From an optimization exercise on the open Yosys and OpenROAD flow, aimed at small area and a short achievable clock period; shortcuts taken in it are not production practice.
RTL that was checked went through simulation tests only; none was proved equivalent to the original.
The series may have gaps, and a smaller design here may also do less where the tests do not look.
Function not checked in runs 2 and 3: the RTL went through the layout flow alone.

===== design/flow/config.mk =====
export PLATFORM = sky130hd
export DESIGN_NAME = neural_network
export DESIGN_NICKNAME = neural_network
export VERILOG_FILES = /design/flow/design.v
export SDC_FILE = /design/flow/constraint.sdc
export NUM_CORES = 4
export LEC_CHECK = 0
export CAP_MARGIN = 20
export CORE_MARGIN = 2
export CORE_UTILIZATION = 40
export SLEW_MARGIN = 20

===== design/flow/constraint.sdc =====
create_clock -name core_clock -period 9.0 [get_ports {clk}]
set_input_delay 1.8000 -clock core_clock [delete_from_list [all_inputs] [get_ports {clk}]]
set_output_delay 1.8000 -clock core_clock [all_outputs]
set_load 0.01 [all_outputs]

===== design/flow/design.v =====
module machine (
    input wire clk,
    input wire reset,
    input wire changes,
    output reg [1:0] state
);
parameter state_data_IN = 2'b00;
parameter state_data_BUFF = 2'b01;
parameter state_data_OUT = 2'b10;
reg [1:0] current_state, next_state;
always@(posedge clk) begin 
    if (reset)
        current_state <= state_data_IN;
    else
        current_state <= next_state;
end 
always @(*) begin
    next_state = current_state;
    case (current_state)
        state_data_IN: if (changes) begin
                        next_state = state_data_BUFF;
                        end
        state_data_BUFF: if (changes) begin
                        next_state = state_data_OUT;
                        end
        state_data_OUT: if (changes) begin
                        next_state = state_data_BUFF;
                        end
        default: if (changes) begin
                next_state=current_state;
                end
    endcase
end
always@(posedge clk) begin 
    if (reset)
        state <= state_data_IN;
    else
        state <= current_state;
end 
endmodule
module shift_register_inputs(
    input clk,rstn,
    input [7:0] data_in,
    input [1:0] selector,   
    input [1:0] selector_output,
    input [7:0] neuron0_output,  
    input [7:0] neuron1_output,  
    input [7:0] neuron2_output,  
    input [7:0] neuron3_output,  
    output reg [7:0] neuron_input0,  
    output reg [7:0] neuron_input1,  
    output reg [7:0] neuron_input2,  
    output reg [7:0] neuron_input3,  
    output reg [7:0] network_outputs
);
always@(posedge clk)
begin
    if(rstn) 
    begin
        neuron_input0 <= 8'b00000000;
        neuron_input1 <= 8'b00000000;
        neuron_input2 <= 8'b00000000;
        neuron_input3 <= 8'b00000000;
        network_outputs <= 8'b00000000;
    end
    else
    begin
        case(selector)
            2'b00   :   begin                                    
                            neuron_input0 <= data_in;            
                            neuron_input1 <= neuron_input0;
                            neuron_input2 <= neuron_input1;
                            neuron_input3 <= neuron_input2;
                        end
            2'b01   :   begin
                            neuron_input0 <= neuron_input0;
                            neuron_input1 <= neuron_input1;
                            neuron_input2 <= neuron_input2;
                            neuron_input3 <= neuron_input3;
                        end
            2'b10   :   begin
                            neuron_input0 <= neuron0_output;
                            neuron_input1 <= neuron1_output;
                            neuron_input2 <= neuron2_output;
                            neuron_input3 <= neuron3_output;
                        end
            default :   begin                                
                            neuron_input0 <= neuron_input0;
                            neuron_input1 <= neuron_input1;
                            neuron_input2 <= neuron_input2;
                            neuron_input3 <= neuron_input3;
                        end
        endcase
    end
    begin
        case(selector_output)
            2'b00   :   begin  
                            network_outputs <= neuron_input0;
            end 
            2'b01   :   begin  
                            network_outputs <= neuron_input1;
            end 
            2'b10   :   begin  
                            network_outputs <= neuron_input2;
            end 
            2'b11   :   begin  
                            network_outputs <= neuron_input3;
            end 
            default: begin
                    network_outputs <= network_outputs;
            end
        endcase
    end
end
endmodule
module register_parameters(
    input wire clk,
    input wire reset,
    input wire [7:0] data_in,
    input [1:0] selector,
    output reg [7:0] th3,
    output reg [7:0] b3,
    output reg [7:0] w33,
    output reg [7:0] w32,
    output reg [7:0] w31,
    output reg [7:0] w30,
    output reg [7:0] th2,
    output reg [7:0] b2,
    output reg [7:0] w23,
    output reg [7:0] w22,
    output reg [7:0] w21,
    output reg [7:0] w20,
    output reg [7:0] th1,
    output reg [7:0] b1,
    output reg [7:0] w13,
    output reg [7:0] w12,
    output reg [7:0] w11,
    output reg [7:0] w10,
    output reg [7:0] th0,
    output reg [7:0] b0,
    output reg [7:0] w03,
    output reg [7:0] w02,
    output reg [7:0] w01,
    output reg [7:0] w00
);
always @(posedge clk)
begin
    if (reset) begin
    w00<=8'd0;
    w01<=8'd0;
    w02<=8'd0;
    w03<=8'd0;
    b0<=8'd0;
    th0<=8'd0;
    w10<=8'd0;
    w11<=8'd0;
    w12<=8'd0;
    w13<=8'd0;
    b1<=8'd0;
    th1<=8'd0;
    w20<=8'd0;
    w21<=8'd0;
    w22<=8'd0;
    w23<=8'd0;
    b2<=8'd0;
    th2<=8'd0;
    w30<=8'd0;
    w31<=8'd0;
    w32<=8'd0;
    w33<=8'd0;
    b3<=8'd0;
    th3<=8'd0;
    end
    else begin
        case(selector)
            2'b00   :   begin 
                        w00<=w00;
                        w01<=w01;
                        w02<=w02;
                        w03<=w03;
                        b0<=b0;
                        th0<=th0;
                        w10<=w10;
                        w11<=w11;
                        w12<=w12;
                        w13<=w13;
                        b1<=b1;
                        th1<=th1;
                        w20<=w20;
                        w21<=w21;
                        w22<=w22;
                        w23<=w23;
                        b2<=b2;
                        th2<=th2;
                        w30<=w30;
                        w31<=w31;
                        w32<=w32;
                        w33<=w33;
                        b3<=b3;
                        th3<=th3;
                        end
            2'b01   :   begin 
                        w00<=w01;
                        w01<=w02;
                        w02<=w03;
                        w03<=b0;
                        b0<=th0;
                        th0<=w10;
                        w10<=w11;
                        w11<=w12;
                        w12<=w13;
                        w13<=b1;
                        b1<=th1;
                        th1<=w20;
                        w20<=w21;
                        w21<=w22;
                        w22<=w23;
                        w23<=b2;
                        b2<=th2;
                        th2<=w30;
                        w30<=w31;
                        w31<=w32;
                        w32<=w33;
                        w33<=b3;
                        b3<=th3;
                        th3<=data_in;
                        end
            2'b10   :   begin 
                        w00<=w00;
                        w01<=w01;
                        w02<=w02;
                        w03<=w03;
                        b0<=b0;
                        th0<=th0;
                        w10<=w10;
                        w11<=w11;
                        w12<=w12;
                        w13<=w13;
                        b1<=b1;
                        th1<=th1;
                        w20<=w20;
                        w21<=w21;
                        w22<=w22;
                        w23<=w23;
                        b2<=b2;
                        th2<=th2;
                        w30<=w30;
                        w31<=w31;
                        w32<=w32;
                        w33<=w33;
                        b3<=b3;
                        th3<=th3;
                        end
            default :   begin 
                        w00<=w00;
                        w01<=w01;
                        w02<=w02;
                        w03<=w03;
                        b0<=b0;
                        th0<=th0;
                        w10<=w10;
                        w11<=w11;
                        w12<=w12;
                        w13<=w13;
                        b1<=b1;
                        th1<=th1;
                        w20<=w20;
                        w21<=w21;
                        w22<=w22;
                        w23<=w23;
                        b2<=b2;
                        th2<=th2;
                        w30<=w30;
                        w31<=w31;
                        w32<=w32;
                        w33<=w33;
                        b3<=b3;
                        th3<=th3;
                        end
            endcase
    end
end
endmodule
module perceptron(
    input [7:0] in0,
    input [7:0] in1,
    input [7:0] in2,
    input [7:0] in3,
    input [7:0] weight0,  
    input [7:0] weight1,
    input [7:0] weight2,
    input [7:0] weight3,
    input [7:0] bias,
    input [7:0] threshold,
    output reg [7:0] out
);
reg [7:0] sum_p;
reg [7:0] res;
always@(*)
begin
    sum_p=in0*weight0+in1*weight1+in2*weight2+in3*weight3+bias;
    res = sum_p - threshold;
    if (res[7])
        out = 8'b00000000;
    else
        out = sum_p;
end
endmodule
module neural_network (
    input wire clk,
    input wire reset,
    input wire changes,
    input wire [1:0] selector_output,
    input wire [7:0] data_in,
    output wire [7:0] network_outputs
);
wire [1:0] state;
wire [7:0] neuron_input0, neuron_input1, neuron_input2, neuron_input3;
wire [7:0] neuron0_output, neuron1_output, neuron2_output, neuron3_output;
wire [7:0] w00, w01, w02, w03, b0, th0;
wire [7:0] w10, w11, w12, w13, b1, th1;
wire [7:0] w20, w21, w22, w23, b2, th2;
wire [7:0] w30, w31, w32, w33, b3, th3;
machine machine_inst (
    .clk(clk),
    .reset(reset),
    .changes(changes),
    .state(state)
);
shift_register_inputs shift_reg_inst (
    .clk(clk),
    .rstn(reset),
    .data_in(data_in),
    .selector(state),
    .selector_output(selector_output),
    .neuron0_output(neuron0_output),
    .neuron1_output(neuron1_output),
    .neuron2_output(neuron2_output),
    .neuron3_output(neuron3_output),
    .neuron_input0(neuron_input0),
    .neuron_input1(neuron_input1),
    .neuron_input2(neuron_input2),
    .neuron_input3(neuron_input3),
    .network_outputs(network_outputs)
);
perceptron perceptron0 (
    .in0(neuron_input0),
    .in1(neuron_input1),
    .in2(neuron_input2),
    .in3(neuron_input3),
    .weight0(w00),
    .weight1(w01),
    .weight2(w02),
    .weight3(w03),
    .bias(b0),
    .threshold(th0),
    .out(neuron0_output)
);
perceptron perceptron1 (
    .in0(neuron_input0),
    .in1(neuron_input1),
    .in2(neuron_input2),
    .in3(neuron_input3),
    .weight0(w10),
    .weight1(w11),
    .weight2(w12),
    .weight3(w13),
    .bias(b1),
    .threshold(th1),
    .out(neuron1_output)
);
perceptron perceptron2 (
    .in0(neuron_input0),
    .in1(neuron_input1),
    .in2(neuron_input2),
    .in3(neuron_input3),
    .weight0(w20),
    .weight1(w21),
    .weight2(w22),
    .weight3(w23),
    .bias(b2),
    .threshold(th2),
    .out(neuron2_output)
);
perceptron perceptron3 (
    .in0(neuron_input0),
    .in1(neuron_input1),
    .in2(neuron_input2),
    .in3(neuron_input3),
    .weight0(w30),
    .weight1(w31),
    .weight2(w32),
    .weight3(w33),
    .bias(b3),
    .threshold(th3),
    .out(neuron3_output)
);
register_parameters reg_params_inst (
    .clk(clk),
    .reset(reset),
    .data_in(data_in),
    .selector(state),
    .th3(th3),
    .b3(b3),
    .w33(w33),
    .w32(w32),
    .w31(w31),
    .w30(w30),
    .th2(th2),
    .b2(b2),
    .w23(w23),
    .w22(w22),
    .w21(w21),
    .w20(w20),
    .th1(th1),
    .b1(b1),
    .w13(w13),
    .w12(w12),
    .w11(w11),
    .w10(w10),
    .th0(th0),
    .b0(b0),
    .w03(w03),
    .w02(w02),
    .w01(w01),
    .w00(w00)
);
endmodule

===== design/flow/run.sh =====
#!/bin/bash
# synth_recipe.tcl (not shown) runs the flow's synth.tcl, then flattens the netlist and writes it again
# the make line also repeats each setting of config.mk as NAME=value (left out here)
make -C /OpenROAD-flow-scripts/flow DESIGN_CONFIG=/design/flow/config.mk WORK_HOME=/design/flow/orfs CLKGATE_MAP_FILE= SYNTH_SCRIPT=/design/flow/synth_recipe.tcl finish

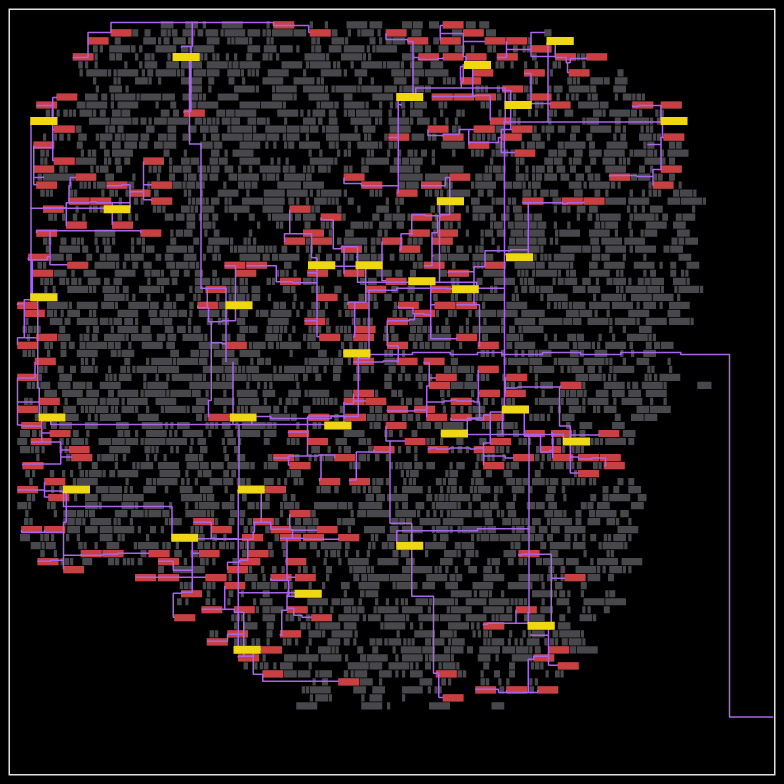
Fig. 1. Routed clock nets over the placement (run 1).
flip-flops -> red  # count 236
clock-net drivers -> yellow  # count 30
clock wires -> purple  # length 4040 um
routed clock nets = 31

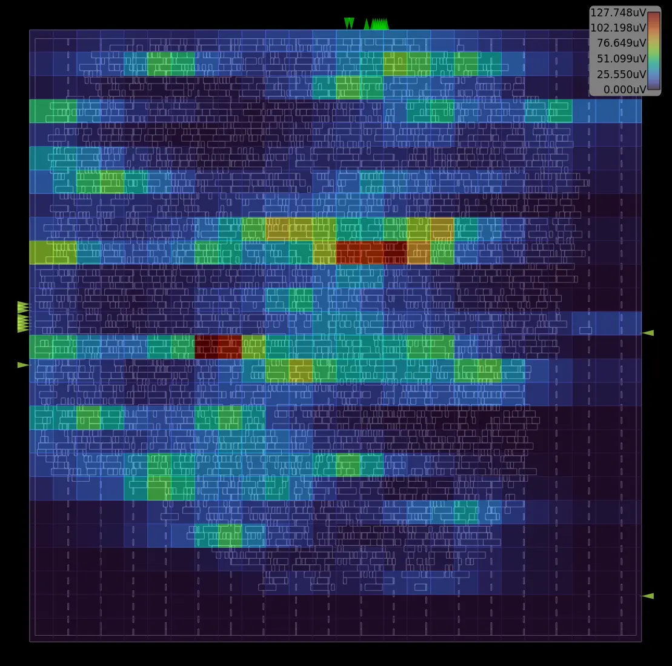
Fig. 2. Supply voltage drop heat map (run 1).

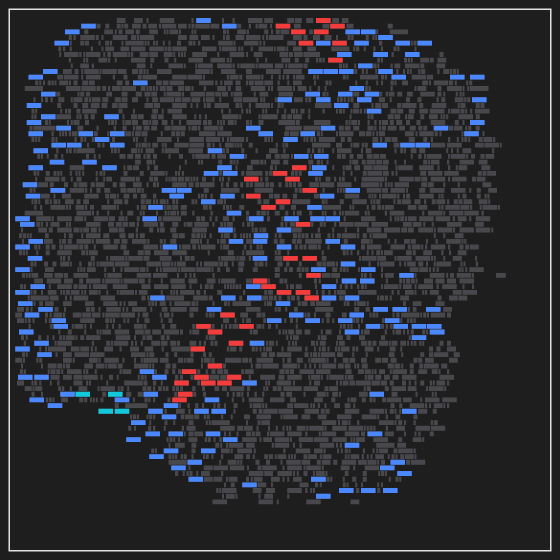
Fig. 3. Sequential cells colored by instance or generate block (run 1).
machine_inst -> cyan  # sequential cells 4, where lower left
reg_params_inst -> blue  # sequential cells 192, where widely spread
shift_reg_inst -> red  # sequential cells 40, where a vertical strip down the middle

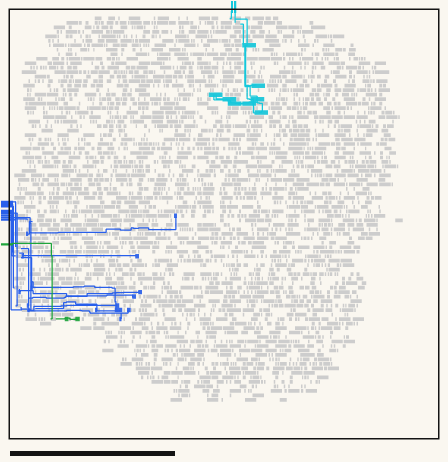
Fig. 4. I/O nets highlighted (run 1).
Scale bar: 100 um.
data_in -> blue  # direction input, edge left, end cells 16, buffers 8, wire 1010 um
selector_output -> cyan  # direction input, edge top, end cells 8, buffers 2, wire 207 um
changes -> green  # direction input, edge left, end cells 3, buffers 1, wire 87.4 um

==> flow_summary.toml, run 1 <==
[clock_network]
cts_tree = "built"
cts_made_buffers = 30
hold_buffers = 0
clockRootBuffer = "clkbuf_16"
clk_path_buf_depth = 3
post_cts_buffers = 0

[timing]
slew_headroom_pct = 26.4
rsz0062_at_grt = "no"
finalSetupViolations = 0
fin_ws_ns = 0.965
hold_violations = 0
max_freq_mhz = 124
worstMarginPinSlew_ns = 1.10
slew_violations = 0
hold_slack_ns = 0.462

[critical_path]
crit_buf_inv = 3
critPathMaxFanout = 18
cpPeakStageDelay_ns = 1.01

[placed_design]
port_buffers = 20
dp_hpwl_mm = 57.9
gp_congestion = 0.915

[synth]
muxShareOfSynthArea_pct = 0.691
synth_common_cells = "nand2_1, inv_1, fa_1"
synth_compound_area_share_pct = 6.37
syn-cell-area_um2 = 26100
synth.avg_cell_area_um2 = 8.35
ys_seq_area_share_pct = 18.1
synth_top_family_by_area = "adder cells"
yosysWarnings = 4
synth_xor_area_share_pct = 9.38

[drt]
wl_met1_mm = 34.6
drt_iter0_drc = 1794
via_count = 19900
drt-wirelength-per-cell_um = 19.7
dr_wl_met3_mm = 5.82

[layout]
fin_nets = 3660
regArea_um2 = 4720
final_util_pct = 43.7
multi_input_area_um2 = 18800
fill_cells = 6474
layout.cells.most_common = "nand2_1"
nClkBuffers = 42
multi_input_area_share_pct = 66.8
instances_no_fill = 3931

[outcome]
status = "complete, no violations"

[global_routing]
gr-usage-met1_pct = 33.7
grt_util_met3_pct = 3.64
met2_usage_pct = 37.2
antenna_found_initial = 2
grt_overflow_total = 0

[min_path]
holdPathEnd = "reg_params_inst.w00[7]"
hp-start = "reg_params_inst.w00[7]"

[die]
core_area_um2 = 64500
## Run 2: files that changed since run 1, shown whole
==> design/flow/design.v <==
module machine (
    input wire clk,
    input wire reset,
    input wire changes,
    output reg st_in,
    output reg st_buff,
    output reg st_out
);
reg cur_buff, cur_out;
always @(posedge clk) begin
    if (reset) begin
        cur_buff <= 1'b0;
        cur_out <= 1'b0;
        st_in <= 1'b1;
        st_buff <= 1'b0;
        st_out <= 1'b0;
    end else begin
        if (changes) begin
            cur_buff <= ~cur_buff;
            cur_out <= cur_buff;
        end
        st_in <= ~(cur_buff | cur_out);
        st_buff <= cur_buff;
        st_out <= cur_out;
    end
end
endmodule
module shift_register_inputs (
    input wire clk,
    input wire reset,
    input wire st_in,
    input wire st_out,
    input wire [7:0] data_in,
    input wire [1:0] selector_output,
    input wire [7:0] s0, s1, s2, s3,
    input wire [3:0] neg_r,
    output reg [7:0] x0, x1, x2, x3,
    output reg [7:0] network_outputs
);
always @(posedge clk) begin
    if (reset) begin
        x0 <= 8'hff;
        x1 <= 8'hff;
        x2 <= 8'hff;
        x3 <= 8'hff;
    end else if (st_in) begin
        x0 <= ~data_in;
        x1 <= x0;
        x2 <= x1;
        x3 <= x2;
    end else if (st_out) begin
        x0 <= neg_r[0] ? 8'hff : ~s0;
        x1 <= neg_r[1] ? 8'hff : ~s1;
        x2 <= neg_r[2] ? 8'hff : ~s2;
        x3 <= neg_r[3] ? 8'hff : ~s3;
    end
end
always @(posedge clk) begin
    case (selector_output)
        2'd0: network_outputs <= ~x0;
        2'd1: network_outputs <= ~x1;
        2'd2: network_outputs <= ~x2;
        default: network_outputs <= ~x3;
    endcase
end
endmodule
module register_parameters (
    input wire clk,
    input wire reset,
    input wire shift,
    input wire [7:0] data_in,
    output reg [191:0] p
);
always @(posedge clk) begin
    if (reset)
        p <= {192{1'b1}};
    else if (shift)
        p <= {~data_in, p[191:8]};
end
endmodule
module perceptron(
    input [7:0] xn0,
    input [7:0] xn1,
    input [7:0] xn2,
    input [7:0] xn3,
    input [7:0] wn0,
    input [7:0] wn1,
    input [7:0] wn2,
    input [7:0] wn3,
    input [7:0] bn,
    input [7:0] thn,
    output [7:0] s,
    output neg_r
);
wire p0 = ~(xn0[0] | wn0[0]);
wire p1 = ~(xn0[0] | wn0[1]);
wire p2 = ~(xn0[0] | wn0[2]);
wire p3 = ~(xn0[0] | wn0[3]);
wire p4 = ~(xn0[0] | wn0[4]);
wire p5 = ~(xn0[0] | wn0[5]);
wire p6 = ~(xn0[0] | wn0[6]);
wire p7 = ~(xn0[0] | wn0[7]);
wire p8 = ~(xn0[1] | wn0[0]);
wire p9 = ~(xn0[1] | wn0[1]);
wire p10 = ~(xn0[1] | wn0[2]);
wire p11 = ~(xn0[1] | wn0[3]);
wire p12 = ~(xn0[1] | wn0[4]);
wire p13 = ~(xn0[1] | wn0[5]);
wire p14 = ~(xn0[1] | wn0[6]);
wire p15 = ~(xn0[2] | wn0[0]);
wire p16 = ~(xn0[2] | wn0[1]);
wire p17 = ~(xn0[2] | wn0[2]);
wire p18 = ~(xn0[2] | wn0[3]);
wire p19 = ~(xn0[2] | wn0[4]);
wire p20 = ~(xn0[2] | wn0[5]);
wire p21 = ~(xn0[3] | wn0[0]);
wire p22 = ~(xn0[3] | wn0[1]);
wire p23 = ~(xn0[3] | wn0[2]);
wire p24 = ~(xn0[3] | wn0[3]);
wire p25 = ~(xn0[3] | wn0[4]);
wire p26 = ~(xn0[4] | wn0[0]);
wire p27 = ~(xn0[4] | wn0[1]);
wire p28 = ~(xn0[4] | wn0[2]);
wire p29 = ~(xn0[4] | wn0[3]);
wire p30 = ~(xn0[5] | wn0[0]);
wire p31 = ~(xn0[5] | wn0[1]);
wire p32 = ~(xn0[5] | wn0[2]);
wire p33 = ~(xn0[6] | wn0[0]);
wire p34 = ~(xn0[6] | wn0[1]);
wire p35 = ~(xn0[7] | wn0[0]);
wire p36 = ~(xn1[0] | wn1[0]);
wire p37 = ~(xn1[0] | wn1[1]);
wire p38 = ~(xn1[0] | wn1[2]);
wire p39 = ~(xn1[0] | wn1[3]);
wire p40 = ~(xn1[0] | wn1[4]);
wire p41 = ~(xn1[0] | wn1[5]);
wire p42 = ~(xn1[0] | wn1[6]);
wire p43 = ~(xn1[0] | wn1[7]);
wire p44 = ~(xn1[1] | wn1[0]);
wire p45 = ~(xn1[1] | wn1[1]);
wire p46 = ~(xn1[1] | wn1[2]);
wire p47 = ~(xn1[1] | wn1[3]);
wire p48 = ~(xn1[1] | wn1[4]);
wire p49 = ~(xn1[1] | wn1[5]);
wire p50 = ~(xn1[1] | wn1[6]);
wire p51 = ~(xn1[2] | wn1[0]);
wire p52 = ~(xn1[2] | wn1[1]);
wire p53 = ~(xn1[2] | wn1[2]);
wire p54 = ~(xn1[2] | wn1[3]);
wire p55 = ~(xn1[2] | wn1[4]);
wire p56 = ~(xn1[2] | wn1[5]);
wire p57 = ~(xn1[3] | wn1[0]);
wire p58 = ~(xn1[3] | wn1[1]);
wire p59 = ~(xn1[3] | wn1[2]);
wire p60 = ~(xn1[3] | wn1[3]);
wire p61 = ~(xn1[3] | wn1[4]);
wire p62 = ~(xn1[4] | wn1[0]);
wire p63 = ~(xn1[4] | wn1[1]);
wire p64 = ~(xn1[4] | wn1[2]);
wire p65 = ~(xn1[4] | wn1[3]);
wire p66 = ~(xn1[5] | wn1[0]);
wire p67 = ~(xn1[5] | wn1[1]);
wire p68 = ~(xn1[5] | wn1[2]);
wire p69 = ~(xn1[6] | wn1[0]);
wire p70 = ~(xn1[6] | wn1[1]);
wire p71 = ~(xn1[7] | wn1[0]);
wire p72 = ~(xn2[0] | wn2[0]);
wire p73 = ~(xn2[0] | wn2[1]);
wire p74 = ~(xn2[0] | wn2[2]);
wire p75 = ~(xn2[0] | wn2[3]);
wire p76 = ~(xn2[0] | wn2[4]);
wire p77 = ~(xn2[0] | wn2[5]);
wire p78 = ~(xn2[0] | wn2[6]);
wire p79 = ~(xn2[0] | wn2[7]);
wire p80 = ~(xn2[1] | wn2[0]);
wire p81 = ~(xn2[1] | wn2[1]);
wire p82 = ~(xn2[1] | wn2[2]);
wire p83 = ~(xn2[1] | wn2[3]);
wire p84 = ~(xn2[1] | wn2[4]);
wire p85 = ~(xn2[1] | wn2[5]);
wire p86 = ~(xn2[1] | wn2[6]);
wire p87 = ~(xn2[2] | wn2[0]);
wire p88 = ~(xn2[2] | wn2[1]);
wire p89 = ~(xn2[2] | wn2[2]);
wire p90 = ~(xn2[2] | wn2[3]);
wire p91 = ~(xn2[2] | wn2[4]);
wire p92 = ~(xn2[2] | wn2[5]);
wire p93 = ~(xn2[3] | wn2[0]);
wire p94 = ~(xn2[3] | wn2[1]);
wire p95 = ~(xn2[3] | wn2[2]);
wire p96 = ~(xn2[3] | wn2[3]);
wire p97 = ~(xn2[3] | wn2[4]);
wire p98 = ~(xn2[4] | wn2[0]);
wire p99 = ~(xn2[4] | wn2[1]);
wire p100 = ~(xn2[4] | wn2[2]);
wire p101 = ~(xn2[4] | wn2[3]);
wire p102 = ~(xn2[5] | wn2[0]);
wire p103 = ~(xn2[5] | wn2[1]);
wire p104 = ~(xn2[5] | wn2[2]);
wire p105 = ~(xn2[6] | wn2[0]);
wire p106 = ~(xn2[6] | wn2[1]);
wire p107 = ~(xn2[7] | wn2[0]);
wire p108 = ~(xn3[0] | wn3[0]);
wire p109 = ~(xn3[0] | wn3[1]);
wire p110 = ~(xn3[0] | wn3[2]);
wire p111 = ~(xn3[0] | wn3[3]);
wire p112 = ~(xn3[0] | wn3[4]);
wire p113 = ~(xn3[0] | wn3[5]);
wire p114 = ~(xn3[0] | wn3[6]);
wire p115 = ~(xn3[0] | wn3[7]);
wire p116 = ~(xn3[1] | wn3[0]);
wire p117 = ~(xn3[1] | wn3[1]);
wire p118 = ~(xn3[1] | wn3[2]);
wire p119 = ~(xn3[1] | wn3[3]);
wire p120 = ~(xn3[1] | wn3[4]);
wire p121 = ~(xn3[1] | wn3[5]);
wire p122 = ~(xn3[1] | wn3[6]);
wire p123 = ~(xn3[2] | wn3[0]);
wire p124 = ~(xn3[2] | wn3[1]);
wire p125 = ~(xn3[2] | wn3[2]);
wire p126 = ~(xn3[2] | wn3[3]);
wire p127 = ~(xn3[2] | wn3[4]);
wire p128 = ~(xn3[2] | wn3[5]);
wire p129 = ~(xn3[3] | wn3[0]);
wire p130 = ~(xn3[3] | wn3[1]);
wire p131 = ~(xn3[3] | wn3[2]);
wire p132 = ~(xn3[3] | wn3[3]);
wire p133 = ~(xn3[3] | wn3[4]);
wire p134 = ~(xn3[4] | wn3[0]);
wire p135 = ~(xn3[4] | wn3[1]);
wire p136 = ~(xn3[4] | wn3[2]);
wire p137 = ~(xn3[4] | wn3[3]);
wire p138 = ~(xn3[5] | wn3[0]);
wire p139 = ~(xn3[5] | wn3[1]);
wire p140 = ~(xn3[5] | wn3[2]);
wire p141 = ~(xn3[6] | wn3[0]);
wire p142 = ~(xn3[6] | wn3[1]);
wire p143 = ~(xn3[7] | wn3[0]);
wire s144 = ~bn[0] ^ p0 ^ p36;
wire c145 = (~bn[0] & p0) | (~bn[0] & p36) | (p0 & p36);
wire h146 = p72 ^ p108;
wire k147 = p72 & p108;
wire s148 = ~bn[1] ^ p1 ^ p8;
wire c149 = (~bn[1] & p1) | (~bn[1] & p8) | (p1 & p8);
wire s150 = p37 ^ p44 ^ p73;
wire c151 = (p37 & p44) | (p37 & p73) | (p44 & p73);
wire s152 = p80 ^ p109 ^ p116;
wire c153 = (p80 & p109) | (p80 & p116) | (p109 & p116);
wire s154 = k147 ^ c145 ^ s148;
wire c155 = (k147 & c145) | (k147 & s148) | (c145 & s148);
wire h156 = s150 ^ s152;
wire k157 = s150 & s152;
wire s158 = ~bn[2] ^ p2 ^ p9;
wire c159 = (~bn[2] & p2) | (~bn[2] & p9) | (p2 & p9);
wire s160 = p15 ^ p38 ^ p45;
wire c161 = (p15 & p38) | (p15 & p45) | (p38 & p45);
wire s162 = p51 ^ p74 ^ p81;
wire c163 = (p51 & p74) | (p51 & p81) | (p74 & p81);
wire s164 = p87 ^ p110 ^ p117;
wire c165 = (p87 & p110) | (p87 & p117) | (p110 & p117);
wire s166 = p123 ^ c149 ^ c151;
wire c167 = (p123 & c149) | (p123 & c151) | (c149 & c151);
wire s168 = c153 ^ s158 ^ s160;
wire c169 = (c153 & s158) | (c153 & s160) | (s158 & s160);
wire s170 = s162 ^ s164 ^ k157;
wire c171 = (s162 & s164) | (s162 & k157) | (s164 & k157);
wire s172 = c155 ^ s166 ^ s168;
wire c173 = (c155 & s166) | (c155 & s168) | (s166 & s168);
wire s174 = ~bn[3] ^ p3 ^ p10;
wire c175 = (~bn[3] & p3) | (~bn[3] & p10) | (p3 & p10);
wire s176 = p16 ^ p21 ^ p39;
wire c177 = (p16 & p21) | (p16 & p39) | (p21 & p39);
wire s178 = p46 ^ p52 ^ p57;
wire c179 = (p46 & p52) | (p46 & p57) | (p52 & p57);
wire s180 = p75 ^ p82 ^ p88;
wire c181 = (p75 & p82) | (p75 & p88) | (p82 & p88);
wire s182 = p93 ^ p111 ^ p118;
wire c183 = (p93 & p111) | (p93 & p118) | (p111 & p118);
wire s184 = p124 ^ p129 ^ c159;
wire c185 = (p124 & p129) | (p124 & c159) | (p129 & c159);
wire s186 = c161 ^ c163 ^ c165;
wire c187 = (c161 & c163) | (c161 & c165) | (c163 & c165);
wire s188 = s174 ^ s176 ^ s178;
wire c189 = (s174 & s176) | (s174 & s178) | (s176 & s178);
wire s190 = s180 ^ s182 ^ c167;
wire c191 = (s180 & s182) | (s180 & c167) | (s182 & c167);
wire s192 = c169 ^ s184 ^ s186;
wire c193 = (c169 & s184) | (c169 & s186) | (s184 & s186);
wire s194 = s188 ^ c171 ^ s190;
wire c195 = (s188 & c171) | (s188 & s190) | (c171 & s190);
wire h196 = c173 ^ s192;
wire k197 = c173 & s192;
wire s198 = ~bn[4] ^ p4 ^ p11;
wire c199 = (~bn[4] & p4) | (~bn[4] & p11) | (p4 & p11);
wire s200 = p17 ^ p22 ^ p26;
wire c201 = (p17 & p22) | (p17 & p26) | (p22 & p26);
wire s202 = p40 ^ p47 ^ p53;
wire c203 = (p40 & p47) | (p40 & p53) | (p47 & p53);
wire s204 = p58 ^ p62 ^ p76;
wire c205 = (p58 & p62) | (p58 & p76) | (p62 & p76);
wire s206 = p83 ^ p89 ^ p94;
wire c207 = (p83 & p89) | (p83 & p94) | (p89 & p94);
wire s208 = p98 ^ p112 ^ p119;
wire c209 = (p98 & p112) | (p98 & p119) | (p112 & p119);
wire s210 = p125 ^ p130 ^ p134;
wire c211 = (p125 & p130) | (p125 & p134) | (p130 & p134);
wire s212 = c175 ^ c177 ^ c179;
wire c213 = (c175 & c177) | (c175 & c179) | (c177 & c179);
wire s214 = c181 ^ c183 ^ s198;
wire c215 = (c181 & c183) | (c181 & s198) | (c183 & s198);
wire s216 = s200 ^ s202 ^ s204;
wire c217 = (s200 & s202) | (s200 & s204) | (s202 & s204);
wire s218 = s206 ^ s208 ^ s210;
wire c219 = (s206 & s208) | (s206 & s210) | (s208 & s210);
wire s220 = c185 ^ c187 ^ c189;
wire c221 = (c185 & c187) | (c185 & c189) | (c187 & c189);
wire s222 = s212 ^ s214 ^ s216;
wire c223 = (s212 & s214) | (s212 & s216) | (s214 & s216);
wire s224 = s218 ^ c191 ^ c193;
wire c225 = (s218 & c191) | (s218 & c193) | (c191 & c193);
wire s226 = s220 ^ s222 ^ k197;
wire c227 = (s220 & s222) | (s220 & k197) | (s222 & k197);
wire h228 = c195 ^ s224;
wire k229 = c195 & s224;
wire s230 = ~bn[5] ^ p5 ^ p12;
wire c231 = (~bn[5] & p5) | (~bn[5] & p12) | (p5 & p12);
wire s232 = p18 ^ p23 ^ p27;
wire c233 = (p18 & p23) | (p18 & p27) | (p23 & p27);
wire s234 = p30 ^ p41 ^ p48;
wire c235 = (p30 & p41) | (p30 & p48) | (p41 & p48);
wire s236 = p54 ^ p59 ^ p63;
wire c237 = (p54 & p59) | (p54 & p63) | (p59 & p63);
wire s238 = p66 ^ p77 ^ p84;
wire c239 = (p66 & p77) | (p66 & p84) | (p77 & p84);
wire s240 = p90 ^ p95 ^ p99;
wire c241 = (p90 & p95) | (p90 & p99) | (p95 & p99);
wire s242 = p102 ^ p113 ^ p120;
wire c243 = (p102 & p113) | (p102 & p120) | (p113 & p120);
wire s244 = p126 ^ p131 ^ p135;
wire c245 = (p126 & p131) | (p126 & p135) | (p131 & p135);
wire s246 = p138 ^ c199 ^ c201;
wire c247 = (p138 & c199) | (p138 & c201) | (c199 & c201);
wire s248 = c203 ^ c205 ^ c207;
wire c249 = (c203 & c205) | (c203 & c207) | (c205 & c207);
wire s250 = c209 ^ c211 ^ s230;
wire c251 = (c209 & c211) | (c209 & s230) | (c211 & s230);
wire s252 = s232 ^ s234 ^ s236;
wire c253 = (s232 & s234) | (s232 & s236) | (s234 & s236);
wire s254 = s238 ^ s240 ^ s242;
wire c255 = (s238 & s240) | (s238 & s242) | (s240 & s242);
wire s256 = s244 ^ c213 ^ c215;
wire c257 = (s244 & c213) | (s244 & c215) | (c213 & c215);
wire s258 = c217 ^ c219 ^ s246;
wire c259 = (c217 & c219) | (c217 & s246) | (c219 & s246);
wire s260 = s248 ^ s250 ^ s252;
wire c261 = (s248 & s250) | (s248 & s252) | (s250 & s252);
wire s262 = s254 ^ c221 ^ c223;
wire c263 = (s254 & c221) | (s254 & c223) | (c221 & c223);
wire s264 = s256 ^ s258 ^ s260;
wire c265 = (s256 & s258) | (s256 & s260) | (s258 & s260);
wire s266 = c225 ^ s262 ^ c227;
wire c267 = (c225 & s262) | (c225 & c227) | (s262 & c227);
wire h268 = k229 ^ s264;
wire k269 = k229 & s264;
wire s270 = ~bn[6] ^ p6 ^ p13;
wire c271 = (~bn[6] & p6) | (~bn[6] & p13) | (p6 & p13);
wire s272 = p19 ^ p24 ^ p28;
wire c273 = (p19 & p24) | (p19 & p28) | (p24 & p28);
wire s274 = p31 ^ p33 ^ p42;
wire c275 = (p31 & p33) | (p31 & p42) | (p33 & p42);
wire s276 = p49 ^ p55 ^ p60;
wire c277 = (p49 & p55) | (p49 & p60) | (p55 & p60);
wire s278 = p64 ^ p67 ^ p69;
wire c279 = (p64 & p67) | (p64 & p69) | (p67 & p69);
wire s280 = p78 ^ p85 ^ p91;
wire c281 = (p78 & p85) | (p78 & p91) | (p85 & p91);
wire s282 = p96 ^ p100 ^ p103;
wire c283 = (p96 & p100) | (p96 & p103) | (p100 & p103);
wire s284 = p105 ^ p114 ^ p121;
wire c285 = (p105 & p114) | (p105 & p121) | (p114 & p121);
wire s286 = p127 ^ p132 ^ p136;
wire c287 = (p127 & p132) | (p127 & p136) | (p132 & p136);
wire s288 = p139 ^ p141 ^ c231;
wire c289 = (p139 & p141) | (p139 & c231) | (p141 & c231);
wire s290 = c233 ^ c235 ^ c237;
wire c291 = (c233 & c235) | (c233 & c237) | (c235 & c237);
wire s292 = c239 ^ c241 ^ c243;
wire c293 = (c239 & c241) | (c239 & c243) | (c241 & c243);
wire s294 = c245 ^ s270 ^ s272;
wire c295 = (c245 & s270) | (c245 & s272) | (s270 & s272);
wire s296 = s274 ^ s276 ^ s278;
wire c297 = (s274 & s276) | (s274 & s278) | (s276 & s278);
wire s298 = s280 ^ s282 ^ s284;
wire c299 = (s280 & s282) | (s280 & s284) | (s282 & s284);
wire s300 = s286 ^ c247 ^ c249;
wire c301 = (s286 & c247) | (s286 & c249) | (c247 & c249);
wire s302 = c251 ^ c253 ^ c255;
wire c303 = (c251 & c253) | (c251 & c255) | (c253 & c255);
wire s304 = s288 ^ s290 ^ s292;
wire c305 = (s288 & s290) | (s288 & s292) | (s290 & s292);
wire s306 = s294 ^ s296 ^ s298;
wire c307 = (s294 & s296) | (s294 & s298) | (s296 & s298);
wire s308 = c257 ^ c259 ^ s300;
wire c309 = (c257 & c259) | (c257 & s300) | (c259 & s300);
wire s310 = c261 ^ s302 ^ s304;
wire c311 = (c261 & s302) | (c261 & s304) | (s302 & s304);
wire s312 = s306 ^ c263 ^ s308;
wire c313 = (s306 & c263) | (s306 & s308) | (c263 & s308);
wire s314 = c265 ^ s310 ^ k269;
wire c315 = (c265 & s310) | (c265 & k269) | (s310 & k269);
wire h316 = s312 ^ c267;
wire k317 = s312 & c267;
wire x318 = ~bn[7] ^ p7;
wire x319 = p14 ^ p20;
wire x320 = p25 ^ p29;
wire x321 = p32 ^ p34;
wire x322 = p35 ^ p43;
wire x323 = p50 ^ p56;
wire x324 = p61 ^ p65;
wire x325 = p68 ^ p70;
wire x326 = p71 ^ p79;
wire x327 = p86 ^ p92;
wire x328 = p97 ^ p101;
wire x329 = p104 ^ p106;
wire x330 = p107 ^ p115;
wire x331 = p122 ^ p128;
wire x332 = p133 ^ p137;
wire x333 = p140 ^ p142;
wire x334 = p143 ^ x318;
wire x335 = x319 ^ x320;
wire x336 = x321 ^ x322;
wire x337 = x323 ^ x324;
wire x338 = x325 ^ x326;
wire x339 = x327 ^ x328;
wire x340 = x329 ^ x330;
wire x341 = x331 ^ x332;
wire x342 = x333 ^ c271;
wire x343 = c273 ^ c275;
wire x344 = c277 ^ c279;
wire x345 = c281 ^ c283;
wire x346 = c285 ^ c287;
wire x347 = x334 ^ x335;
wire x348 = x336 ^ x337;
wire x349 = x338 ^ x339;
wire x350 = x340 ^ x341;
wire x351 = x342 ^ x343;
wire x352 = x344 ^ x345;
wire x353 = x346 ^ x347;
wire x354 = x348 ^ x349;
wire x355 = x350 ^ c289;
wire x356 = c291 ^ c293;
wire x357 = x351 ^ x352;
wire x358 = x353 ^ x354;
wire x359 = c295 ^ c297;
wire x360 = c299 ^ x355;
wire x361 = x356 ^ x357;
wire x362 = x358 ^ x359;
wire x363 = x360 ^ x361;
wire x364 = c301 ^ c303;
wire x365 = c305 ^ x362;
wire x366 = c307 ^ x363;
wire x367 = x364 ^ x365;
wire x368 = x366 ^ x367;
wire x369 = c309 ^ c311;
wire x370 = x368 ^ x369;
wire x371 = c313 ^ x370;
wire x372 = x371 ^ c315;
wire x373 = k317 ^ x372;
wire h374 = s144 ^ h146;
wire k375 = s144 & h146;
wire s376 = s154 ^ h156 ^ thn[1];
wire c377 = (s154 & h156) | (s154 & thn[1]) | (h156 & thn[1]);
wire s378 = s170 ^ s172 ^ thn[2];
wire c379 = (s170 & s172) | (s170 & thn[2]) | (s172 & thn[2]);
wire s380 = s194 ^ h196 ^ thn[3];
wire c381 = (s194 & h196) | (s194 & thn[3]) | (h196 & thn[3]);
wire s382 = s226 ^ h228 ^ thn[4];
wire c383 = (s226 & h228) | (s226 & thn[4]) | (h228 & thn[4]);
wire s384 = s266 ^ h268 ^ thn[5];
wire c385 = (s266 & h268) | (s266 & thn[5]) | (h268 & thn[5]);
wire s386 = s314 ^ h316 ^ thn[6];
wire c387 = (s314 & h316) | (s314 & thn[6]) | (h316 & thn[6]);
wire x388 = x373 ^ thn[7];
wire x389 = x388 ^ c387;
wire [6:0] ra = {s314, s266, s226, s194, s170, s154, s144};
wire [6:0] rb = {h316, h268, h228, h196, s172, h156, h146};
wire [7:0] lo = {1'b0, ra} + {1'b0, rb};
assign s = {x373 ^ lo[7], lo[6:0]};
wire [6:0] ta = {c385, c383, c381, c379, c377, k375, thn[0]};
wire [6:0] tb = {s386, s384, s382, s380, s378, s376, h374};
wire [7:0] tl = {1'b0, ta} + {1'b0, tb} + 8'd1;
assign neg_r = x389 ^ tl[7];
endmodule
module neural_network (
    input wire clk,
    input wire reset,
    input wire changes,
    input wire [1:0] selector_output,
    input wire [7:0] data_in,
    output wire [7:0] network_outputs
);
wire st_in, st_buff, st_out;
machine machine_inst (
    .clk(clk), .reset(reset), .changes(changes),
    .st_in(st_in), .st_buff(st_buff), .st_out(st_out)
);
wire [191:0] p;
register_parameters reg_params_inst (
    .clk(clk), .reset(reset), .shift(st_buff), .data_in(data_in), .p(p)
);
wire [7:0] x0, x1, x2, x3;
wire [7:0] s0, s1, s2, s3;
wire [3:0] neg_r;
shift_register_inputs shift_reg_inst (
    .clk(clk), .reset(reset), .st_in(st_in), .st_out(st_out),
    .data_in(data_in), .selector_output(selector_output),
    .s0(s0), .s1(s1), .s2(s2), .s3(s3), .neg_r(neg_r),
    .x0(x0), .x1(x1), .x2(x2), .x3(x3),
    .network_outputs(network_outputs)
);
wire [7:0] w00 = p[7:0];
wire [7:0] w01 = p[15:8];
wire [7:0] w02 = p[23:16];
wire [7:0] w03 = p[31:24];
wire [7:0] b0 = p[39:32];
wire [7:0] th0 = p[47:40];
wire [7:0] w10 = p[55:48];
wire [7:0] w11 = p[63:56];
wire [7:0] w12 = p[71:64];
wire [7:0] w13 = p[79:72];
wire [7:0] b1 = p[87:80];
wire [7:0] th1 = p[95:88];
wire [7:0] w20 = p[103:96];
wire [7:0] w21 = p[111:104];
wire [7:0] w22 = p[119:112];
wire [7:0] w23 = p[127:120];
wire [7:0] b2 = p[135:128];
wire [7:0] th2 = p[143:136];
wire [7:0] w30 = p[151:144];
wire [7:0] w31 = p[159:152];
wire [7:0] w32 = p[167:160];
wire [7:0] w33 = p[175:168];
wire [7:0] b3 = p[183:176];
wire [7:0] th3 = p[191:184];
perceptron perceptron0 (.xn0(x0), .xn1(x1), .xn2(x2), .xn3(x3), .wn0(w00), .wn1(w01), .wn2(w02), .wn3(w03), .bn(b0), .thn(th0), .s(s0), .neg_r(neg_r[0]));
perceptron perceptron1 (.xn0(x0), .xn1(x1), .xn2(x2), .xn3(x3), .wn0(w10), .wn1(w11), .wn2(w12), .wn3(w13), .bn(b1), .thn(th1), .s(s1), .neg_r(neg_r[1]));
perceptron perceptron2 (.xn0(x0), .xn1(x1), .xn2(x2), .xn3(x3), .wn0(w20), .wn1(w21), .wn2(w22), .wn3(w23), .bn(b2), .thn(th2), .s(s2), .neg_r(neg_r[2]));
perceptron perceptron3 (.xn0(x0), .xn1(x1), .xn2(x2), .xn3(x3), .wn0(w30), .wn1(w31), .wn2(w32), .wn3(w33), .bn(b3), .thn(th3), .s(s3), .neg_r(neg_r[3]));
endmodule
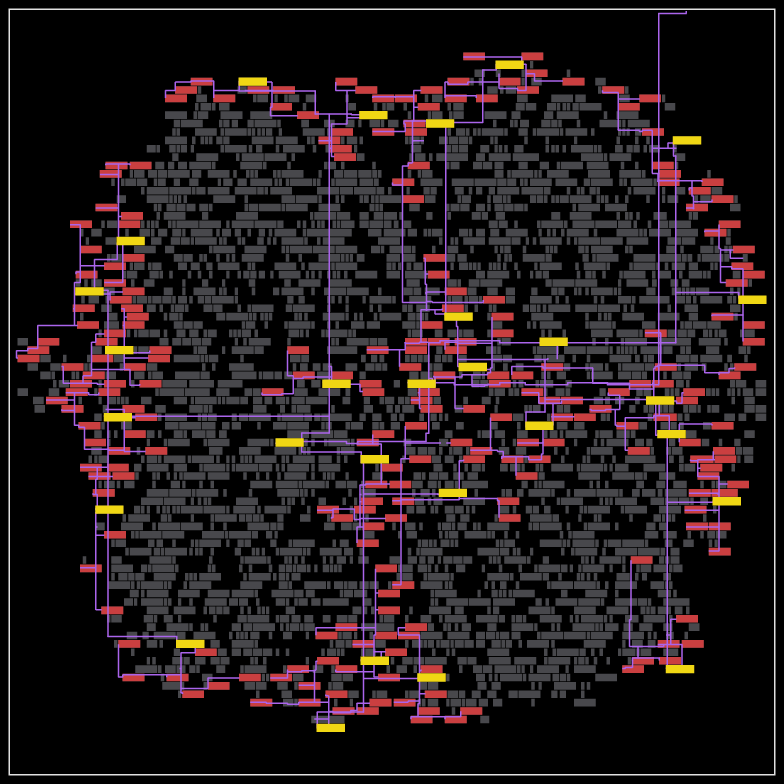
Fig. 5. Routed clock nets over the placement (run 2).
clock-net drivers -> yellow  # count 28
flip-flops -> red  # count 237
clock wires -> purple  # length 3660 um
routed clock nets = 29
flops lie = widely spread

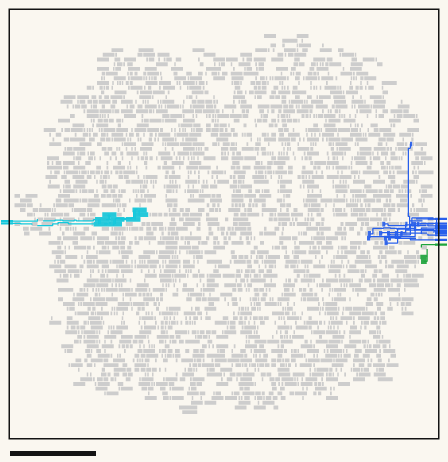
Fig. 6. I/O nets highlighted (run 2).
Scale bar: 50 um.
selector_output -> cyan  # direction input, edge left, end cells 8, buffers 2, wire 152 um
data_in -> blue  # direction input, edge right, end cells 16, buffers 8, wire 395 um
changes -> green  # direction input, edge right, end cells 2, buffers 1, wire 19.9 um

==> run 2 against run 1 <==
Compared with the run above: critical endpoint is now shift_reg_inst.x2[3]; fmax increased by 14%; die area down 8.9%; via count decreased by 12%; non-clock buffer count is 18 lower; clock skew increased by 0.0051 ns; cell count is 14% lower; first-iteration DRC count down 21%; core utilization decreased by 0.42 points; worst hold slack improved by 0.014 ns; count of clock-buffer cells in the layout down 8.
==> flow_summary.toml, run 2 <==
[outcome]
status = "complete, no violations"

[critical_path]
crit_buf_inv = 5
critPathMaxFanout = 14

[clock_network]
post_cts_buffers = 0
cts_made_buffers = 28
clk_path_buf_depth = 3
cts_tree = "built"
clockRootBuffer = "clkbuf_16"

[placed_design]
port_buffers = 20
gp_congestion = 0.907

[layout]
fill_cells = 5763
layout.cells.most_common = "nor2_1"
regArea_um2 = 4750
final_util_pct = 43.2
multi_input_area_um2 = 16800
multi_input_area_share_pct = 66.1
instances_no_fill = 3365

[timing]
fin_ws_ns = 1.94
rsz0062_at_grt = "no"
max_freq_mhz = 142
slew_headroom_pct = 16.2
slew_violations = 0
finalSetupViolations = 0
hold_violations = 0

[synth]
ys_seq_area_share_pct = 20.0
synth_xor_area_share_pct = 9.90
synth.avg_cell_area_um2 = 8.95
muxShareOfSynthArea_pct = 7.72
yosysWarnings = 3
syn-cell-area_um2 = 23700
synth_common_cells = "nor2_1, inv_1, fa_1"

[global_routing]
grt_overflow_total = 0
antenna_found_initial = 0

[die]
core_area_um2 = 58800

[drt]
wl_met1_mm = 30.6
via_count = 17500
drt_iter0_drc = 1426
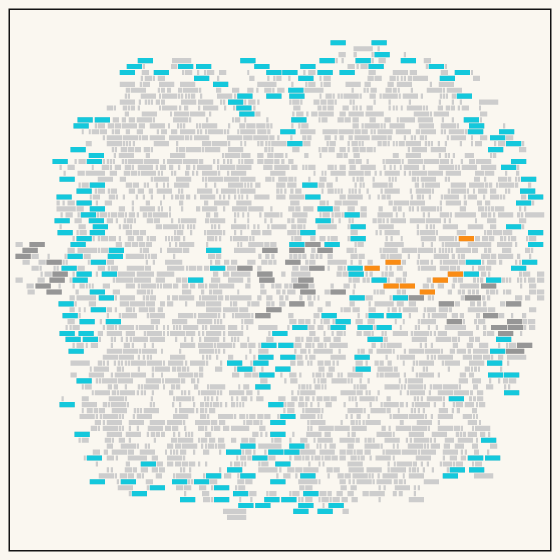
Fig. 7. Sequential cells grouped by signal name (run 2).
reg_params_inst.p -> cyan  # sequential cells 192, where widely spread
shift_reg_inst.x3 -> orange  # sequential cells 8, where middle right
not colored = 37

Fig. 8: run 2, sequential cells colored by instance or generate block
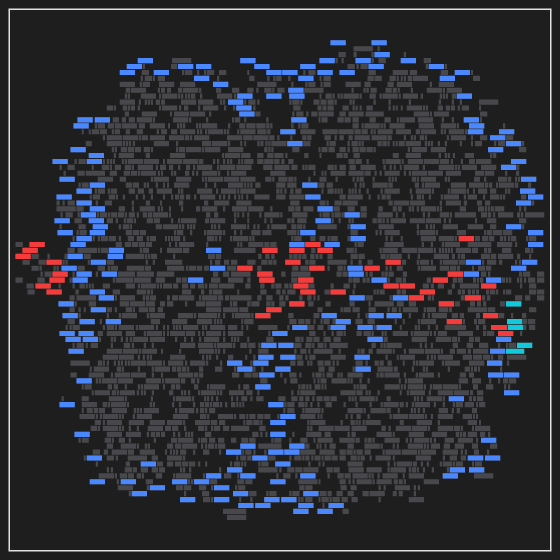

--- run 3 (changed files replaced; the others as in run 2) ---
==> design/flow/design.v <==
module machine (
    input wire clk,
    input wire reset,
    input wire changes,
    output reg st_in,
    output reg st_buff,
    output reg st_out
);
reg cur_buff, cur_out;
always @(posedge clk) begin
    if (reset) begin
        cur_buff <= 1'b0;
        cur_out <= 1'b0;
        st_in <= 1'b1;
        st_buff <= 1'b0;
        st_out <= 1'b0;
    end else begin
        if (changes) begin
            cur_buff <= ~cur_buff;
            cur_out <= cur_buff;
        end
        st_in <= ~(cur_buff | cur_out);
        st_buff <= cur_buff;
        st_out <= cur_out;
    end
end
endmodule
module shift_register_inputs (
    input wire clk,
    input wire reset,
    input wire st_in,
    input wire st_out,
    input wire [7:0] data_in,
    input wire [1:0] selector_output,
    input wire [7:0] s0, s1, s2, s3,
    input wire [3:0] neg_r,
    output reg [7:0] x0, x1, x2, x3,
    output reg [7:0] network_outputs
);
always @(posedge clk) begin
    if (reset) begin
        x0 <= 8'd0;
        x1 <= 8'd0;
        x2 <= 8'd0;
        x3 <= 8'd0;
    end else if (st_in) begin
        x0 <= data_in;
        x1 <= x0;
        x2 <= x1;
        x3 <= x2;
    end else if (st_out) begin
        x0 <= neg_r[0] ? 8'd0 : s0;
        x1 <= neg_r[1] ? 8'd0 : s1;
        x2 <= neg_r[2] ? 8'd0 : s2;
        x3 <= neg_r[3] ? 8'd0 : s3;
    end
end
always @(posedge clk) begin
    case (selector_output)
        2'd0: network_outputs <= x0;
        2'd1: network_outputs <= x1;
        2'd2: network_outputs <= x2;
        default: network_outputs <= x3;
    endcase
end
endmodule
module register_parameters (
    input wire clk,
    input wire reset,
    input wire shift,
    input wire [7:0] data_in,
    output reg [191:0] p
);
always @(posedge clk) begin
    if (reset)
        p <= 192'd0;
    else if (shift)
        p <= {data_in, p[191:8]};
end
endmodule
module perceptron(
    input [7:0] x0,
    input [7:0] x1,
    input [7:0] x2,
    input [7:0] x3,
    input [7:0] w0,
    input [7:0] w1,
    input [7:0] w2,
    input [7:0] w3,
    input [7:0] b,
    input [7:0] th,
    output [7:0] s,
    output neg_r
);
wire p0 = ~(x0[0] & w0[0]);
wire p1 = ~(x0[0] & w0[1]);
wire p2 = ~(x0[0] & w0[2]);
wire p3 = ~(x0[0] & w0[3]);
wire p4 = ~(x0[0] & w0[4]);
wire p5 = ~(x0[0] & w0[5]);
wire p6 = ~(x0[0] & w0[6]);
wire p7 = ~(x0[0] & w0[7]);
wire p8 = ~(x0[1] & w0[0]);
wire p9 = ~(x0[1] & w0[1]);
wire p10 = ~(x0[1] & w0[2]);
wire p11 = ~(x0[1] & w0[3]);
wire p12 = ~(x0[1] & w0[4]);
wire p13 = ~(x0[1] & w0[5]);
wire p14 = ~(x0[1] & w0[6]);
wire p15 = ~(x0[2] & w0[0]);
wire p16 = ~(x0[2] & w0[1]);
wire p17 = ~(x0[2] & w0[2]);
wire p18 = ~(x0[2] & w0[3]);
wire p19 = ~(x0[2] & w0[4]);
wire p20 = ~(x0[2] & w0[5]);
wire p21 = ~(x0[3] & w0[0]);
wire p22 = ~(x0[3] & w0[1]);
wire p23 = ~(x0[3] & w0[2]);
wire p24 = ~(x0[3] & w0[3]);
wire p25 = ~(x0[3] & w0[4]);
wire p26 = ~(x0[4] & w0[0]);
wire p27 = ~(x0[4] & w0[1]);
wire p28 = ~(x0[4] & w0[2]);
wire p29 = ~(x0[4] & w0[3]);
wire p30 = ~(x0[5] & w0[0]);
wire p31 = ~(x0[5] & w0[1]);
wire p32 = ~(x0[5] & w0[2]);
wire p33 = ~(x0[6] & w0[0]);
wire p34 = ~(x0[6] & w0[1]);
wire p35 = ~(x0[7] & w0[0]);
wire p36 = ~(x1[0] & w1[0]);
wire p37 = ~(x1[0] & w1[1]);
wire p38 = ~(x1[0] & w1[2]);
wire p39 = ~(x1[0] & w1[3]);
wire p40 = ~(x1[0] & w1[4]);
wire p41 = ~(x1[0] & w1[5]);
wire p42 = ~(x1[0] & w1[6]);
wire p43 = ~(x1[0] & w1[7]);
wire p44 = ~(x1[1] & w1[0]);
wire p45 = ~(x1[1] & w1[1]);
wire p46 = ~(x1[1] & w1[2]);
wire p47 = ~(x1[1] & w1[3]);
wire p48 = ~(x1[1] & w1[4]);
wire p49 = ~(x1[1] & w1[5]);
wire p50 = ~(x1[1] & w1[6]);
wire p51 = ~(x1[2] & w1[0]);
wire p52 = ~(x1[2] & w1[1]);
wire p53 = ~(x1[2] & w1[2]);
wire p54 = ~(x1[2] & w1[3]);
wire p55 = ~(x1[2] & w1[4]);
wire p56 = ~(x1[2] & w1[5]);
wire p57 = ~(x1[3] & w1[0]);
wire p58 = ~(x1[3] & w1[1]);
wire p59 = ~(x1[3] & w1[2]);
wire p60 = ~(x1[3] & w1[3]);
wire p61 = ~(x1[3] & w1[4]);
wire p62 = ~(x1[4] & w1[0]);
wire p63 = ~(x1[4] & w1[1]);
wire p64 = ~(x1[4] & w1[2]);
wire p65 = ~(x1[4] & w1[3]);
wire p66 = ~(x1[5] & w1[0]);
wire p67 = ~(x1[5] & w1[1]);
wire p68 = ~(x1[5] & w1[2]);
wire p69 = ~(x1[6] & w1[0]);
wire p70 = ~(x1[6] & w1[1]);
wire p71 = ~(x1[7] & w1[0]);
wire p72 = ~(x2[0] & w2[0]);
wire p73 = ~(x2[0] & w2[1]);
wire p74 = ~(x2[0] & w2[2]);
wire p75 = ~(x2[0] & w2[3]);
wire p76 = ~(x2[0] & w2[4]);
wire p77 = ~(x2[0] & w2[5]);
wire p78 = ~(x2[0] & w2[6]);
wire p79 = ~(x2[0] & w2[7]);
wire p80 = ~(x2[1] & w2[0]);
wire p81 = ~(x2[1] & w2[1]);
wire p82 = ~(x2[1] & w2[2]);
wire p83 = ~(x2[1] & w2[3]);
wire p84 = ~(x2[1] & w2[4]);
wire p85 = ~(x2[1] & w2[5]);
wire p86 = ~(x2[1] & w2[6]);
wire p87 = ~(x2[2] & w2[0]);
wire p88 = ~(x2[2] & w2[1]);
wire p89 = ~(x2[2] & w2[2]);
wire p90 = ~(x2[2] & w2[3]);
wire p91 = ~(x2[2] & w2[4]);
wire p92 = ~(x2[2] & w2[5]);
wire p93 = ~(x2[3] & w2[0]);
wire p94 = ~(x2[3] & w2[1]);
wire p95 = ~(x2[3] & w2[2]);
wire p96 = ~(x2[3] & w2[3]);
wire p97 = ~(x2[3] & w2[4]);
wire p98 = ~(x2[4] & w2[0]);
wire p99 = ~(x2[4] & w2[1]);
wire p100 = ~(x2[4] & w2[2]);
wire p101 = ~(x2[4] & w2[3]);
wire p102 = ~(x2[5] & w2[0]);
wire p103 = ~(x2[5] & w2[1]);
wire p104 = ~(x2[5] & w2[2]);
wire p105 = ~(x2[6] & w2[0]);
wire p106 = ~(x2[6] & w2[1]);
wire p107 = ~(x2[7] & w2[0]);
wire p108 = ~(x3[0] & w3[0]);
wire p109 = ~(x3[0] & w3[1]);
wire p110 = ~(x3[0] & w3[2]);
wire p111 = ~(x3[0] & w3[3]);
wire p112 = ~(x3[0] & w3[4]);
wire p113 = ~(x3[0] & w3[5]);
wire p114 = ~(x3[0] & w3[6]);
wire p115 = ~(x3[0] & w3[7]);
wire p116 = ~(x3[1] & w3[0]);
wire p117 = ~(x3[1] & w3[1]);
wire p118 = ~(x3[1] & w3[2]);
wire p119 = ~(x3[1] & w3[3]);
wire p120 = ~(x3[1] & w3[4]);
wire p121 = ~(x3[1] & w3[5]);
wire p122 = ~(x3[1] & w3[6]);
wire p123 = ~(x3[2] & w3[0]);
wire p124 = ~(x3[2] & w3[1]);
wire p125 = ~(x3[2] & w3[2]);
wire p126 = ~(x3[2] & w3[3]);
wire p127 = ~(x3[2] & w3[4]);
wire p128 = ~(x3[2] & w3[5]);
wire p129 = ~(x3[3] & w3[0]);
wire p130 = ~(x3[3] & w3[1]);
wire p131 = ~(x3[3] & w3[2]);
wire p132 = ~(x3[3] & w3[3]);
wire p133 = ~(x3[3] & w3[4]);
wire p134 = ~(x3[4] & w3[0]);
wire p135 = ~(x3[4] & w3[1]);
wire p136 = ~(x3[4] & w3[2]);
wire p137 = ~(x3[4] & w3[3]);
wire p138 = ~(x3[5] & w3[0]);
wire p139 = ~(x3[5] & w3[1]);
wire p140 = ~(x3[5] & w3[2]);
wire p141 = ~(x3[6] & w3[0]);
wire p142 = ~(x3[6] & w3[1]);
wire p143 = ~(x3[7] & w3[0]);
wire s144 = ~b[0] ^ p0 ^ p36;
wire c145 = (~b[0] & p0) | (~b[0] & p36) | (p0 & p36);
wire h146 = ~(p72 ^ p108);
wire k147 = p72 | p108;
wire s148 = ~b[1] ^ p1 ^ p8;
wire c149 = (~b[1] & p1) | (~b[1] & p8) | (p1 & p8);
wire s150 = p37 ^ p44 ^ p73;
wire c151 = (p37 & p44) | (p37 & p73) | (p44 & p73);
wire s152 = p80 ^ p109 ^ p116;
wire c153 = (p80 & p109) | (p80 & p116) | (p109 & p116);
wire s154 = k147 ^ c145 ^ s148;
wire c155 = (k147 & c145) | (k147 & s148) | (c145 & s148);
wire h156 = ~(s150 ^ s152);
wire k157 = s150 | s152;
wire s158 = ~b[2] ^ p2 ^ p9;
wire c159 = (~b[2] & p2) | (~b[2] & p9) | (p2 & p9);
wire s160 = p15 ^ p38 ^ p45;
wire c161 = (p15 & p38) | (p15 & p45) | (p38 & p45);
wire s162 = p51 ^ p74 ^ p81;
wire c163 = (p51 & p74) | (p51 & p81) | (p74 & p81);
wire s164 = p87 ^ p110 ^ p117;
wire c165 = (p87 & p110) | (p87 & p117) | (p110 & p117);
wire s166 = p123 ^ c149 ^ c151;
wire c167 = (p123 & c149) | (p123 & c151) | (c149 & c151);
wire s168 = c153 ^ s158 ^ s160;
wire c169 = (c153 & s158) | (c153 & s160) | (s158 & s160);
wire s170 = s162 ^ s164 ^ k157;
wire c171 = (s162 & s164) | (s162 & k157) | (s164 & k157);
wire s172 = c155 ^ s166 ^ s168;
wire c173 = (c155 & s166) | (c155 & s168) | (s166 & s168);
wire s174 = ~b[3] ^ p3 ^ p10;
wire c175 = (~b[3] & p3) | (~b[3] & p10) | (p3 & p10);
wire s176 = p16 ^ p21 ^ p39;
wire c177 = (p16 & p21) | (p16 & p39) | (p21 & p39);
wire s178 = p46 ^ p52 ^ p57;
wire c179 = (p46 & p52) | (p46 & p57) | (p52 & p57);
wire s180 = p75 ^ p82 ^ p88;
wire c181 = (p75 & p82) | (p75 & p88) | (p82 & p88);
wire s182 = p93 ^ p111 ^ p118;
wire c183 = (p93 & p111) | (p93 & p118) | (p111 & p118);
wire s184 = p124 ^ p129 ^ c159;
wire c185 = (p124 & p129) | (p124 & c159) | (p129 & c159);
wire s186 = c161 ^ c163 ^ c165;
wire c187 = (c161 & c163) | (c161 & c165) | (c163 & c165);
wire s188 = s174 ^ s176 ^ s178;
wire c189 = (s174 & s176) | (s174 & s178) | (s176 & s178);
wire s190 = s180 ^ s182 ^ c167;
wire c191 = (s180 & s182) | (s180 & c167) | (s182 & c167);
wire s192 = c169 ^ s184 ^ s186;
wire c193 = (c169 & s184) | (c169 & s186) | (s184 & s186);
wire s194 = s188 ^ c171 ^ s190;
wire c195 = (s188 & c171) | (s188 & s190) | (c171 & s190);
wire h196 = ~(c173 ^ s192);
wire k197 = c173 | s192;
wire s198 = ~b[4] ^ p4 ^ p11;
wire c199 = (~b[4] & p4) | (~b[4] & p11) | (p4 & p11);
wire s200 = p17 ^ p22 ^ p26;
wire c201 = (p17 & p22) | (p17 & p26) | (p22 & p26);
wire s202 = p40 ^ p47 ^ p53;
wire c203 = (p40 & p47) | (p40 & p53) | (p47 & p53);
wire s204 = p58 ^ p62 ^ p76;
wire c205 = (p58 & p62) | (p58 & p76) | (p62 & p76);
wire s206 = p83 ^ p89 ^ p94;
wire c207 = (p83 & p89) | (p83 & p94) | (p89 & p94);
wire s208 = p98 ^ p112 ^ p119;
wire c209 = (p98 & p112) | (p98 & p119) | (p112 & p119);
wire s210 = p125 ^ p130 ^ p134;
wire c211 = (p125 & p130) | (p125 & p134) | (p130 & p134);
wire s212 = c175 ^ c177 ^ c179;
wire c213 = (c175 & c177) | (c175 & c179) | (c177 & c179);
wire s214 = c181 ^ c183 ^ s198;
wire c215 = (c181 & c183) | (c181 & s198) | (c183 & s198);
wire s216 = s200 ^ s202 ^ s204;
wire c217 = (s200 & s202) | (s200 & s204) | (s202 & s204);
wire s218 = s206 ^ s208 ^ s210;
wire c219 = (s206 & s208) | (s206 & s210) | (s208 & s210);
wire s220 = c185 ^ c187 ^ c189;
wire c221 = (c185 & c187) | (c185 & c189) | (c187 & c189);
wire s222 = s212 ^ s214 ^ s216;
wire c223 = (s212 & s214) | (s212 & s216) | (s214 & s216);
wire s224 = s218 ^ c191 ^ c193;
wire c225 = (s218 & c191) | (s218 & c193) | (c191 & c193);
wire s226 = s220 ^ s222 ^ k197;
wire c227 = (s220 & s222) | (s220 & k197) | (s222 & k197);
wire h228 = ~(c195 ^ s224);
wire k229 = c195 | s224;
wire s230 = ~b[5] ^ p5 ^ p12;
wire c231 = (~b[5] & p5) | (~b[5] & p12) | (p5 & p12);
wire s232 = p18 ^ p23 ^ p27;
wire c233 = (p18 & p23) | (p18 & p27) | (p23 & p27);
wire s234 = p30 ^ p41 ^ p48;
wire c235 = (p30 & p41) | (p30 & p48) | (p41 & p48);
wire s236 = p54 ^ p59 ^ p63;
wire c237 = (p54 & p59) | (p54 & p63) | (p59 & p63);
wire s238 = p66 ^ p77 ^ p84;
wire c239 = (p66 & p77) | (p66 & p84) | (p77 & p84);
wire s240 = p90 ^ p95 ^ p99;
wire c241 = (p90 & p95) | (p90 & p99) | (p95 & p99);
wire s242 = p102 ^ p113 ^ p120;
wire c243 = (p102 & p113) | (p102 & p120) | (p113 & p120);
wire s244 = p126 ^ p131 ^ p135;
wire c245 = (p126 & p131) | (p126 & p135) | (p131 & p135);
wire s246 = p138 ^ c199 ^ c201;
wire c247 = (p138 & c199) | (p138 & c201) | (c199 & c201);
wire s248 = c203 ^ c205 ^ c207;
wire c249 = (c203 & c205) | (c203 & c207) | (c205 & c207);
wire s250 = c209 ^ c211 ^ s230;
wire c251 = (c209 & c211) | (c209 & s230) | (c211 & s230);
wire s252 = s232 ^ s234 ^ s236;
wire c253 = (s232 & s234) | (s232 & s236) | (s234 & s236);
wire s254 = s238 ^ s240 ^ s242;
wire c255 = (s238 & s240) | (s238 & s242) | (s240 & s242);
wire s256 = s244 ^ c213 ^ c215;
wire c257 = (s244 & c213) | (s244 & c215) | (c213 & c215);
wire s258 = c217 ^ c219 ^ s246;
wire c259 = (c217 & c219) | (c217 & s246) | (c219 & s246);
wire s260 = s248 ^ s250 ^ s252;
wire c261 = (s248 & s250) | (s248 & s252) | (s250 & s252);
wire s262 = s254 ^ c221 ^ c223;
wire c263 = (s254 & c221) | (s254 & c223) | (c221 & c223);
wire s264 = s256 ^ s258 ^ s260;
wire c265 = (s256 & s258) | (s256 & s260) | (s258 & s260);
wire s266 = c225 ^ s262 ^ c227;
wire c267 = (c225 & s262) | (c225 & c227) | (s262 & c227);
wire h268 = ~(k229 ^ s264);
wire k269 = k229 | s264;
wire s270 = ~b[6] ^ p6 ^ p13;
wire c271 = (~b[6] & p6) | (~b[6] & p13) | (p6 & p13);
wire s272 = p19 ^ p24 ^ p28;
wire c273 = (p19 & p24) | (p19 & p28) | (p24 & p28);
wire s274 = p31 ^ p33 ^ p42;
wire c275 = (p31 & p33) | (p31 & p42) | (p33 & p42);
wire s276 = p49 ^ p55 ^ p60;
wire c277 = (p49 & p55) | (p49 & p60) | (p55 & p60);
wire s278 = p64 ^ p67 ^ p69;
wire c279 = (p64 & p67) | (p64 & p69) | (p67 & p69);
wire s280 = p78 ^ p85 ^ p91;
wire c281 = (p78 & p85) | (p78 & p91) | (p85 & p91);
wire s282 = p96 ^ p100 ^ p103;
wire c283 = (p96 & p100) | (p96 & p103) | (p100 & p103);
wire s284 = p105 ^ p114 ^ p121;
wire c285 = (p105 & p114) | (p105 & p121) | (p114 & p121);
wire s286 = p127 ^ p132 ^ p136;
wire c287 = (p127 & p132) | (p127 & p136) | (p132 & p136);
wire s288 = p139 ^ p141 ^ c231;
wire c289 = (p139 & p141) | (p139 & c231) | (p141 & c231);
wire s290 = c233 ^ c235 ^ c237;
wire c291 = (c233 & c235) | (c233 & c237) | (c235 & c237);
wire s292 = c239 ^ c241 ^ c243;
wire c293 = (c239 & c241) | (c239 & c243) | (c241 & c243);
wire s294 = c245 ^ s270 ^ s272;
wire c295 = (c245 & s270) | (c245 & s272) | (s270 & s272);
wire s296 = s274 ^ s276 ^ s278;
wire c297 = (s274 & s276) | (s274 & s278) | (s276 & s278);
wire s298 = s280 ^ s282 ^ s284;
wire c299 = (s280 & s282) | (s280 & s284) | (s282 & s284);
wire s300 = s286 ^ c247 ^ c249;
wire c301 = (s286 & c247) | (s286 & c249) | (c247 & c249);
wire s302 = c251 ^ c253 ^ c255;
wire c303 = (c251 & c253) | (c251 & c255) | (c253 & c255);
wire s304 = s288 ^ s290 ^ s292;
wire c305 = (s288 & s290) | (s288 & s292) | (s290 & s292);
wire s306 = s294 ^ s296 ^ s298;
wire c307 = (s294 & s296) | (s294 & s298) | (s296 & s298);
wire s308 = c257 ^ c259 ^ s300;
wire c309 = (c257 & c259) | (c257 & s300) | (c259 & s300);
wire s310 = c261 ^ s302 ^ s304;
wire c311 = (c261 & s302) | (c261 & s304) | (s302 & s304);
wire s312 = s306 ^ c263 ^ s308;
wire c313 = (s306 & c263) | (s306 & s308) | (c263 & s308);
wire s314 = c265 ^ s310 ^ k269;
wire c315 = (c265 & s310) | (c265 & k269) | (s310 & k269);
wire h316 = ~(s312 ^ c267);
wire k317 = s312 | c267;
wire x318 = ~b[7] ^ p7;
wire x319 = p14 ^ p20;
wire x320 = p25 ^ p29;
wire x321 = p32 ^ p34;
wire x322 = p35 ^ p43;
wire x323 = p50 ^ p56;
wire x324 = p61 ^ p65;
wire x325 = p68 ^ p70;
wire x326 = p71 ^ p79;
wire x327 = p86 ^ p92;
wire x328 = p97 ^ p101;
wire x329 = p104 ^ p106;
wire x330 = p107 ^ p115;
wire x331 = p122 ^ p128;
wire x332 = p133 ^ p137;
wire x333 = p140 ^ p142;
wire x334 = p143 ^ x318;
wire x335 = x319 ^ x320;
wire x336 = x321 ^ x322;
wire x337 = x323 ^ x324;
wire x338 = x325 ^ x326;
wire x339 = x327 ^ x328;
wire x340 = x329 ^ x330;
wire x341 = x331 ^ x332;
wire x342 = x333 ^ c271;
wire x343 = c273 ^ c275;
wire x344 = c277 ^ c279;
wire x345 = c281 ^ c283;
wire x346 = c285 ^ c287;
wire x347 = x334 ^ x335;
wire x348 = x336 ^ x337;
wire x349 = x338 ^ x339;
wire x350 = x340 ^ x341;
wire x351 = x342 ^ x343;
wire x352 = x344 ^ x345;
wire x353 = x346 ^ x347;
wire x354 = x348 ^ x349;
wire x355 = x350 ^ c289;
wire x356 = c291 ^ c293;
wire x357 = x351 ^ x352;
wire x358 = x353 ^ x354;
wire x359 = c295 ^ c297;
wire x360 = c299 ^ x355;
wire x361 = x356 ^ x357;
wire x362 = x358 ^ x359;
wire x363 = x360 ^ x361;
wire x364 = c301 ^ c303;
wire x365 = c305 ^ x362;
wire x366 = c307 ^ x363;
wire x367 = x364 ^ x365;
wire x368 = x366 ^ x367;
wire x369 = c309 ^ c311;
wire x370 = x368 ^ x369;
wire x371 = c313 ^ x370;
wire x372 = x371 ^ c315;
wire x373 = k317 ^ x372;
wire h374 = ~(s144 ^ h146);
wire k375 = s144 | h146;
wire s376 = s154 ^ h156 ^ th[1];
wire c377 = (s154 & h156) | (s154 & th[1]) | (h156 & th[1]);
wire s378 = s170 ^ s172 ^ th[2];
wire c379 = (s170 & s172) | (s170 & th[2]) | (s172 & th[2]);
wire s380 = s194 ^ h196 ^ th[3];
wire c381 = (s194 & h196) | (s194 & th[3]) | (h196 & th[3]);
wire s382 = s226 ^ h228 ^ th[4];
wire c383 = (s226 & h228) | (s226 & th[4]) | (h228 & th[4]);
wire s384 = s266 ^ h268 ^ th[5];
wire c385 = (s266 & h268) | (s266 & th[5]) | (h268 & th[5]);
wire s386 = s314 ^ h316 ^ th[6];
wire c387 = (s314 & h316) | (s314 & th[6]) | (h316 & th[6]);
wire x388 = ~x373 ^ ~th[7];
wire x389 = x388 ^ c387;
wire [6:0] ra = {~s314, ~s266, ~s226, ~s194, ~s170, ~s154, ~s144};
wire [6:0] rb = {~h316, ~h268, ~h228, ~h196, ~s172, ~h156, ~h146};
wire [7:0] lo = {1'b0, ra} + {1'b0, rb};
assign s = {~x373 ^ lo[7], lo[6:0]};
wire [6:0] ta = {~c385, ~c383, ~c381, ~c379, ~c377, ~k375, ~th[0]};
wire [6:0] tb = {~s386, ~s384, ~s382, ~s380, ~s378, ~s376, ~h374};
wire [7:0] tl = {1'b0, ta} + {1'b0, tb} + 8'd1;
assign neg_r = ~x389 ^ tl[7];
endmodule
module neural_network (
    input wire clk,
    input wire reset,
    input wire changes,
    input wire [1:0] selector_output,
    input wire [7:0] data_in,
    output wire [7:0] network_outputs
);
wire st_in, st_buff, st_out;
machine machine_inst (
    .clk(clk), .reset(reset), .changes(changes),
    .st_in(st_in), .st_buff(st_buff), .st_out(st_out)
);
wire [191:0] p;
register_parameters reg_params_inst (
    .clk(clk), .reset(reset), .shift(st_buff), .data_in(data_in), .p(p)
);
wire [7:0] x0, x1, x2, x3;
wire [7:0] s0, s1, s2, s3;
wire [3:0] neg_r;
shift_register_inputs shift_reg_inst (
    .clk(clk), .reset(reset), .st_in(st_in), .st_out(st_out),
    .data_in(data_in), .selector_output(selector_output),
    .s0(s0), .s1(s1), .s2(s2), .s3(s3), .neg_r(neg_r),
    .x0(x0), .x1(x1), .x2(x2), .x3(x3),
    .network_outputs(network_outputs)
);
wire [7:0] w00 = p[7:0];
wire [7:0] w01 = p[15:8];
wire [7:0] w02 = p[23:16];
wire [7:0] w03 = p[31:24];
wire [7:0] b0 = p[39:32];
wire [7:0] th0 = p[47:40];
wire [7:0] w10 = p[55:48];
wire [7:0] w11 = p[63:56];
wire [7:0] w12 = p[71:64];
wire [7:0] w13 = p[79:72];
wire [7:0] b1 = p[87:80];
wire [7:0] th1 = p[95:88];
wire [7:0] w20 = p[103:96];
wire [7:0] w21 = p[111:104];
wire [7:0] w22 = p[119:112];
wire [7:0] w23 = p[127:120];
wire [7:0] b2 = p[135:128];
wire [7:0] th2 = p[143:136];
wire [7:0] w30 = p[151:144];
wire [7:0] w31 = p[159:152];
wire [7:0] w32 = p[167:160];
wire [7:0] w33 = p[175:168];
wire [7:0] b3 = p[183:176];
wire [7:0] th3 = p[191:184];
perceptron perceptron0 (.x0(x0), .x1(x1), .x2(x2), .x3(x3), .w0(w00), .w1(w01), .w2(w02), .w3(w03), .b(b0), .th(th0), .s(s0), .neg_r(neg_r[0]));
perceptron perceptron1 (.x0(x0), .x1(x1), .x2(x2), .x3(x3), .w0(w10), .w1(w11), .w2(w12), .w3(w13), .b(b1), .th(th1), .s(s1), .neg_r(neg_r[1]));
perceptron perceptron2 (.x0(x0), .x1(x1), .x2(x2), .x3(x3), .w0(w20), .w1(w21), .w2(w22), .w3(w23), .b(b2), .th(th2), .s(s2), .neg_r(neg_r[2]));
perceptron perceptron3 (.x0(x0), .x1(x1), .x2(x2), .x3(x3), .w0(w30), .w1(w31), .w2(w32), .w3(w33), .b(b3), .th(th3), .s(s3), .neg_r(neg_r[3]));
endmodule
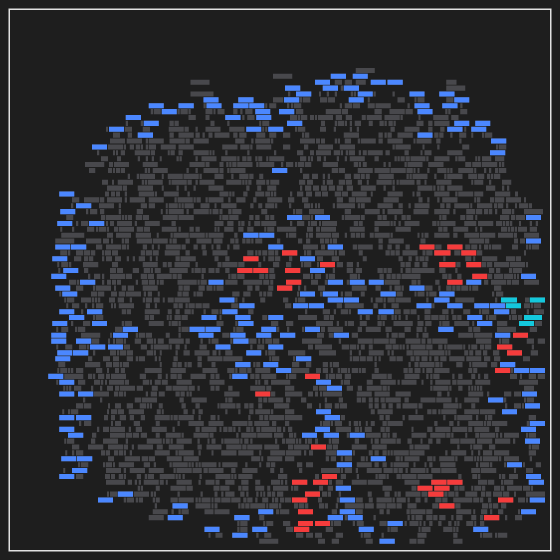
Fig. 9. Sequential cells colored by instance or generate block (run 3).
reg_params_inst -> blue  # sequential cells 192, where widely spread
shift_reg_inst -> red  # sequential cells 40
machine_inst -> cyan  # sequential cells 5, where middle right

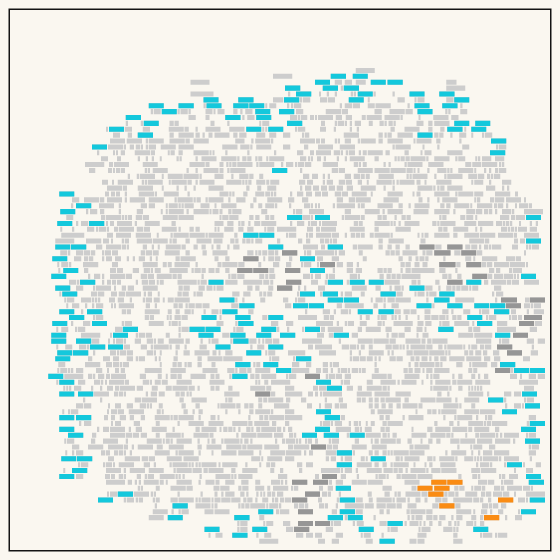
Fig. 10. Sequential cells grouped by signal name (run 3).
shift_reg_inst.x3 -> orange  # sequential cells 8, where lower right
reg_params_inst.p -> cyan  # sequential cells 192, where widely spread
not colored = 37

==> run 3 against run 2 <==
Compared with the run above: still clean; critical path depth is 3 lower; count of clock-buffer cells in the layout increased by 4; design area grew 2.5%; synthesized cell count shrank 3.4%; core utilization up 0.18 points.
==> flow_summary.toml, run 3 <==
[die]
core_area_um2 = 60000

[drt]
drt-wirelength-per-cell_um = 22.3
dr_wl_met3_mm = 4.73
drt_iter0_drc = 1377

[clock_network]
clockRootBuffer = "clkbuf_16"
hold_buffers = 0
post_cts_buffers = 0

[synth]
synth_common_cells = "and2_1, fa_1, inv_1"
muxShareOfSynthArea_pct = 8.93
synth_top_family_by_area = "adder cells"
yosysWarnings = 3

[timing]
max_freq_mhz = 155

[placed_design]
gp_congestion = 0.938
dp_hpwl_mm = 53.6

[layout]
fin_nets = 2962
instances_no_fill = 3319
layout.cells.most_common = "and2_1"

[critical_path]
cpPeakStageDelay_ns = 0.63
critPathMaxFanout = 13

[global_routing]
gr-usage-met1_pct = 32.7
grt_util_met3_pct = 3.10

[outcome]
status = "complete, no violations"
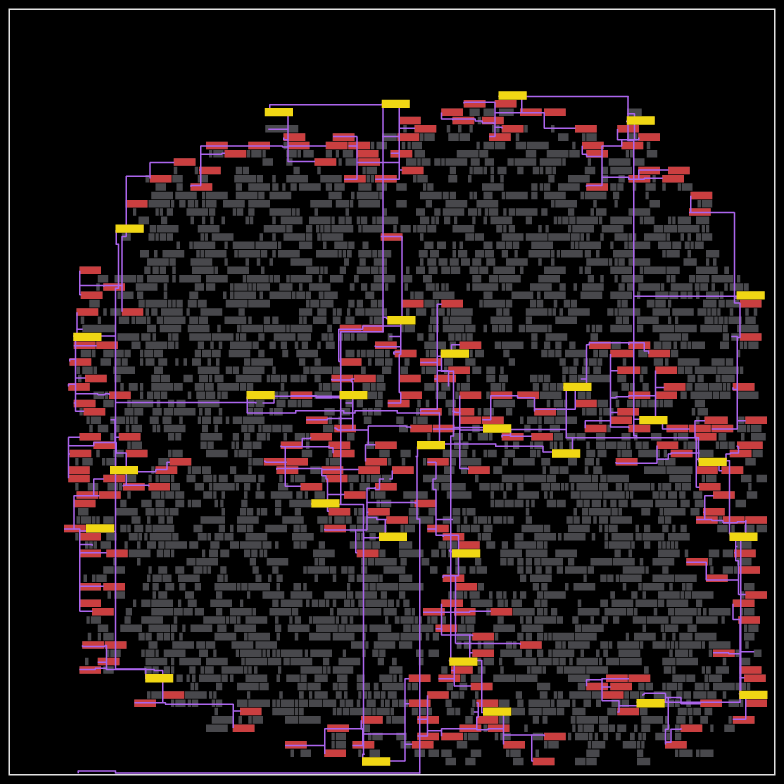
Fig. 11. Routed clock nets over the placement (run 3).
flip-flops -> red  # count 237
clock wires -> purple  # length 3830 um
clock-net drivers -> yellow  # count 29
routed clock nets = 30
flops lie = widely spread

Fig. 12: run 3, I/O nets highlighted
Scale bar: 50 um.
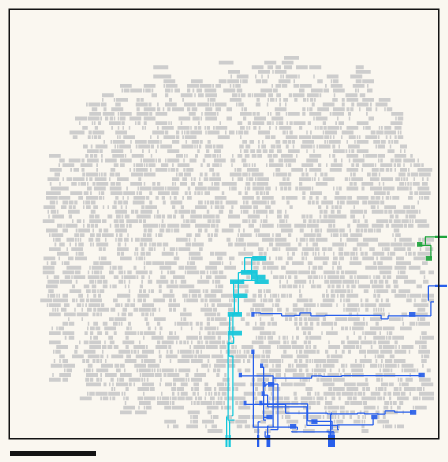

## Run 4: large edit since run 3, in outline
design/flow/design.v: 549 -> 615 lines; modules unchanged: 0
  machine: edited, 27 -> 37 lines
  shift_register_inputs: edited, 39 -> 28 lines
  register_parameters: edited, 14 -> 10 lines
  perceptron: edited, 413 -> 471 lines
  csa_fa: new, 4 lines
  csa_ha: new, 4 lines
  csa_x: new, 3 lines
  neural_network: edited, 56 -> 58 lines
==> module machine as of run 4 <==
module machine (
    input wire clk,
    input wire reset,
    input wire changes,
    output reg st_in,
    output reg st_buff,
    output reg st_out,
    output wire n_in,
    output wire n_hold,
    output wire n_out,
    output wire p_take,
    output wire p_keep
);
assign n_in = ~st_in | reset;
assign n_hold = ~st_buff | reset;
assign n_out = ~st_out | reset;
assign p_take = ~st_buff | reset;
assign p_keep = st_buff | reset;
reg cur_buff, cur_out;
always @(posedge clk) begin
    if (reset) begin
        cur_buff <= 1'b0;
        cur_out <= 1'b0;
        st_in <= 1'b1;
        st_buff <= 1'b0;
        st_out <= 1'b0;
    end else begin
        if (changes) begin
            cur_buff <= ~cur_buff;
            cur_out <= cur_buff;
        end
        st_in <= ~(cur_buff | cur_out);
        st_buff <= cur_buff;
        st_out <= cur_out;
    end
end
endmodule
==> module csa_x as of run 4 <==
module csa_x(input a, input b, output s);
assign s = a ^ b;
endmodule
==> module csa_fa as of run 4 <==
module csa_fa(input a, input b, input c, output s, output co);
assign s = a ^ b ^ c;
assign co = (a & b) | (a & c) | (b & c);
endmodule
==> module register_parameters as of run 4 <==
module register_parameters (
    input wire clk,
    input wire take,
    input wire keep,
    input wire [7:0] data_in,
    output reg [191:0] p
);
always @(posedge clk)
    p <= ({~data_in, p[191:8]} | {192{take}}) & (p | {192{keep}});
endmodule
==> module shift_register_inputs as of run 4 <==
module shift_register_inputs (
    input wire clk,
    input wire n_in,
    input wire n_hold,
    input wire n_out,
    input wire [7:0] data_in,
    input wire [1:0] selector_output,
    input wire [7:0] s0, s1, s2, s3,
    input wire [3:0] neg_r,
    output reg [7:0] x0, x1, x2, x3,
    output reg [7:0] network_outputs
);
wire [3:0] kill = neg_r | {4{n_out}};
always @(posedge clk) begin
    x0 <= (~data_in | {8{n_in}}) & (x0 | {8{n_hold}}) & (~s0 | {8{kill[0]}});
    x1 <= (x0 | {8{n_in}}) & (x1 | {8{n_hold}}) & (~s1 | {8{kill[1]}});
    x2 <= (x1 | {8{n_in}}) & (x2 | {8{n_hold}}) & (~s2 | {8{kill[2]}});
    x3 <= (x2 | {8{n_in}}) & (x3 | {8{n_hold}}) & (~s3 | {8{kill[3]}});
end
always @(posedge clk) begin
    case (selector_output)
        2'd0: network_outputs <= ~x0;
        2'd1: network_outputs <= ~x1;
        2'd2: network_outputs <= ~x2;
        default: network_outputs <= ~x3;
    endcase
end
endmodule
==> module neural_network as of run 4 <==
module neural_network (
    input wire clk,
    input wire reset,
    input wire changes,
    input wire [1:0] selector_output,
    input wire [7:0] data_in,
    output wire [7:0] network_outputs
);
wire st_in, st_buff, st_out;
wire n_in, n_hold, n_out, p_take, p_keep;
machine machine_inst (
    .clk(clk), .reset(reset), .changes(changes),
    .st_in(st_in), .st_buff(st_buff), .st_out(st_out),
    .n_in(n_in), .n_hold(n_hold), .n_out(n_out), .p_take(p_take), .p_keep(p_keep)
);
wire [191:0] p;
register_parameters reg_params_inst (
    .clk(clk), .take(p_take), .keep(p_keep), .data_in(data_in), .p(p)
);
wire [7:0] x0, x1, x2, x3;
wire [7:0] s0, s1, s2, s3;
wire [3:0] neg_r;
shift_register_inputs shift_reg_inst (
    .clk(clk), .n_in(n_in), .n_hold(n_hold), .n_out(n_out),
    .data_in(data_in), .selector_output(selector_output),
    .s0(s0), .s1(s1), .s2(s2), .s3(s3), .neg_r(neg_r),
    .x0(x0), .x1(x1), .x2(x2), .x3(x3),
    .network_outputs(network_outputs)
);
wire [7:0] w00 = p[7:0];
wire [7:0] w01 = p[15:8];
wire [7:0] w02 = p[23:16];
wire [7:0] w03 = p[31:24];
wire [7:0] b0 = p[39:32];
wire [7:0] th0 = p[47:40];
wire [7:0] w10 = p[55:48];
wire [7:0] w11 = p[63:56];
wire [7:0] w12 = p[71:64];
wire [7:0] w13 = p[79:72];
wire [7:0] b1 = p[87:80];
wire [7:0] th1 = p[95:88];
wire [7:0] w20 = p[103:96];
wire [7:0] w21 = p[111:104];
wire [7:0] w22 = p[119:112];
wire [7:0] w23 = p[127:120];
wire [7:0] b2 = p[135:128];
wire [7:0] th2 = p[143:136];
wire [7:0] w30 = p[151:144];
wire [7:0] w31 = p[159:152];
wire [7:0] w32 = p[167:160];
wire [7:0] w33 = p[175:168];
wire [7:0] b3 = p[183:176];
wire [7:0] th3 = p[191:184];
perceptron perceptron0 (.xn0(x0), .xn1(x1), .xn2(x2), .xn3(x3), .wn0(w00), .wn1(w01), .wn2(w02), .wn3(w03), .bn(b0), .thn(th0), .s(s0), .neg_r(neg_r[0]));
perceptron perceptron1 (.xn0(x0), .xn1(x1), .xn2(x2), .xn3(x3), .wn0(w10), .wn1(w11), .wn2(w12), .wn3(w13), .bn(b1), .thn(th1), .s(s1), .neg_r(neg_r[1]));
perceptron perceptron2 (.xn0(x0), .xn1(x1), .xn2(x2), .xn3(x3), .wn0(w20), .wn1(w21), .wn2(w22), .wn3(w23), .bn(b2), .thn(th2), .s(s2), .neg_r(neg_r[2]));
perceptron perceptron3 (.xn0(x0), .xn1(x1), .xn2(x2), .xn3(x3), .wn0(w30), .wn1(w31), .wn2(w32), .wn3(w33), .bn(b3), .thn(th3), .s(s3), .neg_r(neg_r[3]));
endmodule
==> module csa_ha as of run 4 <==
module csa_ha(input a, input b, output s, output co);
assign s = a ^ b;
assign co = a & b;
endmodule
==> design/flow/flow/run.sh (new file) <==
#!/bin/bash
# The standard layout with its standard synthesis unchanged; the only
# difference is MATCH_CELL_FOOTPRINT=0, which lets timing repair resize cells
# to footprints other than the one synthesis chose. ORFS writes each tool's
# log under orfs/logs; make's own output goes to standard.log.
set -euo pipefail
bash standard.sh MATCH_CELL_FOOTPRINT=0 finish > standard.log 2>&1
==> design/flow/standard.sh (new file) <==
#!/bin/bash
# synth_recipe.tcl (not shown) runs the flow's synth.tcl, then flattens the netlist and writes it again
# the make line also repeats each setting of config.mk as NAME=value (left out here)
make -C /OpenROAD-flow-scripts/flow DESIGN_CONFIG=/design/flow/config.mk WORK_HOME=/design/flow/orfs CLKGATE_MAP_FILE= SYNTH_SCRIPT=/design/flow/synth_recipe.tcl "${@:-finish}"
--- a/design/flow/config.mk
+++ b/design/flow/config.mk
@@ -9,3 +9,5 @@
 export CORE_MARGIN = 2
 export CORE_UTILIZATION = 40
+export SETUP_SLACK_MARGIN = 5
 export SLEW_MARGIN = 20
+export SYNTH_HIERARCHICAL = 1
removed: design/flow/run.sh
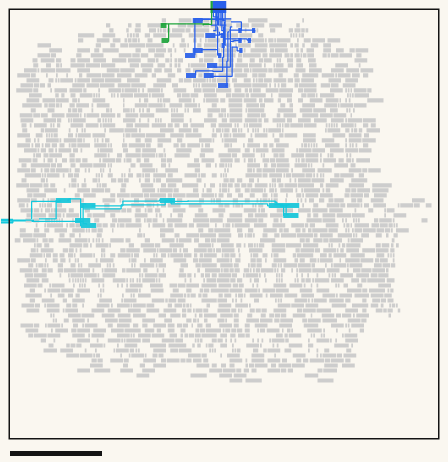
Fig. 13. I/O nets highlighted (run 4).
Scale bar: 50 um.
data_in -> blue  # direction input, edge top, end cells 16, buffers 8, wire 381 um
selector_output -> cyan  # direction input, edge left, end cells 8, buffers 2, wire 366 um
changes -> green  # direction input, edge top, end cells 2, buffers 1, wire 49.3 um

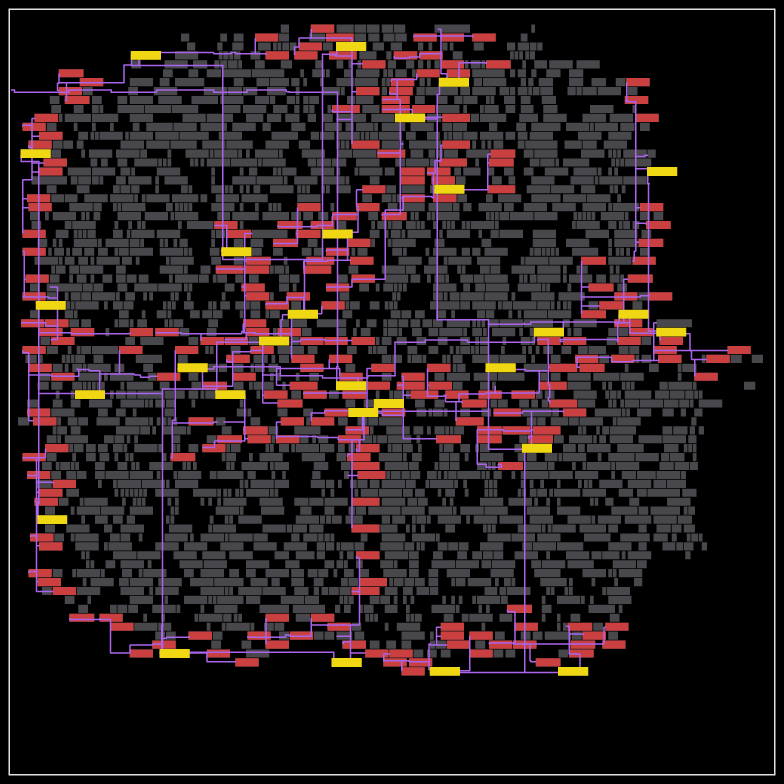
Fig. 14. Routed clock nets over the placement (run 4).
flip-flops -> red  # count 237
clock-net drivers -> yellow  # count 28
clock wires -> purple  # length 3480 um
flops lie = widely spread

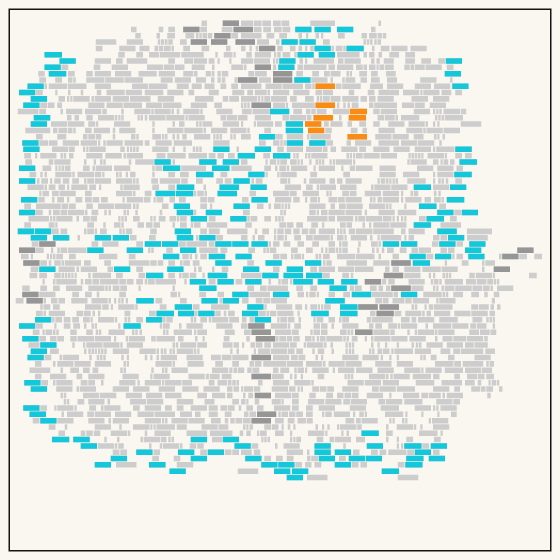
Fig. 15. Sequential cells grouped by signal name (run 4).
shift_reg_inst.x3 -> orange  # sequential cells 8, where top center
reg_params_inst.p -> cyan  # sequential cells 192, where widely spread
not colored = 37

==> run 4 against run 3 <==
Compared with the run above: first-iteration DRC count is 5.7% higher; clock skew is 0.012 ns higher; sequential share of layout area is 1.4 points higher; fmax is 20% higher; count of clock-buffer cells in the layout stayed put; flip-flop and latch count stayed put; via count is 5.1% lower; global-route usage is 2.4 points higher; critical path depth is 1 lower; cell count is 15% lower; critical endpoint is now shift_reg_inst.x0[1]; highest routed layer is now met4.
==> flow_summary.toml, run 4 <==
[global_routing]
antenna_found_initial = 0
gr-usage-met1_pct = 34.2
grt_overflow_total = 0
grt_util_met3_pct = 5.93

[layout]
layout.cells.most_common = "nor2_1"
multi_input_area_um2 = 16200
nClkBuffers = 38
regArea_um2 = 4910
fin_nets = 2573
final_util_pct = 48.5
fill_cells = 4704

[timing]
rsz0062_at_grt = "yes"
slew_violations = 0
hold_violations = 0
worstMarginPinSlew_ns = 1.02
hold_slack_ns = 0.464
slew_headroom_pct = 31.8
fin_ws_ns = 3.61

[synth]
synth_common_cells = "nor2_1, fa_1, dfxtp_1"
synth.avg_cell_area_um2 = 10.2
muxShareOfSynthArea_pct = 0.908
yosysWarnings = 9
synth_xor_area_share_pct = 10.6
synth_top_family_by_area = "adder cells"
synth_compound_area_share_pct = 11.6

[clock_network]
cts_tree = "built"
clockRootBuffer = "clkbuf_16"
hold_buffers = 0
clk_path_buf_depth = 3

[critical_path]
crit_buf_inv = 2
cpPeakStageDelay_ns = 0.58
critPathMaxFanout = 8

[drt]
drt_iter0_drc = 1456
drt-wirelength-per-cell_um = 25.0
via_count = 16400
wl_met1_mm = 28.0
dr_wl_met3_mm = 6.29

[outcome]
status = "complete, no violations"

[placed_design]
gp_congestion = 0.921
port_buffers = 20

[die]
core_area_um2 = 51500

[min_path]
hp-start = "machine_inst.cur_out"
Fig. 16: run 4, sequential cells colored by instance or generate block
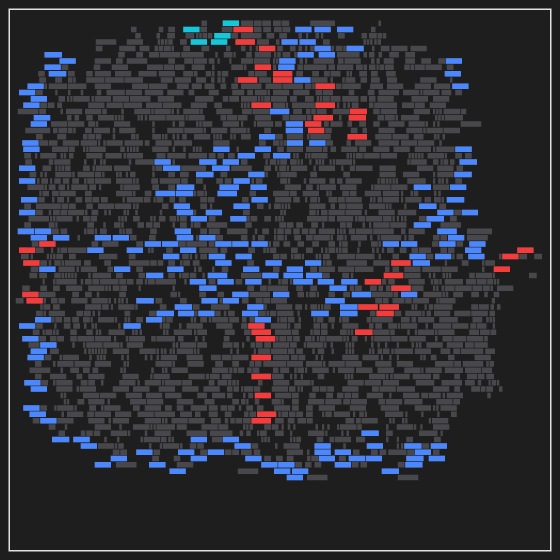

==> inputs of run 5 (changes only) <==
==> design/flow/run.sh (new file) <==
#!/bin/bash
# synth_recipe.tcl (not shown) runs the flow's synth.tcl, then flattens the netlist and writes it again
# the make line also repeats each setting of config.mk as NAME=value (left out here)
make -C /OpenROAD-flow-scripts/flow DESIGN_CONFIG=/design/flow/config.mk WORK_HOME=/design/flow/orfs CLKGATE_MAP_FILE= SYNTH_SCRIPT=/design/flow/synth_recipe.tcl finish
removed: design/flow/flow/run.sh
removed: design/flow/standard.sh
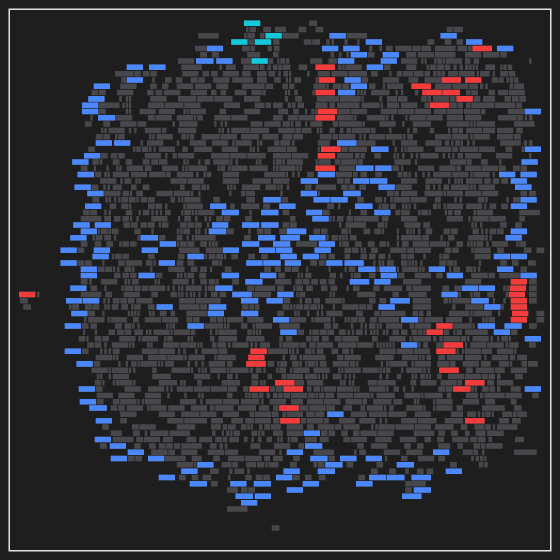
Fig. 17. Sequential cells colored by instance or generate block (run 5).
shift_reg_inst -> red  # sequential cells 40
reg_params_inst -> blue  # sequential cells 192, where widely spread
machine_inst -> cyan  # sequential cells 5, where top center

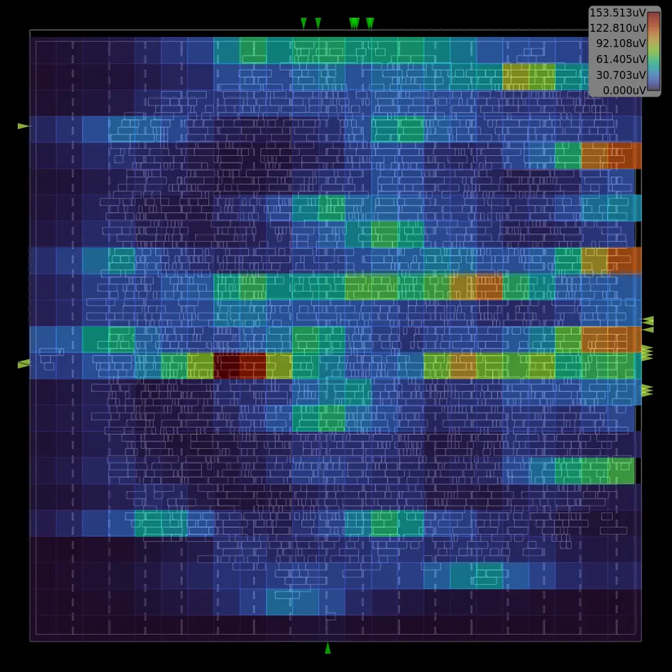
Fig. 18. Supply voltage drop heat map (run 5).

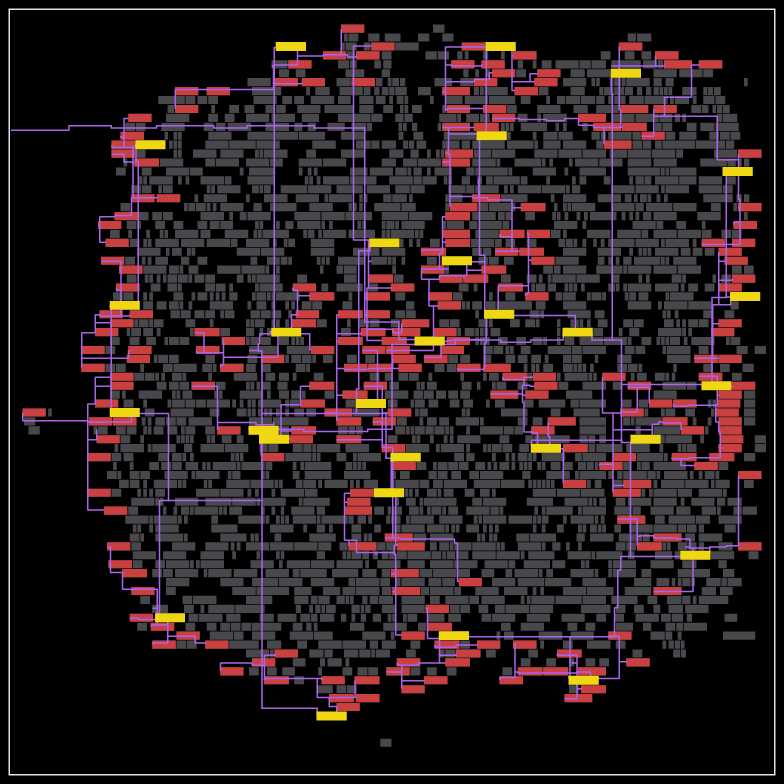
Fig. 19. Routed clock nets over the placement (run 5).
clock-net drivers -> yellow  # count 28
clock wires -> purple  # length 3750 um
flip-flops -> red  # count 237
flops lie = widely spread
routed clock nets = 29

==> run 5 against run 4 <==
Compared with the run above: critical path type unchanged; die area unchanged; register-to-register slack improved by 0.098 ns; sequential share of layout area fell by 0.10 points; first-iteration DRC count decreased by 4.6%; global-route usage rose by 0.65 points; routed wire length up 4.2%.
==> flow_summary.toml, run 5 <==
[layout]
regArea_um2 = 4920
nClkBuffers = 39
instances_no_fill = 2848
fill_cells = 4660

[clock_network]
post_cts_buffers = 106
cts_made_buffers = 28
hold_buffers = 0
clk_path_buf_depth = 3
cts_tree = "built"

[min_path]
hp-start = "machine_inst.cur_out"
holdPathEnd = "machine_inst.st_in"

[critical_path]
crit_buf_inv = 3

[synth]
synth_compound_area_share_pct = 11.6
synth.avg_cell_area_um2 = 10.2
synth_top_family_by_area = "adder cells"

[global_routing]
gr-usage-met1_pct = 34.0
met2_usage_pct = 44.0

[timing]
hold_violations = 0
finalSetupViolations = 0
max_freq_mhz = 189

[outcome]
status = "complete, no violations"

[drt]
via_count = 16600

[die]
core_area_um2 = 51500

[placed_design]
gp_congestion = 0.893
==> inputs of run 6 (changes only) <==
--- a/design/flow/config.mk
+++ b/design/flow/config.mk
@@ -8,6 +8,6 @@
 export CAP_MARGIN = 20
 export CORE_MARGIN = 2
 export CORE_UTILIZATION = 40
-export SETUP_SLACK_MARGIN = 5
+export SETUP_SLACK_MARGIN = 4.5
 export SLEW_MARGIN = 20
 export SYNTH_HIERARCHICAL = 1
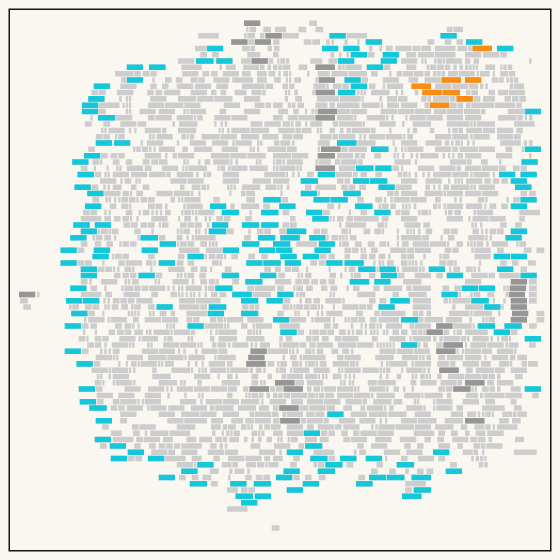
Fig. 20. Sequential cells grouped by signal name (run 6).
reg_params_inst.p -> cyan  # sequential cells 192, where widely spread
shift_reg_inst.x3 -> orange  # sequential cells 8, where upper right
not colored = 37

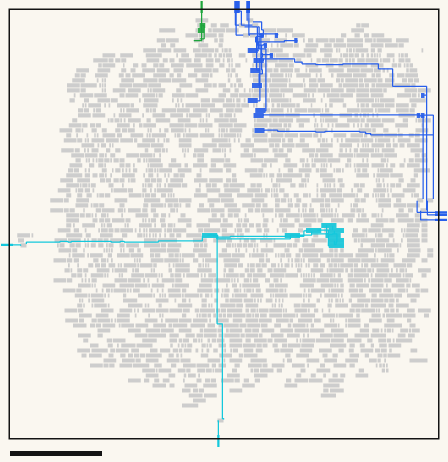
Fig. 21. I/O nets highlighted (run 6).
Scale bar: 50 um.
changes -> green  # direction input, edge top, end cells 2, buffers 1, wire 31.0 um
selector_output -> cyan  # direction input, edge 1 left, 1 bottom, end cells 8, buffers 2, wire 382 um
data_in -> blue  # direction input, edge 5 top, 3 right, end cells 16, buffers 8, wire 788 um

==> run 6 against run 5 <==
Compared with the run above: core utilization is the same; still clean; die area is the same; cell count is the same; critical path type unchanged; critical path depth is the same.
==> flow_summary.toml, run 6 <==
[outcome]
status = "complete, no violations"

[timing]
fin_ws_ns = 3.71
finalSetupViolations = 0
hold_slack_ns = 0.442

[synth]
syn-cell-area_um2 = 20900
yosysWarnings = 9
synth_xor_area_share_pct = 10.6
muxShareOfSynthArea_pct = 0.908
synth_common_cells = "nor2_1, fa_1, dfxtp_1"
synth_top_family_by_area = "adder cells"

[layout]
instances_no_fill = 2848
layout.cells.most_common = "nor2_1"
final_util_pct = 48.8
nClkBuffers = 39
regArea_um2 = 4920

[die]
core_area_um2 = 51500

[clock_network]
clockRootBuffer = "clkbuf_16"
clk_path_buf_depth = 3
post_cts_buffers = 106

[drt]
drt_iter0_drc = 1389

[global_routing]
gr-usage-met1_pct = 34.0
grt_util_met3_pct = 7.08

[placed_design]
dp_hpwl_mm = 44.5

[critical_path]
critPathMaxFanout = 8
==> inputs of run 7 (changes only) <==
--- a/design/flow/config.mk
+++ b/design/flow/config.mk
@@ -7,7 +7,7 @@
 export LEC_CHECK = 0
 export CAP_MARGIN = 20
 export CORE_MARGIN = 2
-export CORE_UTILIZATION = 40
+export CORE_UTILIZATION = 55
 export SETUP_SLACK_MARGIN = 4.5
 export SLEW_MARGIN = 20
 export SYNTH_HIERARCHICAL = 1
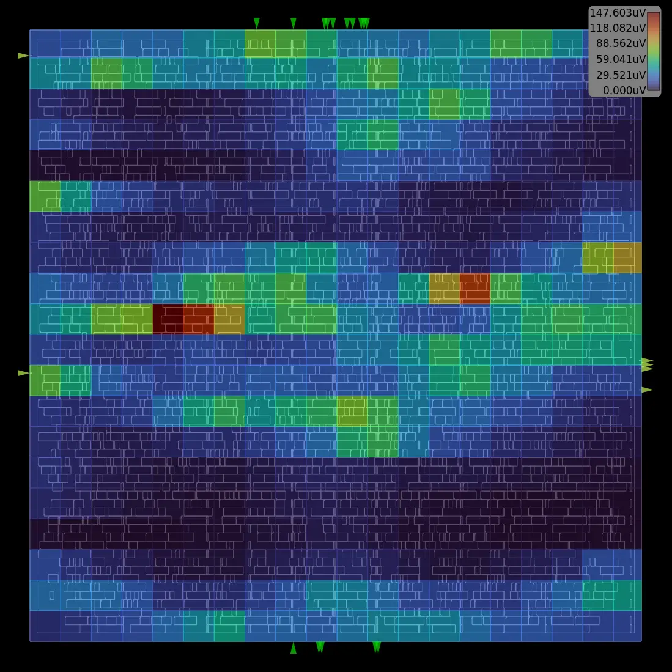
Fig. 22. Supply voltage drop heat map (run 7).

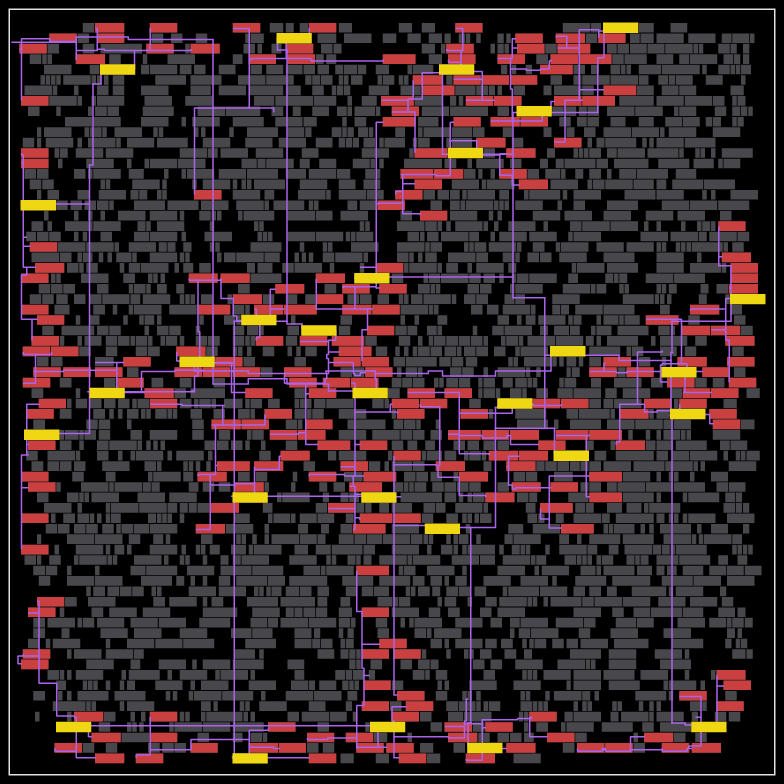
Fig. 23. Routed clock nets over the placement (run 7).
flip-flops -> red  # count 237
clock wires -> purple  # length 3470 um
clock-net drivers -> yellow  # count 28
flops lie = widely spread

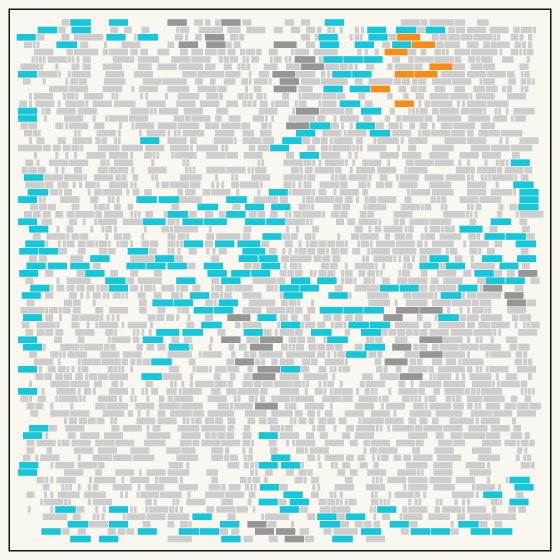
Fig. 24. Sequential cells grouped by signal name (run 7).
reg_params_inst.p -> cyan  # sequential cells 192, where widely spread
shift_reg_inst.x3 -> orange  # sequential cells 8, where upper right

==> run 7 against run 6 <==
Compared with the run above: highest routed layer is now met5; via count shrank 0.62%; still clean on timing, DRC and antenna; setup slack improved by 0.023 ns; non-clock buffer count increased by 12; critical path type unchanged; first-iteration DRC count down 2.4%.
==> flow_summary.toml, run 7 <==
[timing]
max_freq_mhz = 190
slew_headroom_pct = 32.0
slew_violations = 0

[layout]
instances_no_fill = 2689
final_util_pct = 66.6
nClkBuffers = 35
fin_nets = 2601
layout.cells.most_common = "nor2_1"
multi_input_area_share_pct = 65.1

[synth]
ys_seq_area_share_pct = 22.7
syn-cell-area_um2 = 20900
synth_top_family_by_area = "adder cells"
synth_common_cells = "nor2_1, fa_1, dfxtp_1"
synth_xor_area_share_pct = 10.6
synth.avg_cell_area_um2 = 10.2
muxShareOfSynthArea_pct = 0.908

[clock_network]
cts_made_buffers = 28
hold_buffers = 0
post_cts_buffers = 121

[min_path]
hp-start = "machine_inst.cur_out"
holdPathEnd = "machine_inst.st_in"

[outcome]
status = "complete, no violations"

[critical_path]
crit_buf_inv = 1
critPathMaxFanout = 8

[drt]
drt-wirelength-per-cell_um = 27.2
via_count = 16500
dr_wl_met3_mm = 5.93
drt_iter0_drc = 1356

[global_routing]
antenna_found_initial = 2

[placed_design]
gp_congestion = 0.894

[die]
core_area_um2 = 37600
Fig. 25: run 7, sequential cells colored by instance or generate block
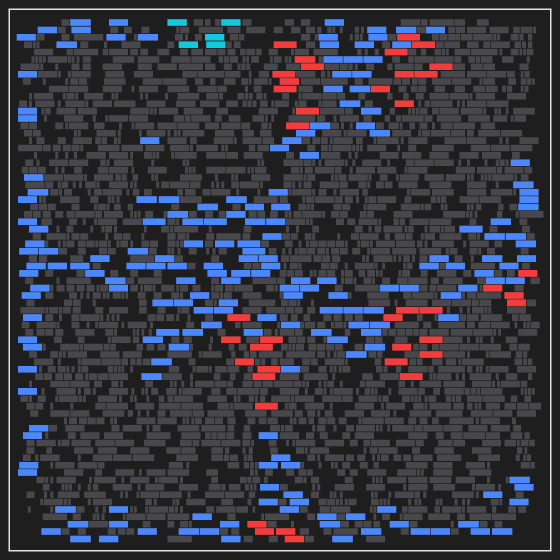

==> inputs of run 8 (changes only) <==
--- a/design/flow/config.mk
+++ b/design/flow/config.mk
@@ -7,7 +7,8 @@
 export LEC_CHECK = 0
 export CAP_MARGIN = 20
 export CORE_MARGIN = 2
-export CORE_UTILIZATION = 55
+export CORE_UTILIZATION = 40
+export CTS_BUF_LIST = sky130_fd_sc_hd__clkbuf_4 sky130_fd_sc_hd__clkbuf_8
 export SETUP_SLACK_MARGIN = 4.5
 export SLEW_MARGIN = 20
 export SYNTH_HIERARCHICAL = 1
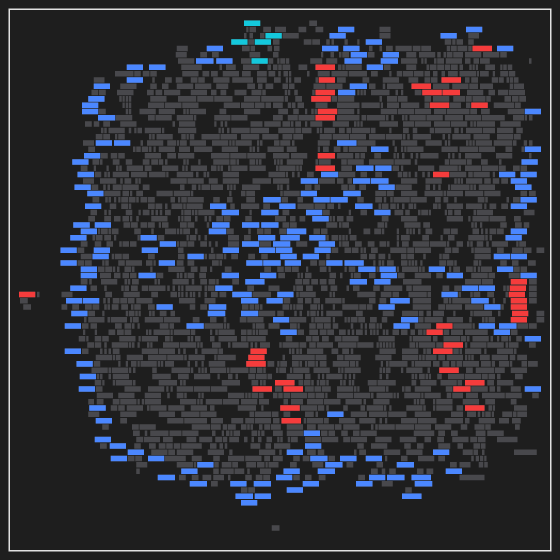
Fig. 26. Sequential cells colored by instance or generate block (run 8).
reg_params_inst -> blue  # sequential cells 192, where widely spread
machine_inst -> cyan  # sequential cells 5, where top center
shift_reg_inst -> red  # sequential cells 40

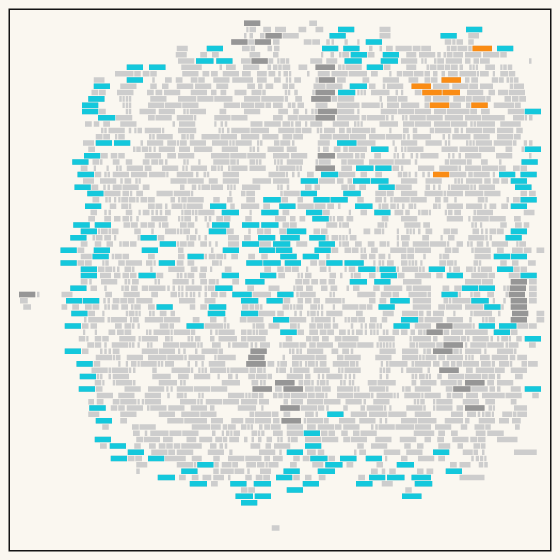
Fig. 27. Sequential cells grouped by signal name (run 8).
reg_params_inst.p -> cyan  # sequential cells 192, where widely spread
shift_reg_inst.x3 -> orange  # sequential cells 8, where upper right
not colored = 37

==> run 8 against run 7 <==
Compared with the run above: count of clock-buffer cells in the layout rose by 29; highest routed layer is now met4; setup slack got worse by 0.14 ns; area after synthesis stayed put; largest cell class unchanged; critical path depth up 2; synthesized cell count did not move; critical path type unchanged; worst hold slack better by 0.0024 ns.
==> flow_summary.toml, run 8 <==
[layout]
multi_input_area_um2 = 16300
instances_no_fill = 2866
layout.cells.most_common = "nor2_1"
regArea_um2 = 4930
final_util_pct = 48.8
fin_nets = 2595
nClkBuffers = 64
multi_input_area_share_pct = 64.8
fill_cells = 4707

[critical_path]
cpPeakStageDelay_ns = 0.60
cp.required_ns = 9.52
slowest_stage = "fa_1"
crit_buf_inv = 3
crit_arrival_ns = 5.93
critPathMaxFanout = 8
cp_num_cells = 18

[synth]
synth_top_family_by_area = "adder cells"
ys_seq_area_share_pct = 22.7
syn-cell-area_um2 = 20900
yosysWarnings = 9
synth_compound_area_share_pct = 11.6
synth_common_cells = "nor2_1, fa_1, dfxtp_1"
synth.avg_cell_area_um2 = 10.2
synth_xor_area_share_pct = 10.6
muxShareOfSynthArea_pct = 0.908

[timing]
slew_headroom_pct = 32.0
hold_slack_ns = 0.463
hold_violations = 0
rsz0062_at_grt = "yes"
slew_violations = 0
worstMarginPinSlew_ns = 1.02
fin_ws_ns = 3.59

[drt]
via_count = 16500
drt-wirelength-per-cell_um = 25.4
drt_iter0_drc = 1587
wl_met1_mm = 27.8
dr_wl_met3_mm = 7.47

[global_routing]
grt_overflow_total = 0
grt_util_met3_pct = 7.98
gr-usage-met1_pct = 33.5
antenna_found_initial = 1
met2_usage_pct = 43.6

[min_path]
holdPathEnd = "machine_inst.st_in"
hp-start = "machine_inst.cur_out"

[placed_design]
port_buffers = 20
gp_congestion = 0.893
dp_hpwl_mm = 44.5

[clock_network]
clk_path_buf_depth = 3
post_cts_buffers = 95
cts_tree = "built"
cts_made_buffers = 45

[outcome]
status = "complete, no violations"

[die]
core_area_um2 = 51500
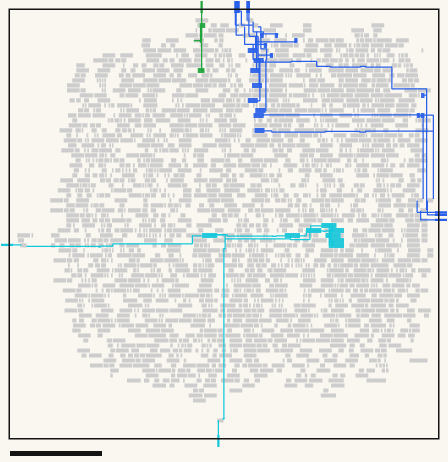
Fig. 28. I/O nets highlighted (run 8).
Scale bar: 50 um.
selector_output -> cyan  # direction input, edge 1 left, 1 bottom, end cells 8, buffers 2, wire 384 um
changes -> green  # direction input, edge top, end cells 2, buffers 1, wire 48.0 um
data_in -> blue  # direction input, edge 5 top, 3 right, end cells 16, buffers 8, wire 781 um

Fig. 29: run 8, routed clock nets over the placement
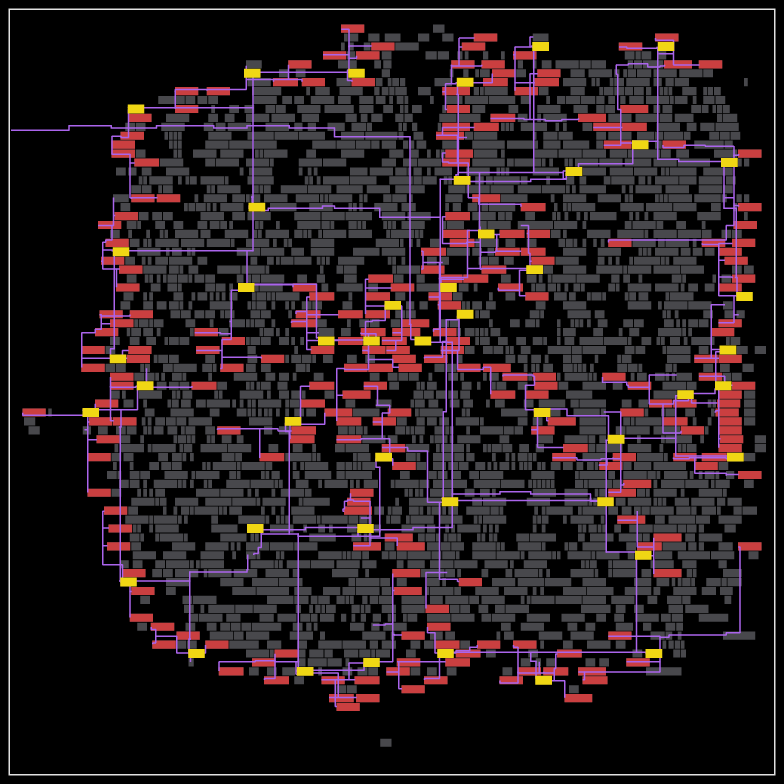

==> inputs of run 9 (changes only) <==
--- a/design/flow/config.mk
+++ b/design/flow/config.mk
@@ -8,7 +8,6 @@
 export CAP_MARGIN = 20
 export CORE_MARGIN = 2
 export CORE_UTILIZATION = 40
-export CTS_BUF_LIST = sky130_fd_sc_hd__clkbuf_4 sky130_fd_sc_hd__clkbuf_8
-export SETUP_SLACK_MARGIN = 4.5
+export SETUP_SLACK_MARGIN = 4
 export SLEW_MARGIN = 20
 export SYNTH_HIERARCHICAL = 1
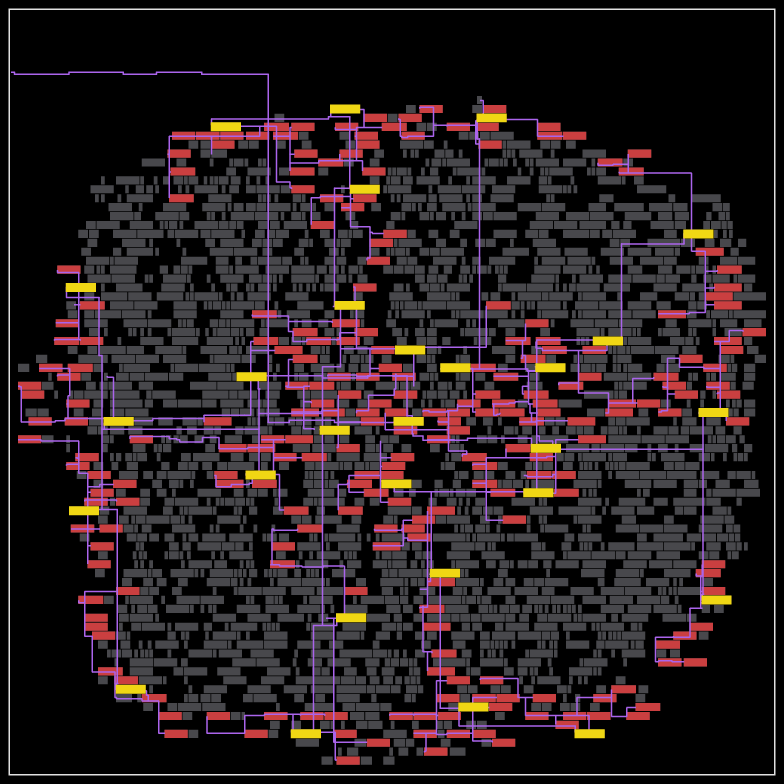
Fig. 30. Routed clock nets over the placement (run 9).
clock wires -> purple  # length 3640 um
clock-net drivers -> yellow  # count 28
flip-flops -> red  # count 237
flops lie = widely spread
routed clock nets = 29

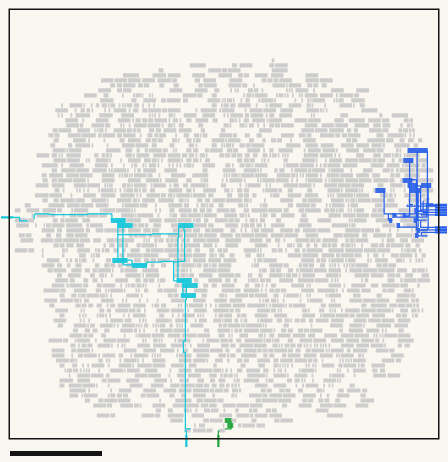
Fig. 31. I/O nets highlighted (run 9).
Scale bar: 50 um.
changes -> green  # direction input, edge bottom, end cells 2, buffers 1, wire 11.8 um
selector_output -> cyan  # direction input, edge 1 left, 1 bottom, end cells 8, buffers 2, wire 359 um
data_in -> blue  # direction input, edge right, end cells 16, buffers 8, wire 394 um

==> run 9 against run 8 <==
Compared with the run above: core utilization down 0.37 points; die area unchanged; largest cell class unchanged; sequential share of layout area up 0.065 points; setup slack better by 0.035 ns; still clean; routed wire length down 2.5%; clock skew down 0.029 ns; via count down 1.9%; critical path depth down 1.
==> flow_summary.toml, run 9 <==
[outcome]
status = "complete, no violations"

[timing]
hold_slack_ns = 0.462
slew_violations = 0
fin_ws_ns = 3.63
worstMarginPinSlew_ns = 0.956

[clock_network]
hold_buffers = 0
post_cts_buffers = 106
cts_made_buffers = 28
clk_path_buf_depth = 3

[drt]
wl_met1_mm = 29.4
drt_iter0_drc = 1316
via_count = 16200

[synth]
synth_top_family_by_area = "adder cells"
yosysWarnings = 9
muxShareOfSynthArea_pct = 0.908
syn-cell-area_um2 = 20900
synth_compound_area_share_pct = 11.6
ys_seq_area_share_pct = 22.7
synth_common_cells = "nor2_1, fa_1, dfxtp_1"

[critical_path]
crit_buf_inv = 2
cp_num_cells = 17

[global_routing]
antenna_found_initial = 1
grt_util_met3_pct = 4.84
met2_usage_pct = 42.6
grt_overflow_total = 0

[layout]
multi_input_area_share_pct = 64.7
instances_no_fill = 2847
final_util_pct = 48.4

[min_path]
hp-start = "machine_inst.cur_out"

[die]
core_area_um2 = 51500
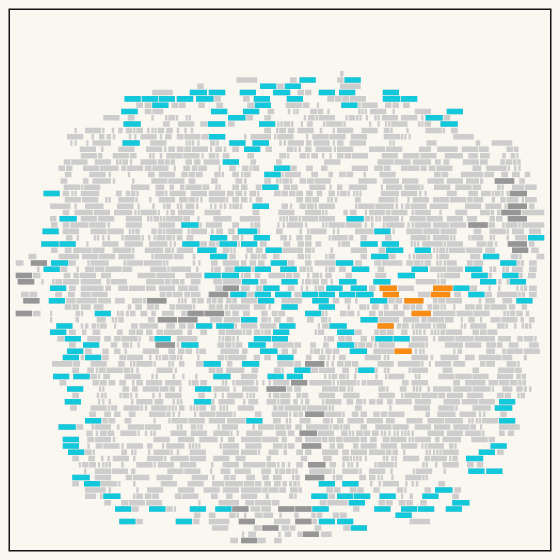
Fig. 32. Sequential cells grouped by signal name (run 9).
shift_reg_inst.x3 -> orange  # sequential cells 8, where middle right
reg_params_inst.p -> cyan  # sequential cells 192, where widely spread


==> notes/layouts.md <==
Pictures saved along the way, in no particular order.

Supply voltage drop heat map.
Plate I
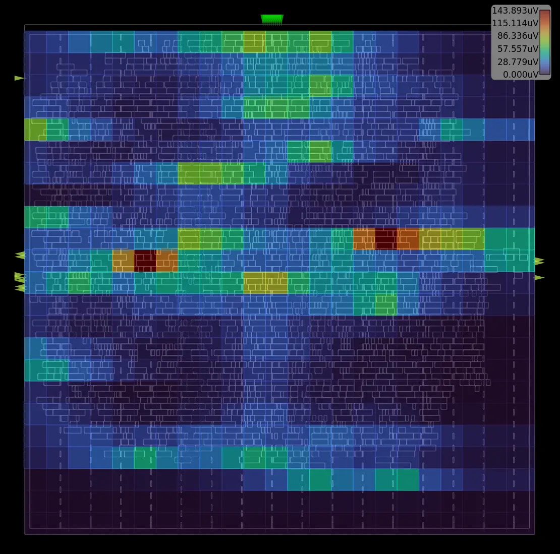
Plate II
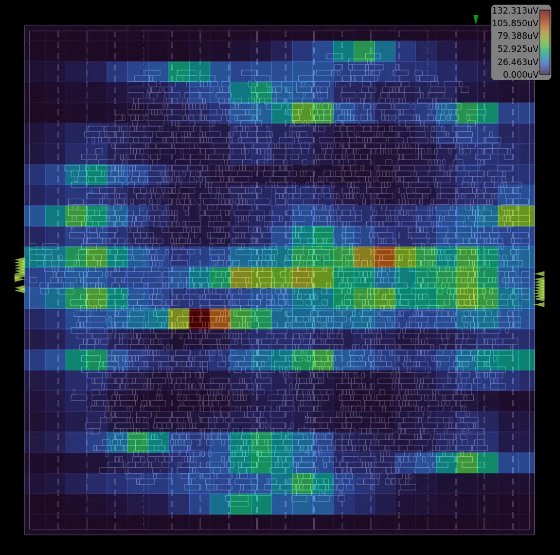
Plate III
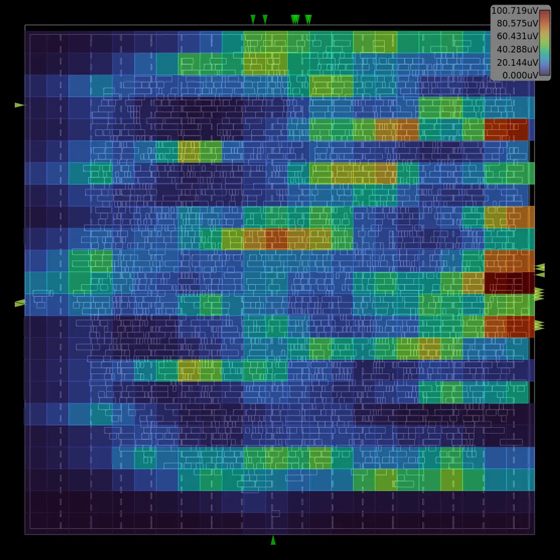
Plate IV
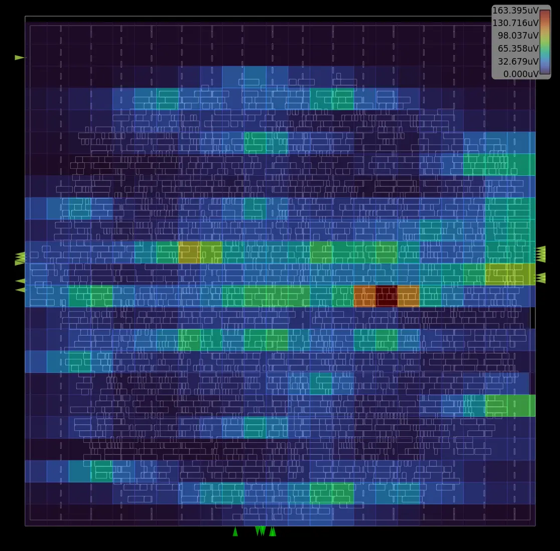
Run 8 is Plate III.
Run 4 is Plate I.
Run 2 is Plate II.
Run 9 is Plate IV.

==> port drivers added, routing unchanged <==
No port has a modelled driver above. Below, the same layouts with a new extraction and two added sets of constraints.
Step 1 sets driving cells, clkbuf_16 on the clock port and buf_2 on the other inputs (assumed; they add their load-dependent delay and slew).
Step 2 moves the port delays by t, midway between the first and last clock arrival at a register: inputs arrive t later, outputs are due t later. That takes back most of the time a late clock gives input paths.
Three values: ideal, step 1, step 2; two values: the first two.
run | t (ns) | slack for setup (ns) | clock arrival spread, ns
run 1 | 0.654 | 0.965 / 0.965 / 0.965 | 0.016 / 0.016
run 2 | 0.641 | 1.938 / 1.938 / 1.938 | 0.027 / 0.028
run 3 | 0.637 | 2.535 / 2.535 / 2.535 | 0.017 / 0.017
run 4 | 0.627 | 3.614 / 3.614 / 3.614 | 0.030 / 0.029
run 5 | 0.641 | 3.712 / 3.712 / 3.712 | 0.017 / 0.018
run 6 | 0.641 | 3.712 / 3.712 / 3.712 | 0.017 / 0.018
run 7 | 0.632 | 3.735 / 3.735 / 3.735 | 0.025 / 0.024
run 8 | 0.694 | 3.593 / 3.593 / 3.593 | 0.044 / 0.044
run 9 | 0.634 | 3.629 / 3.629 / 3.629 | 0.015 / 0.014
After both steps every run listed still meets setup and hold.
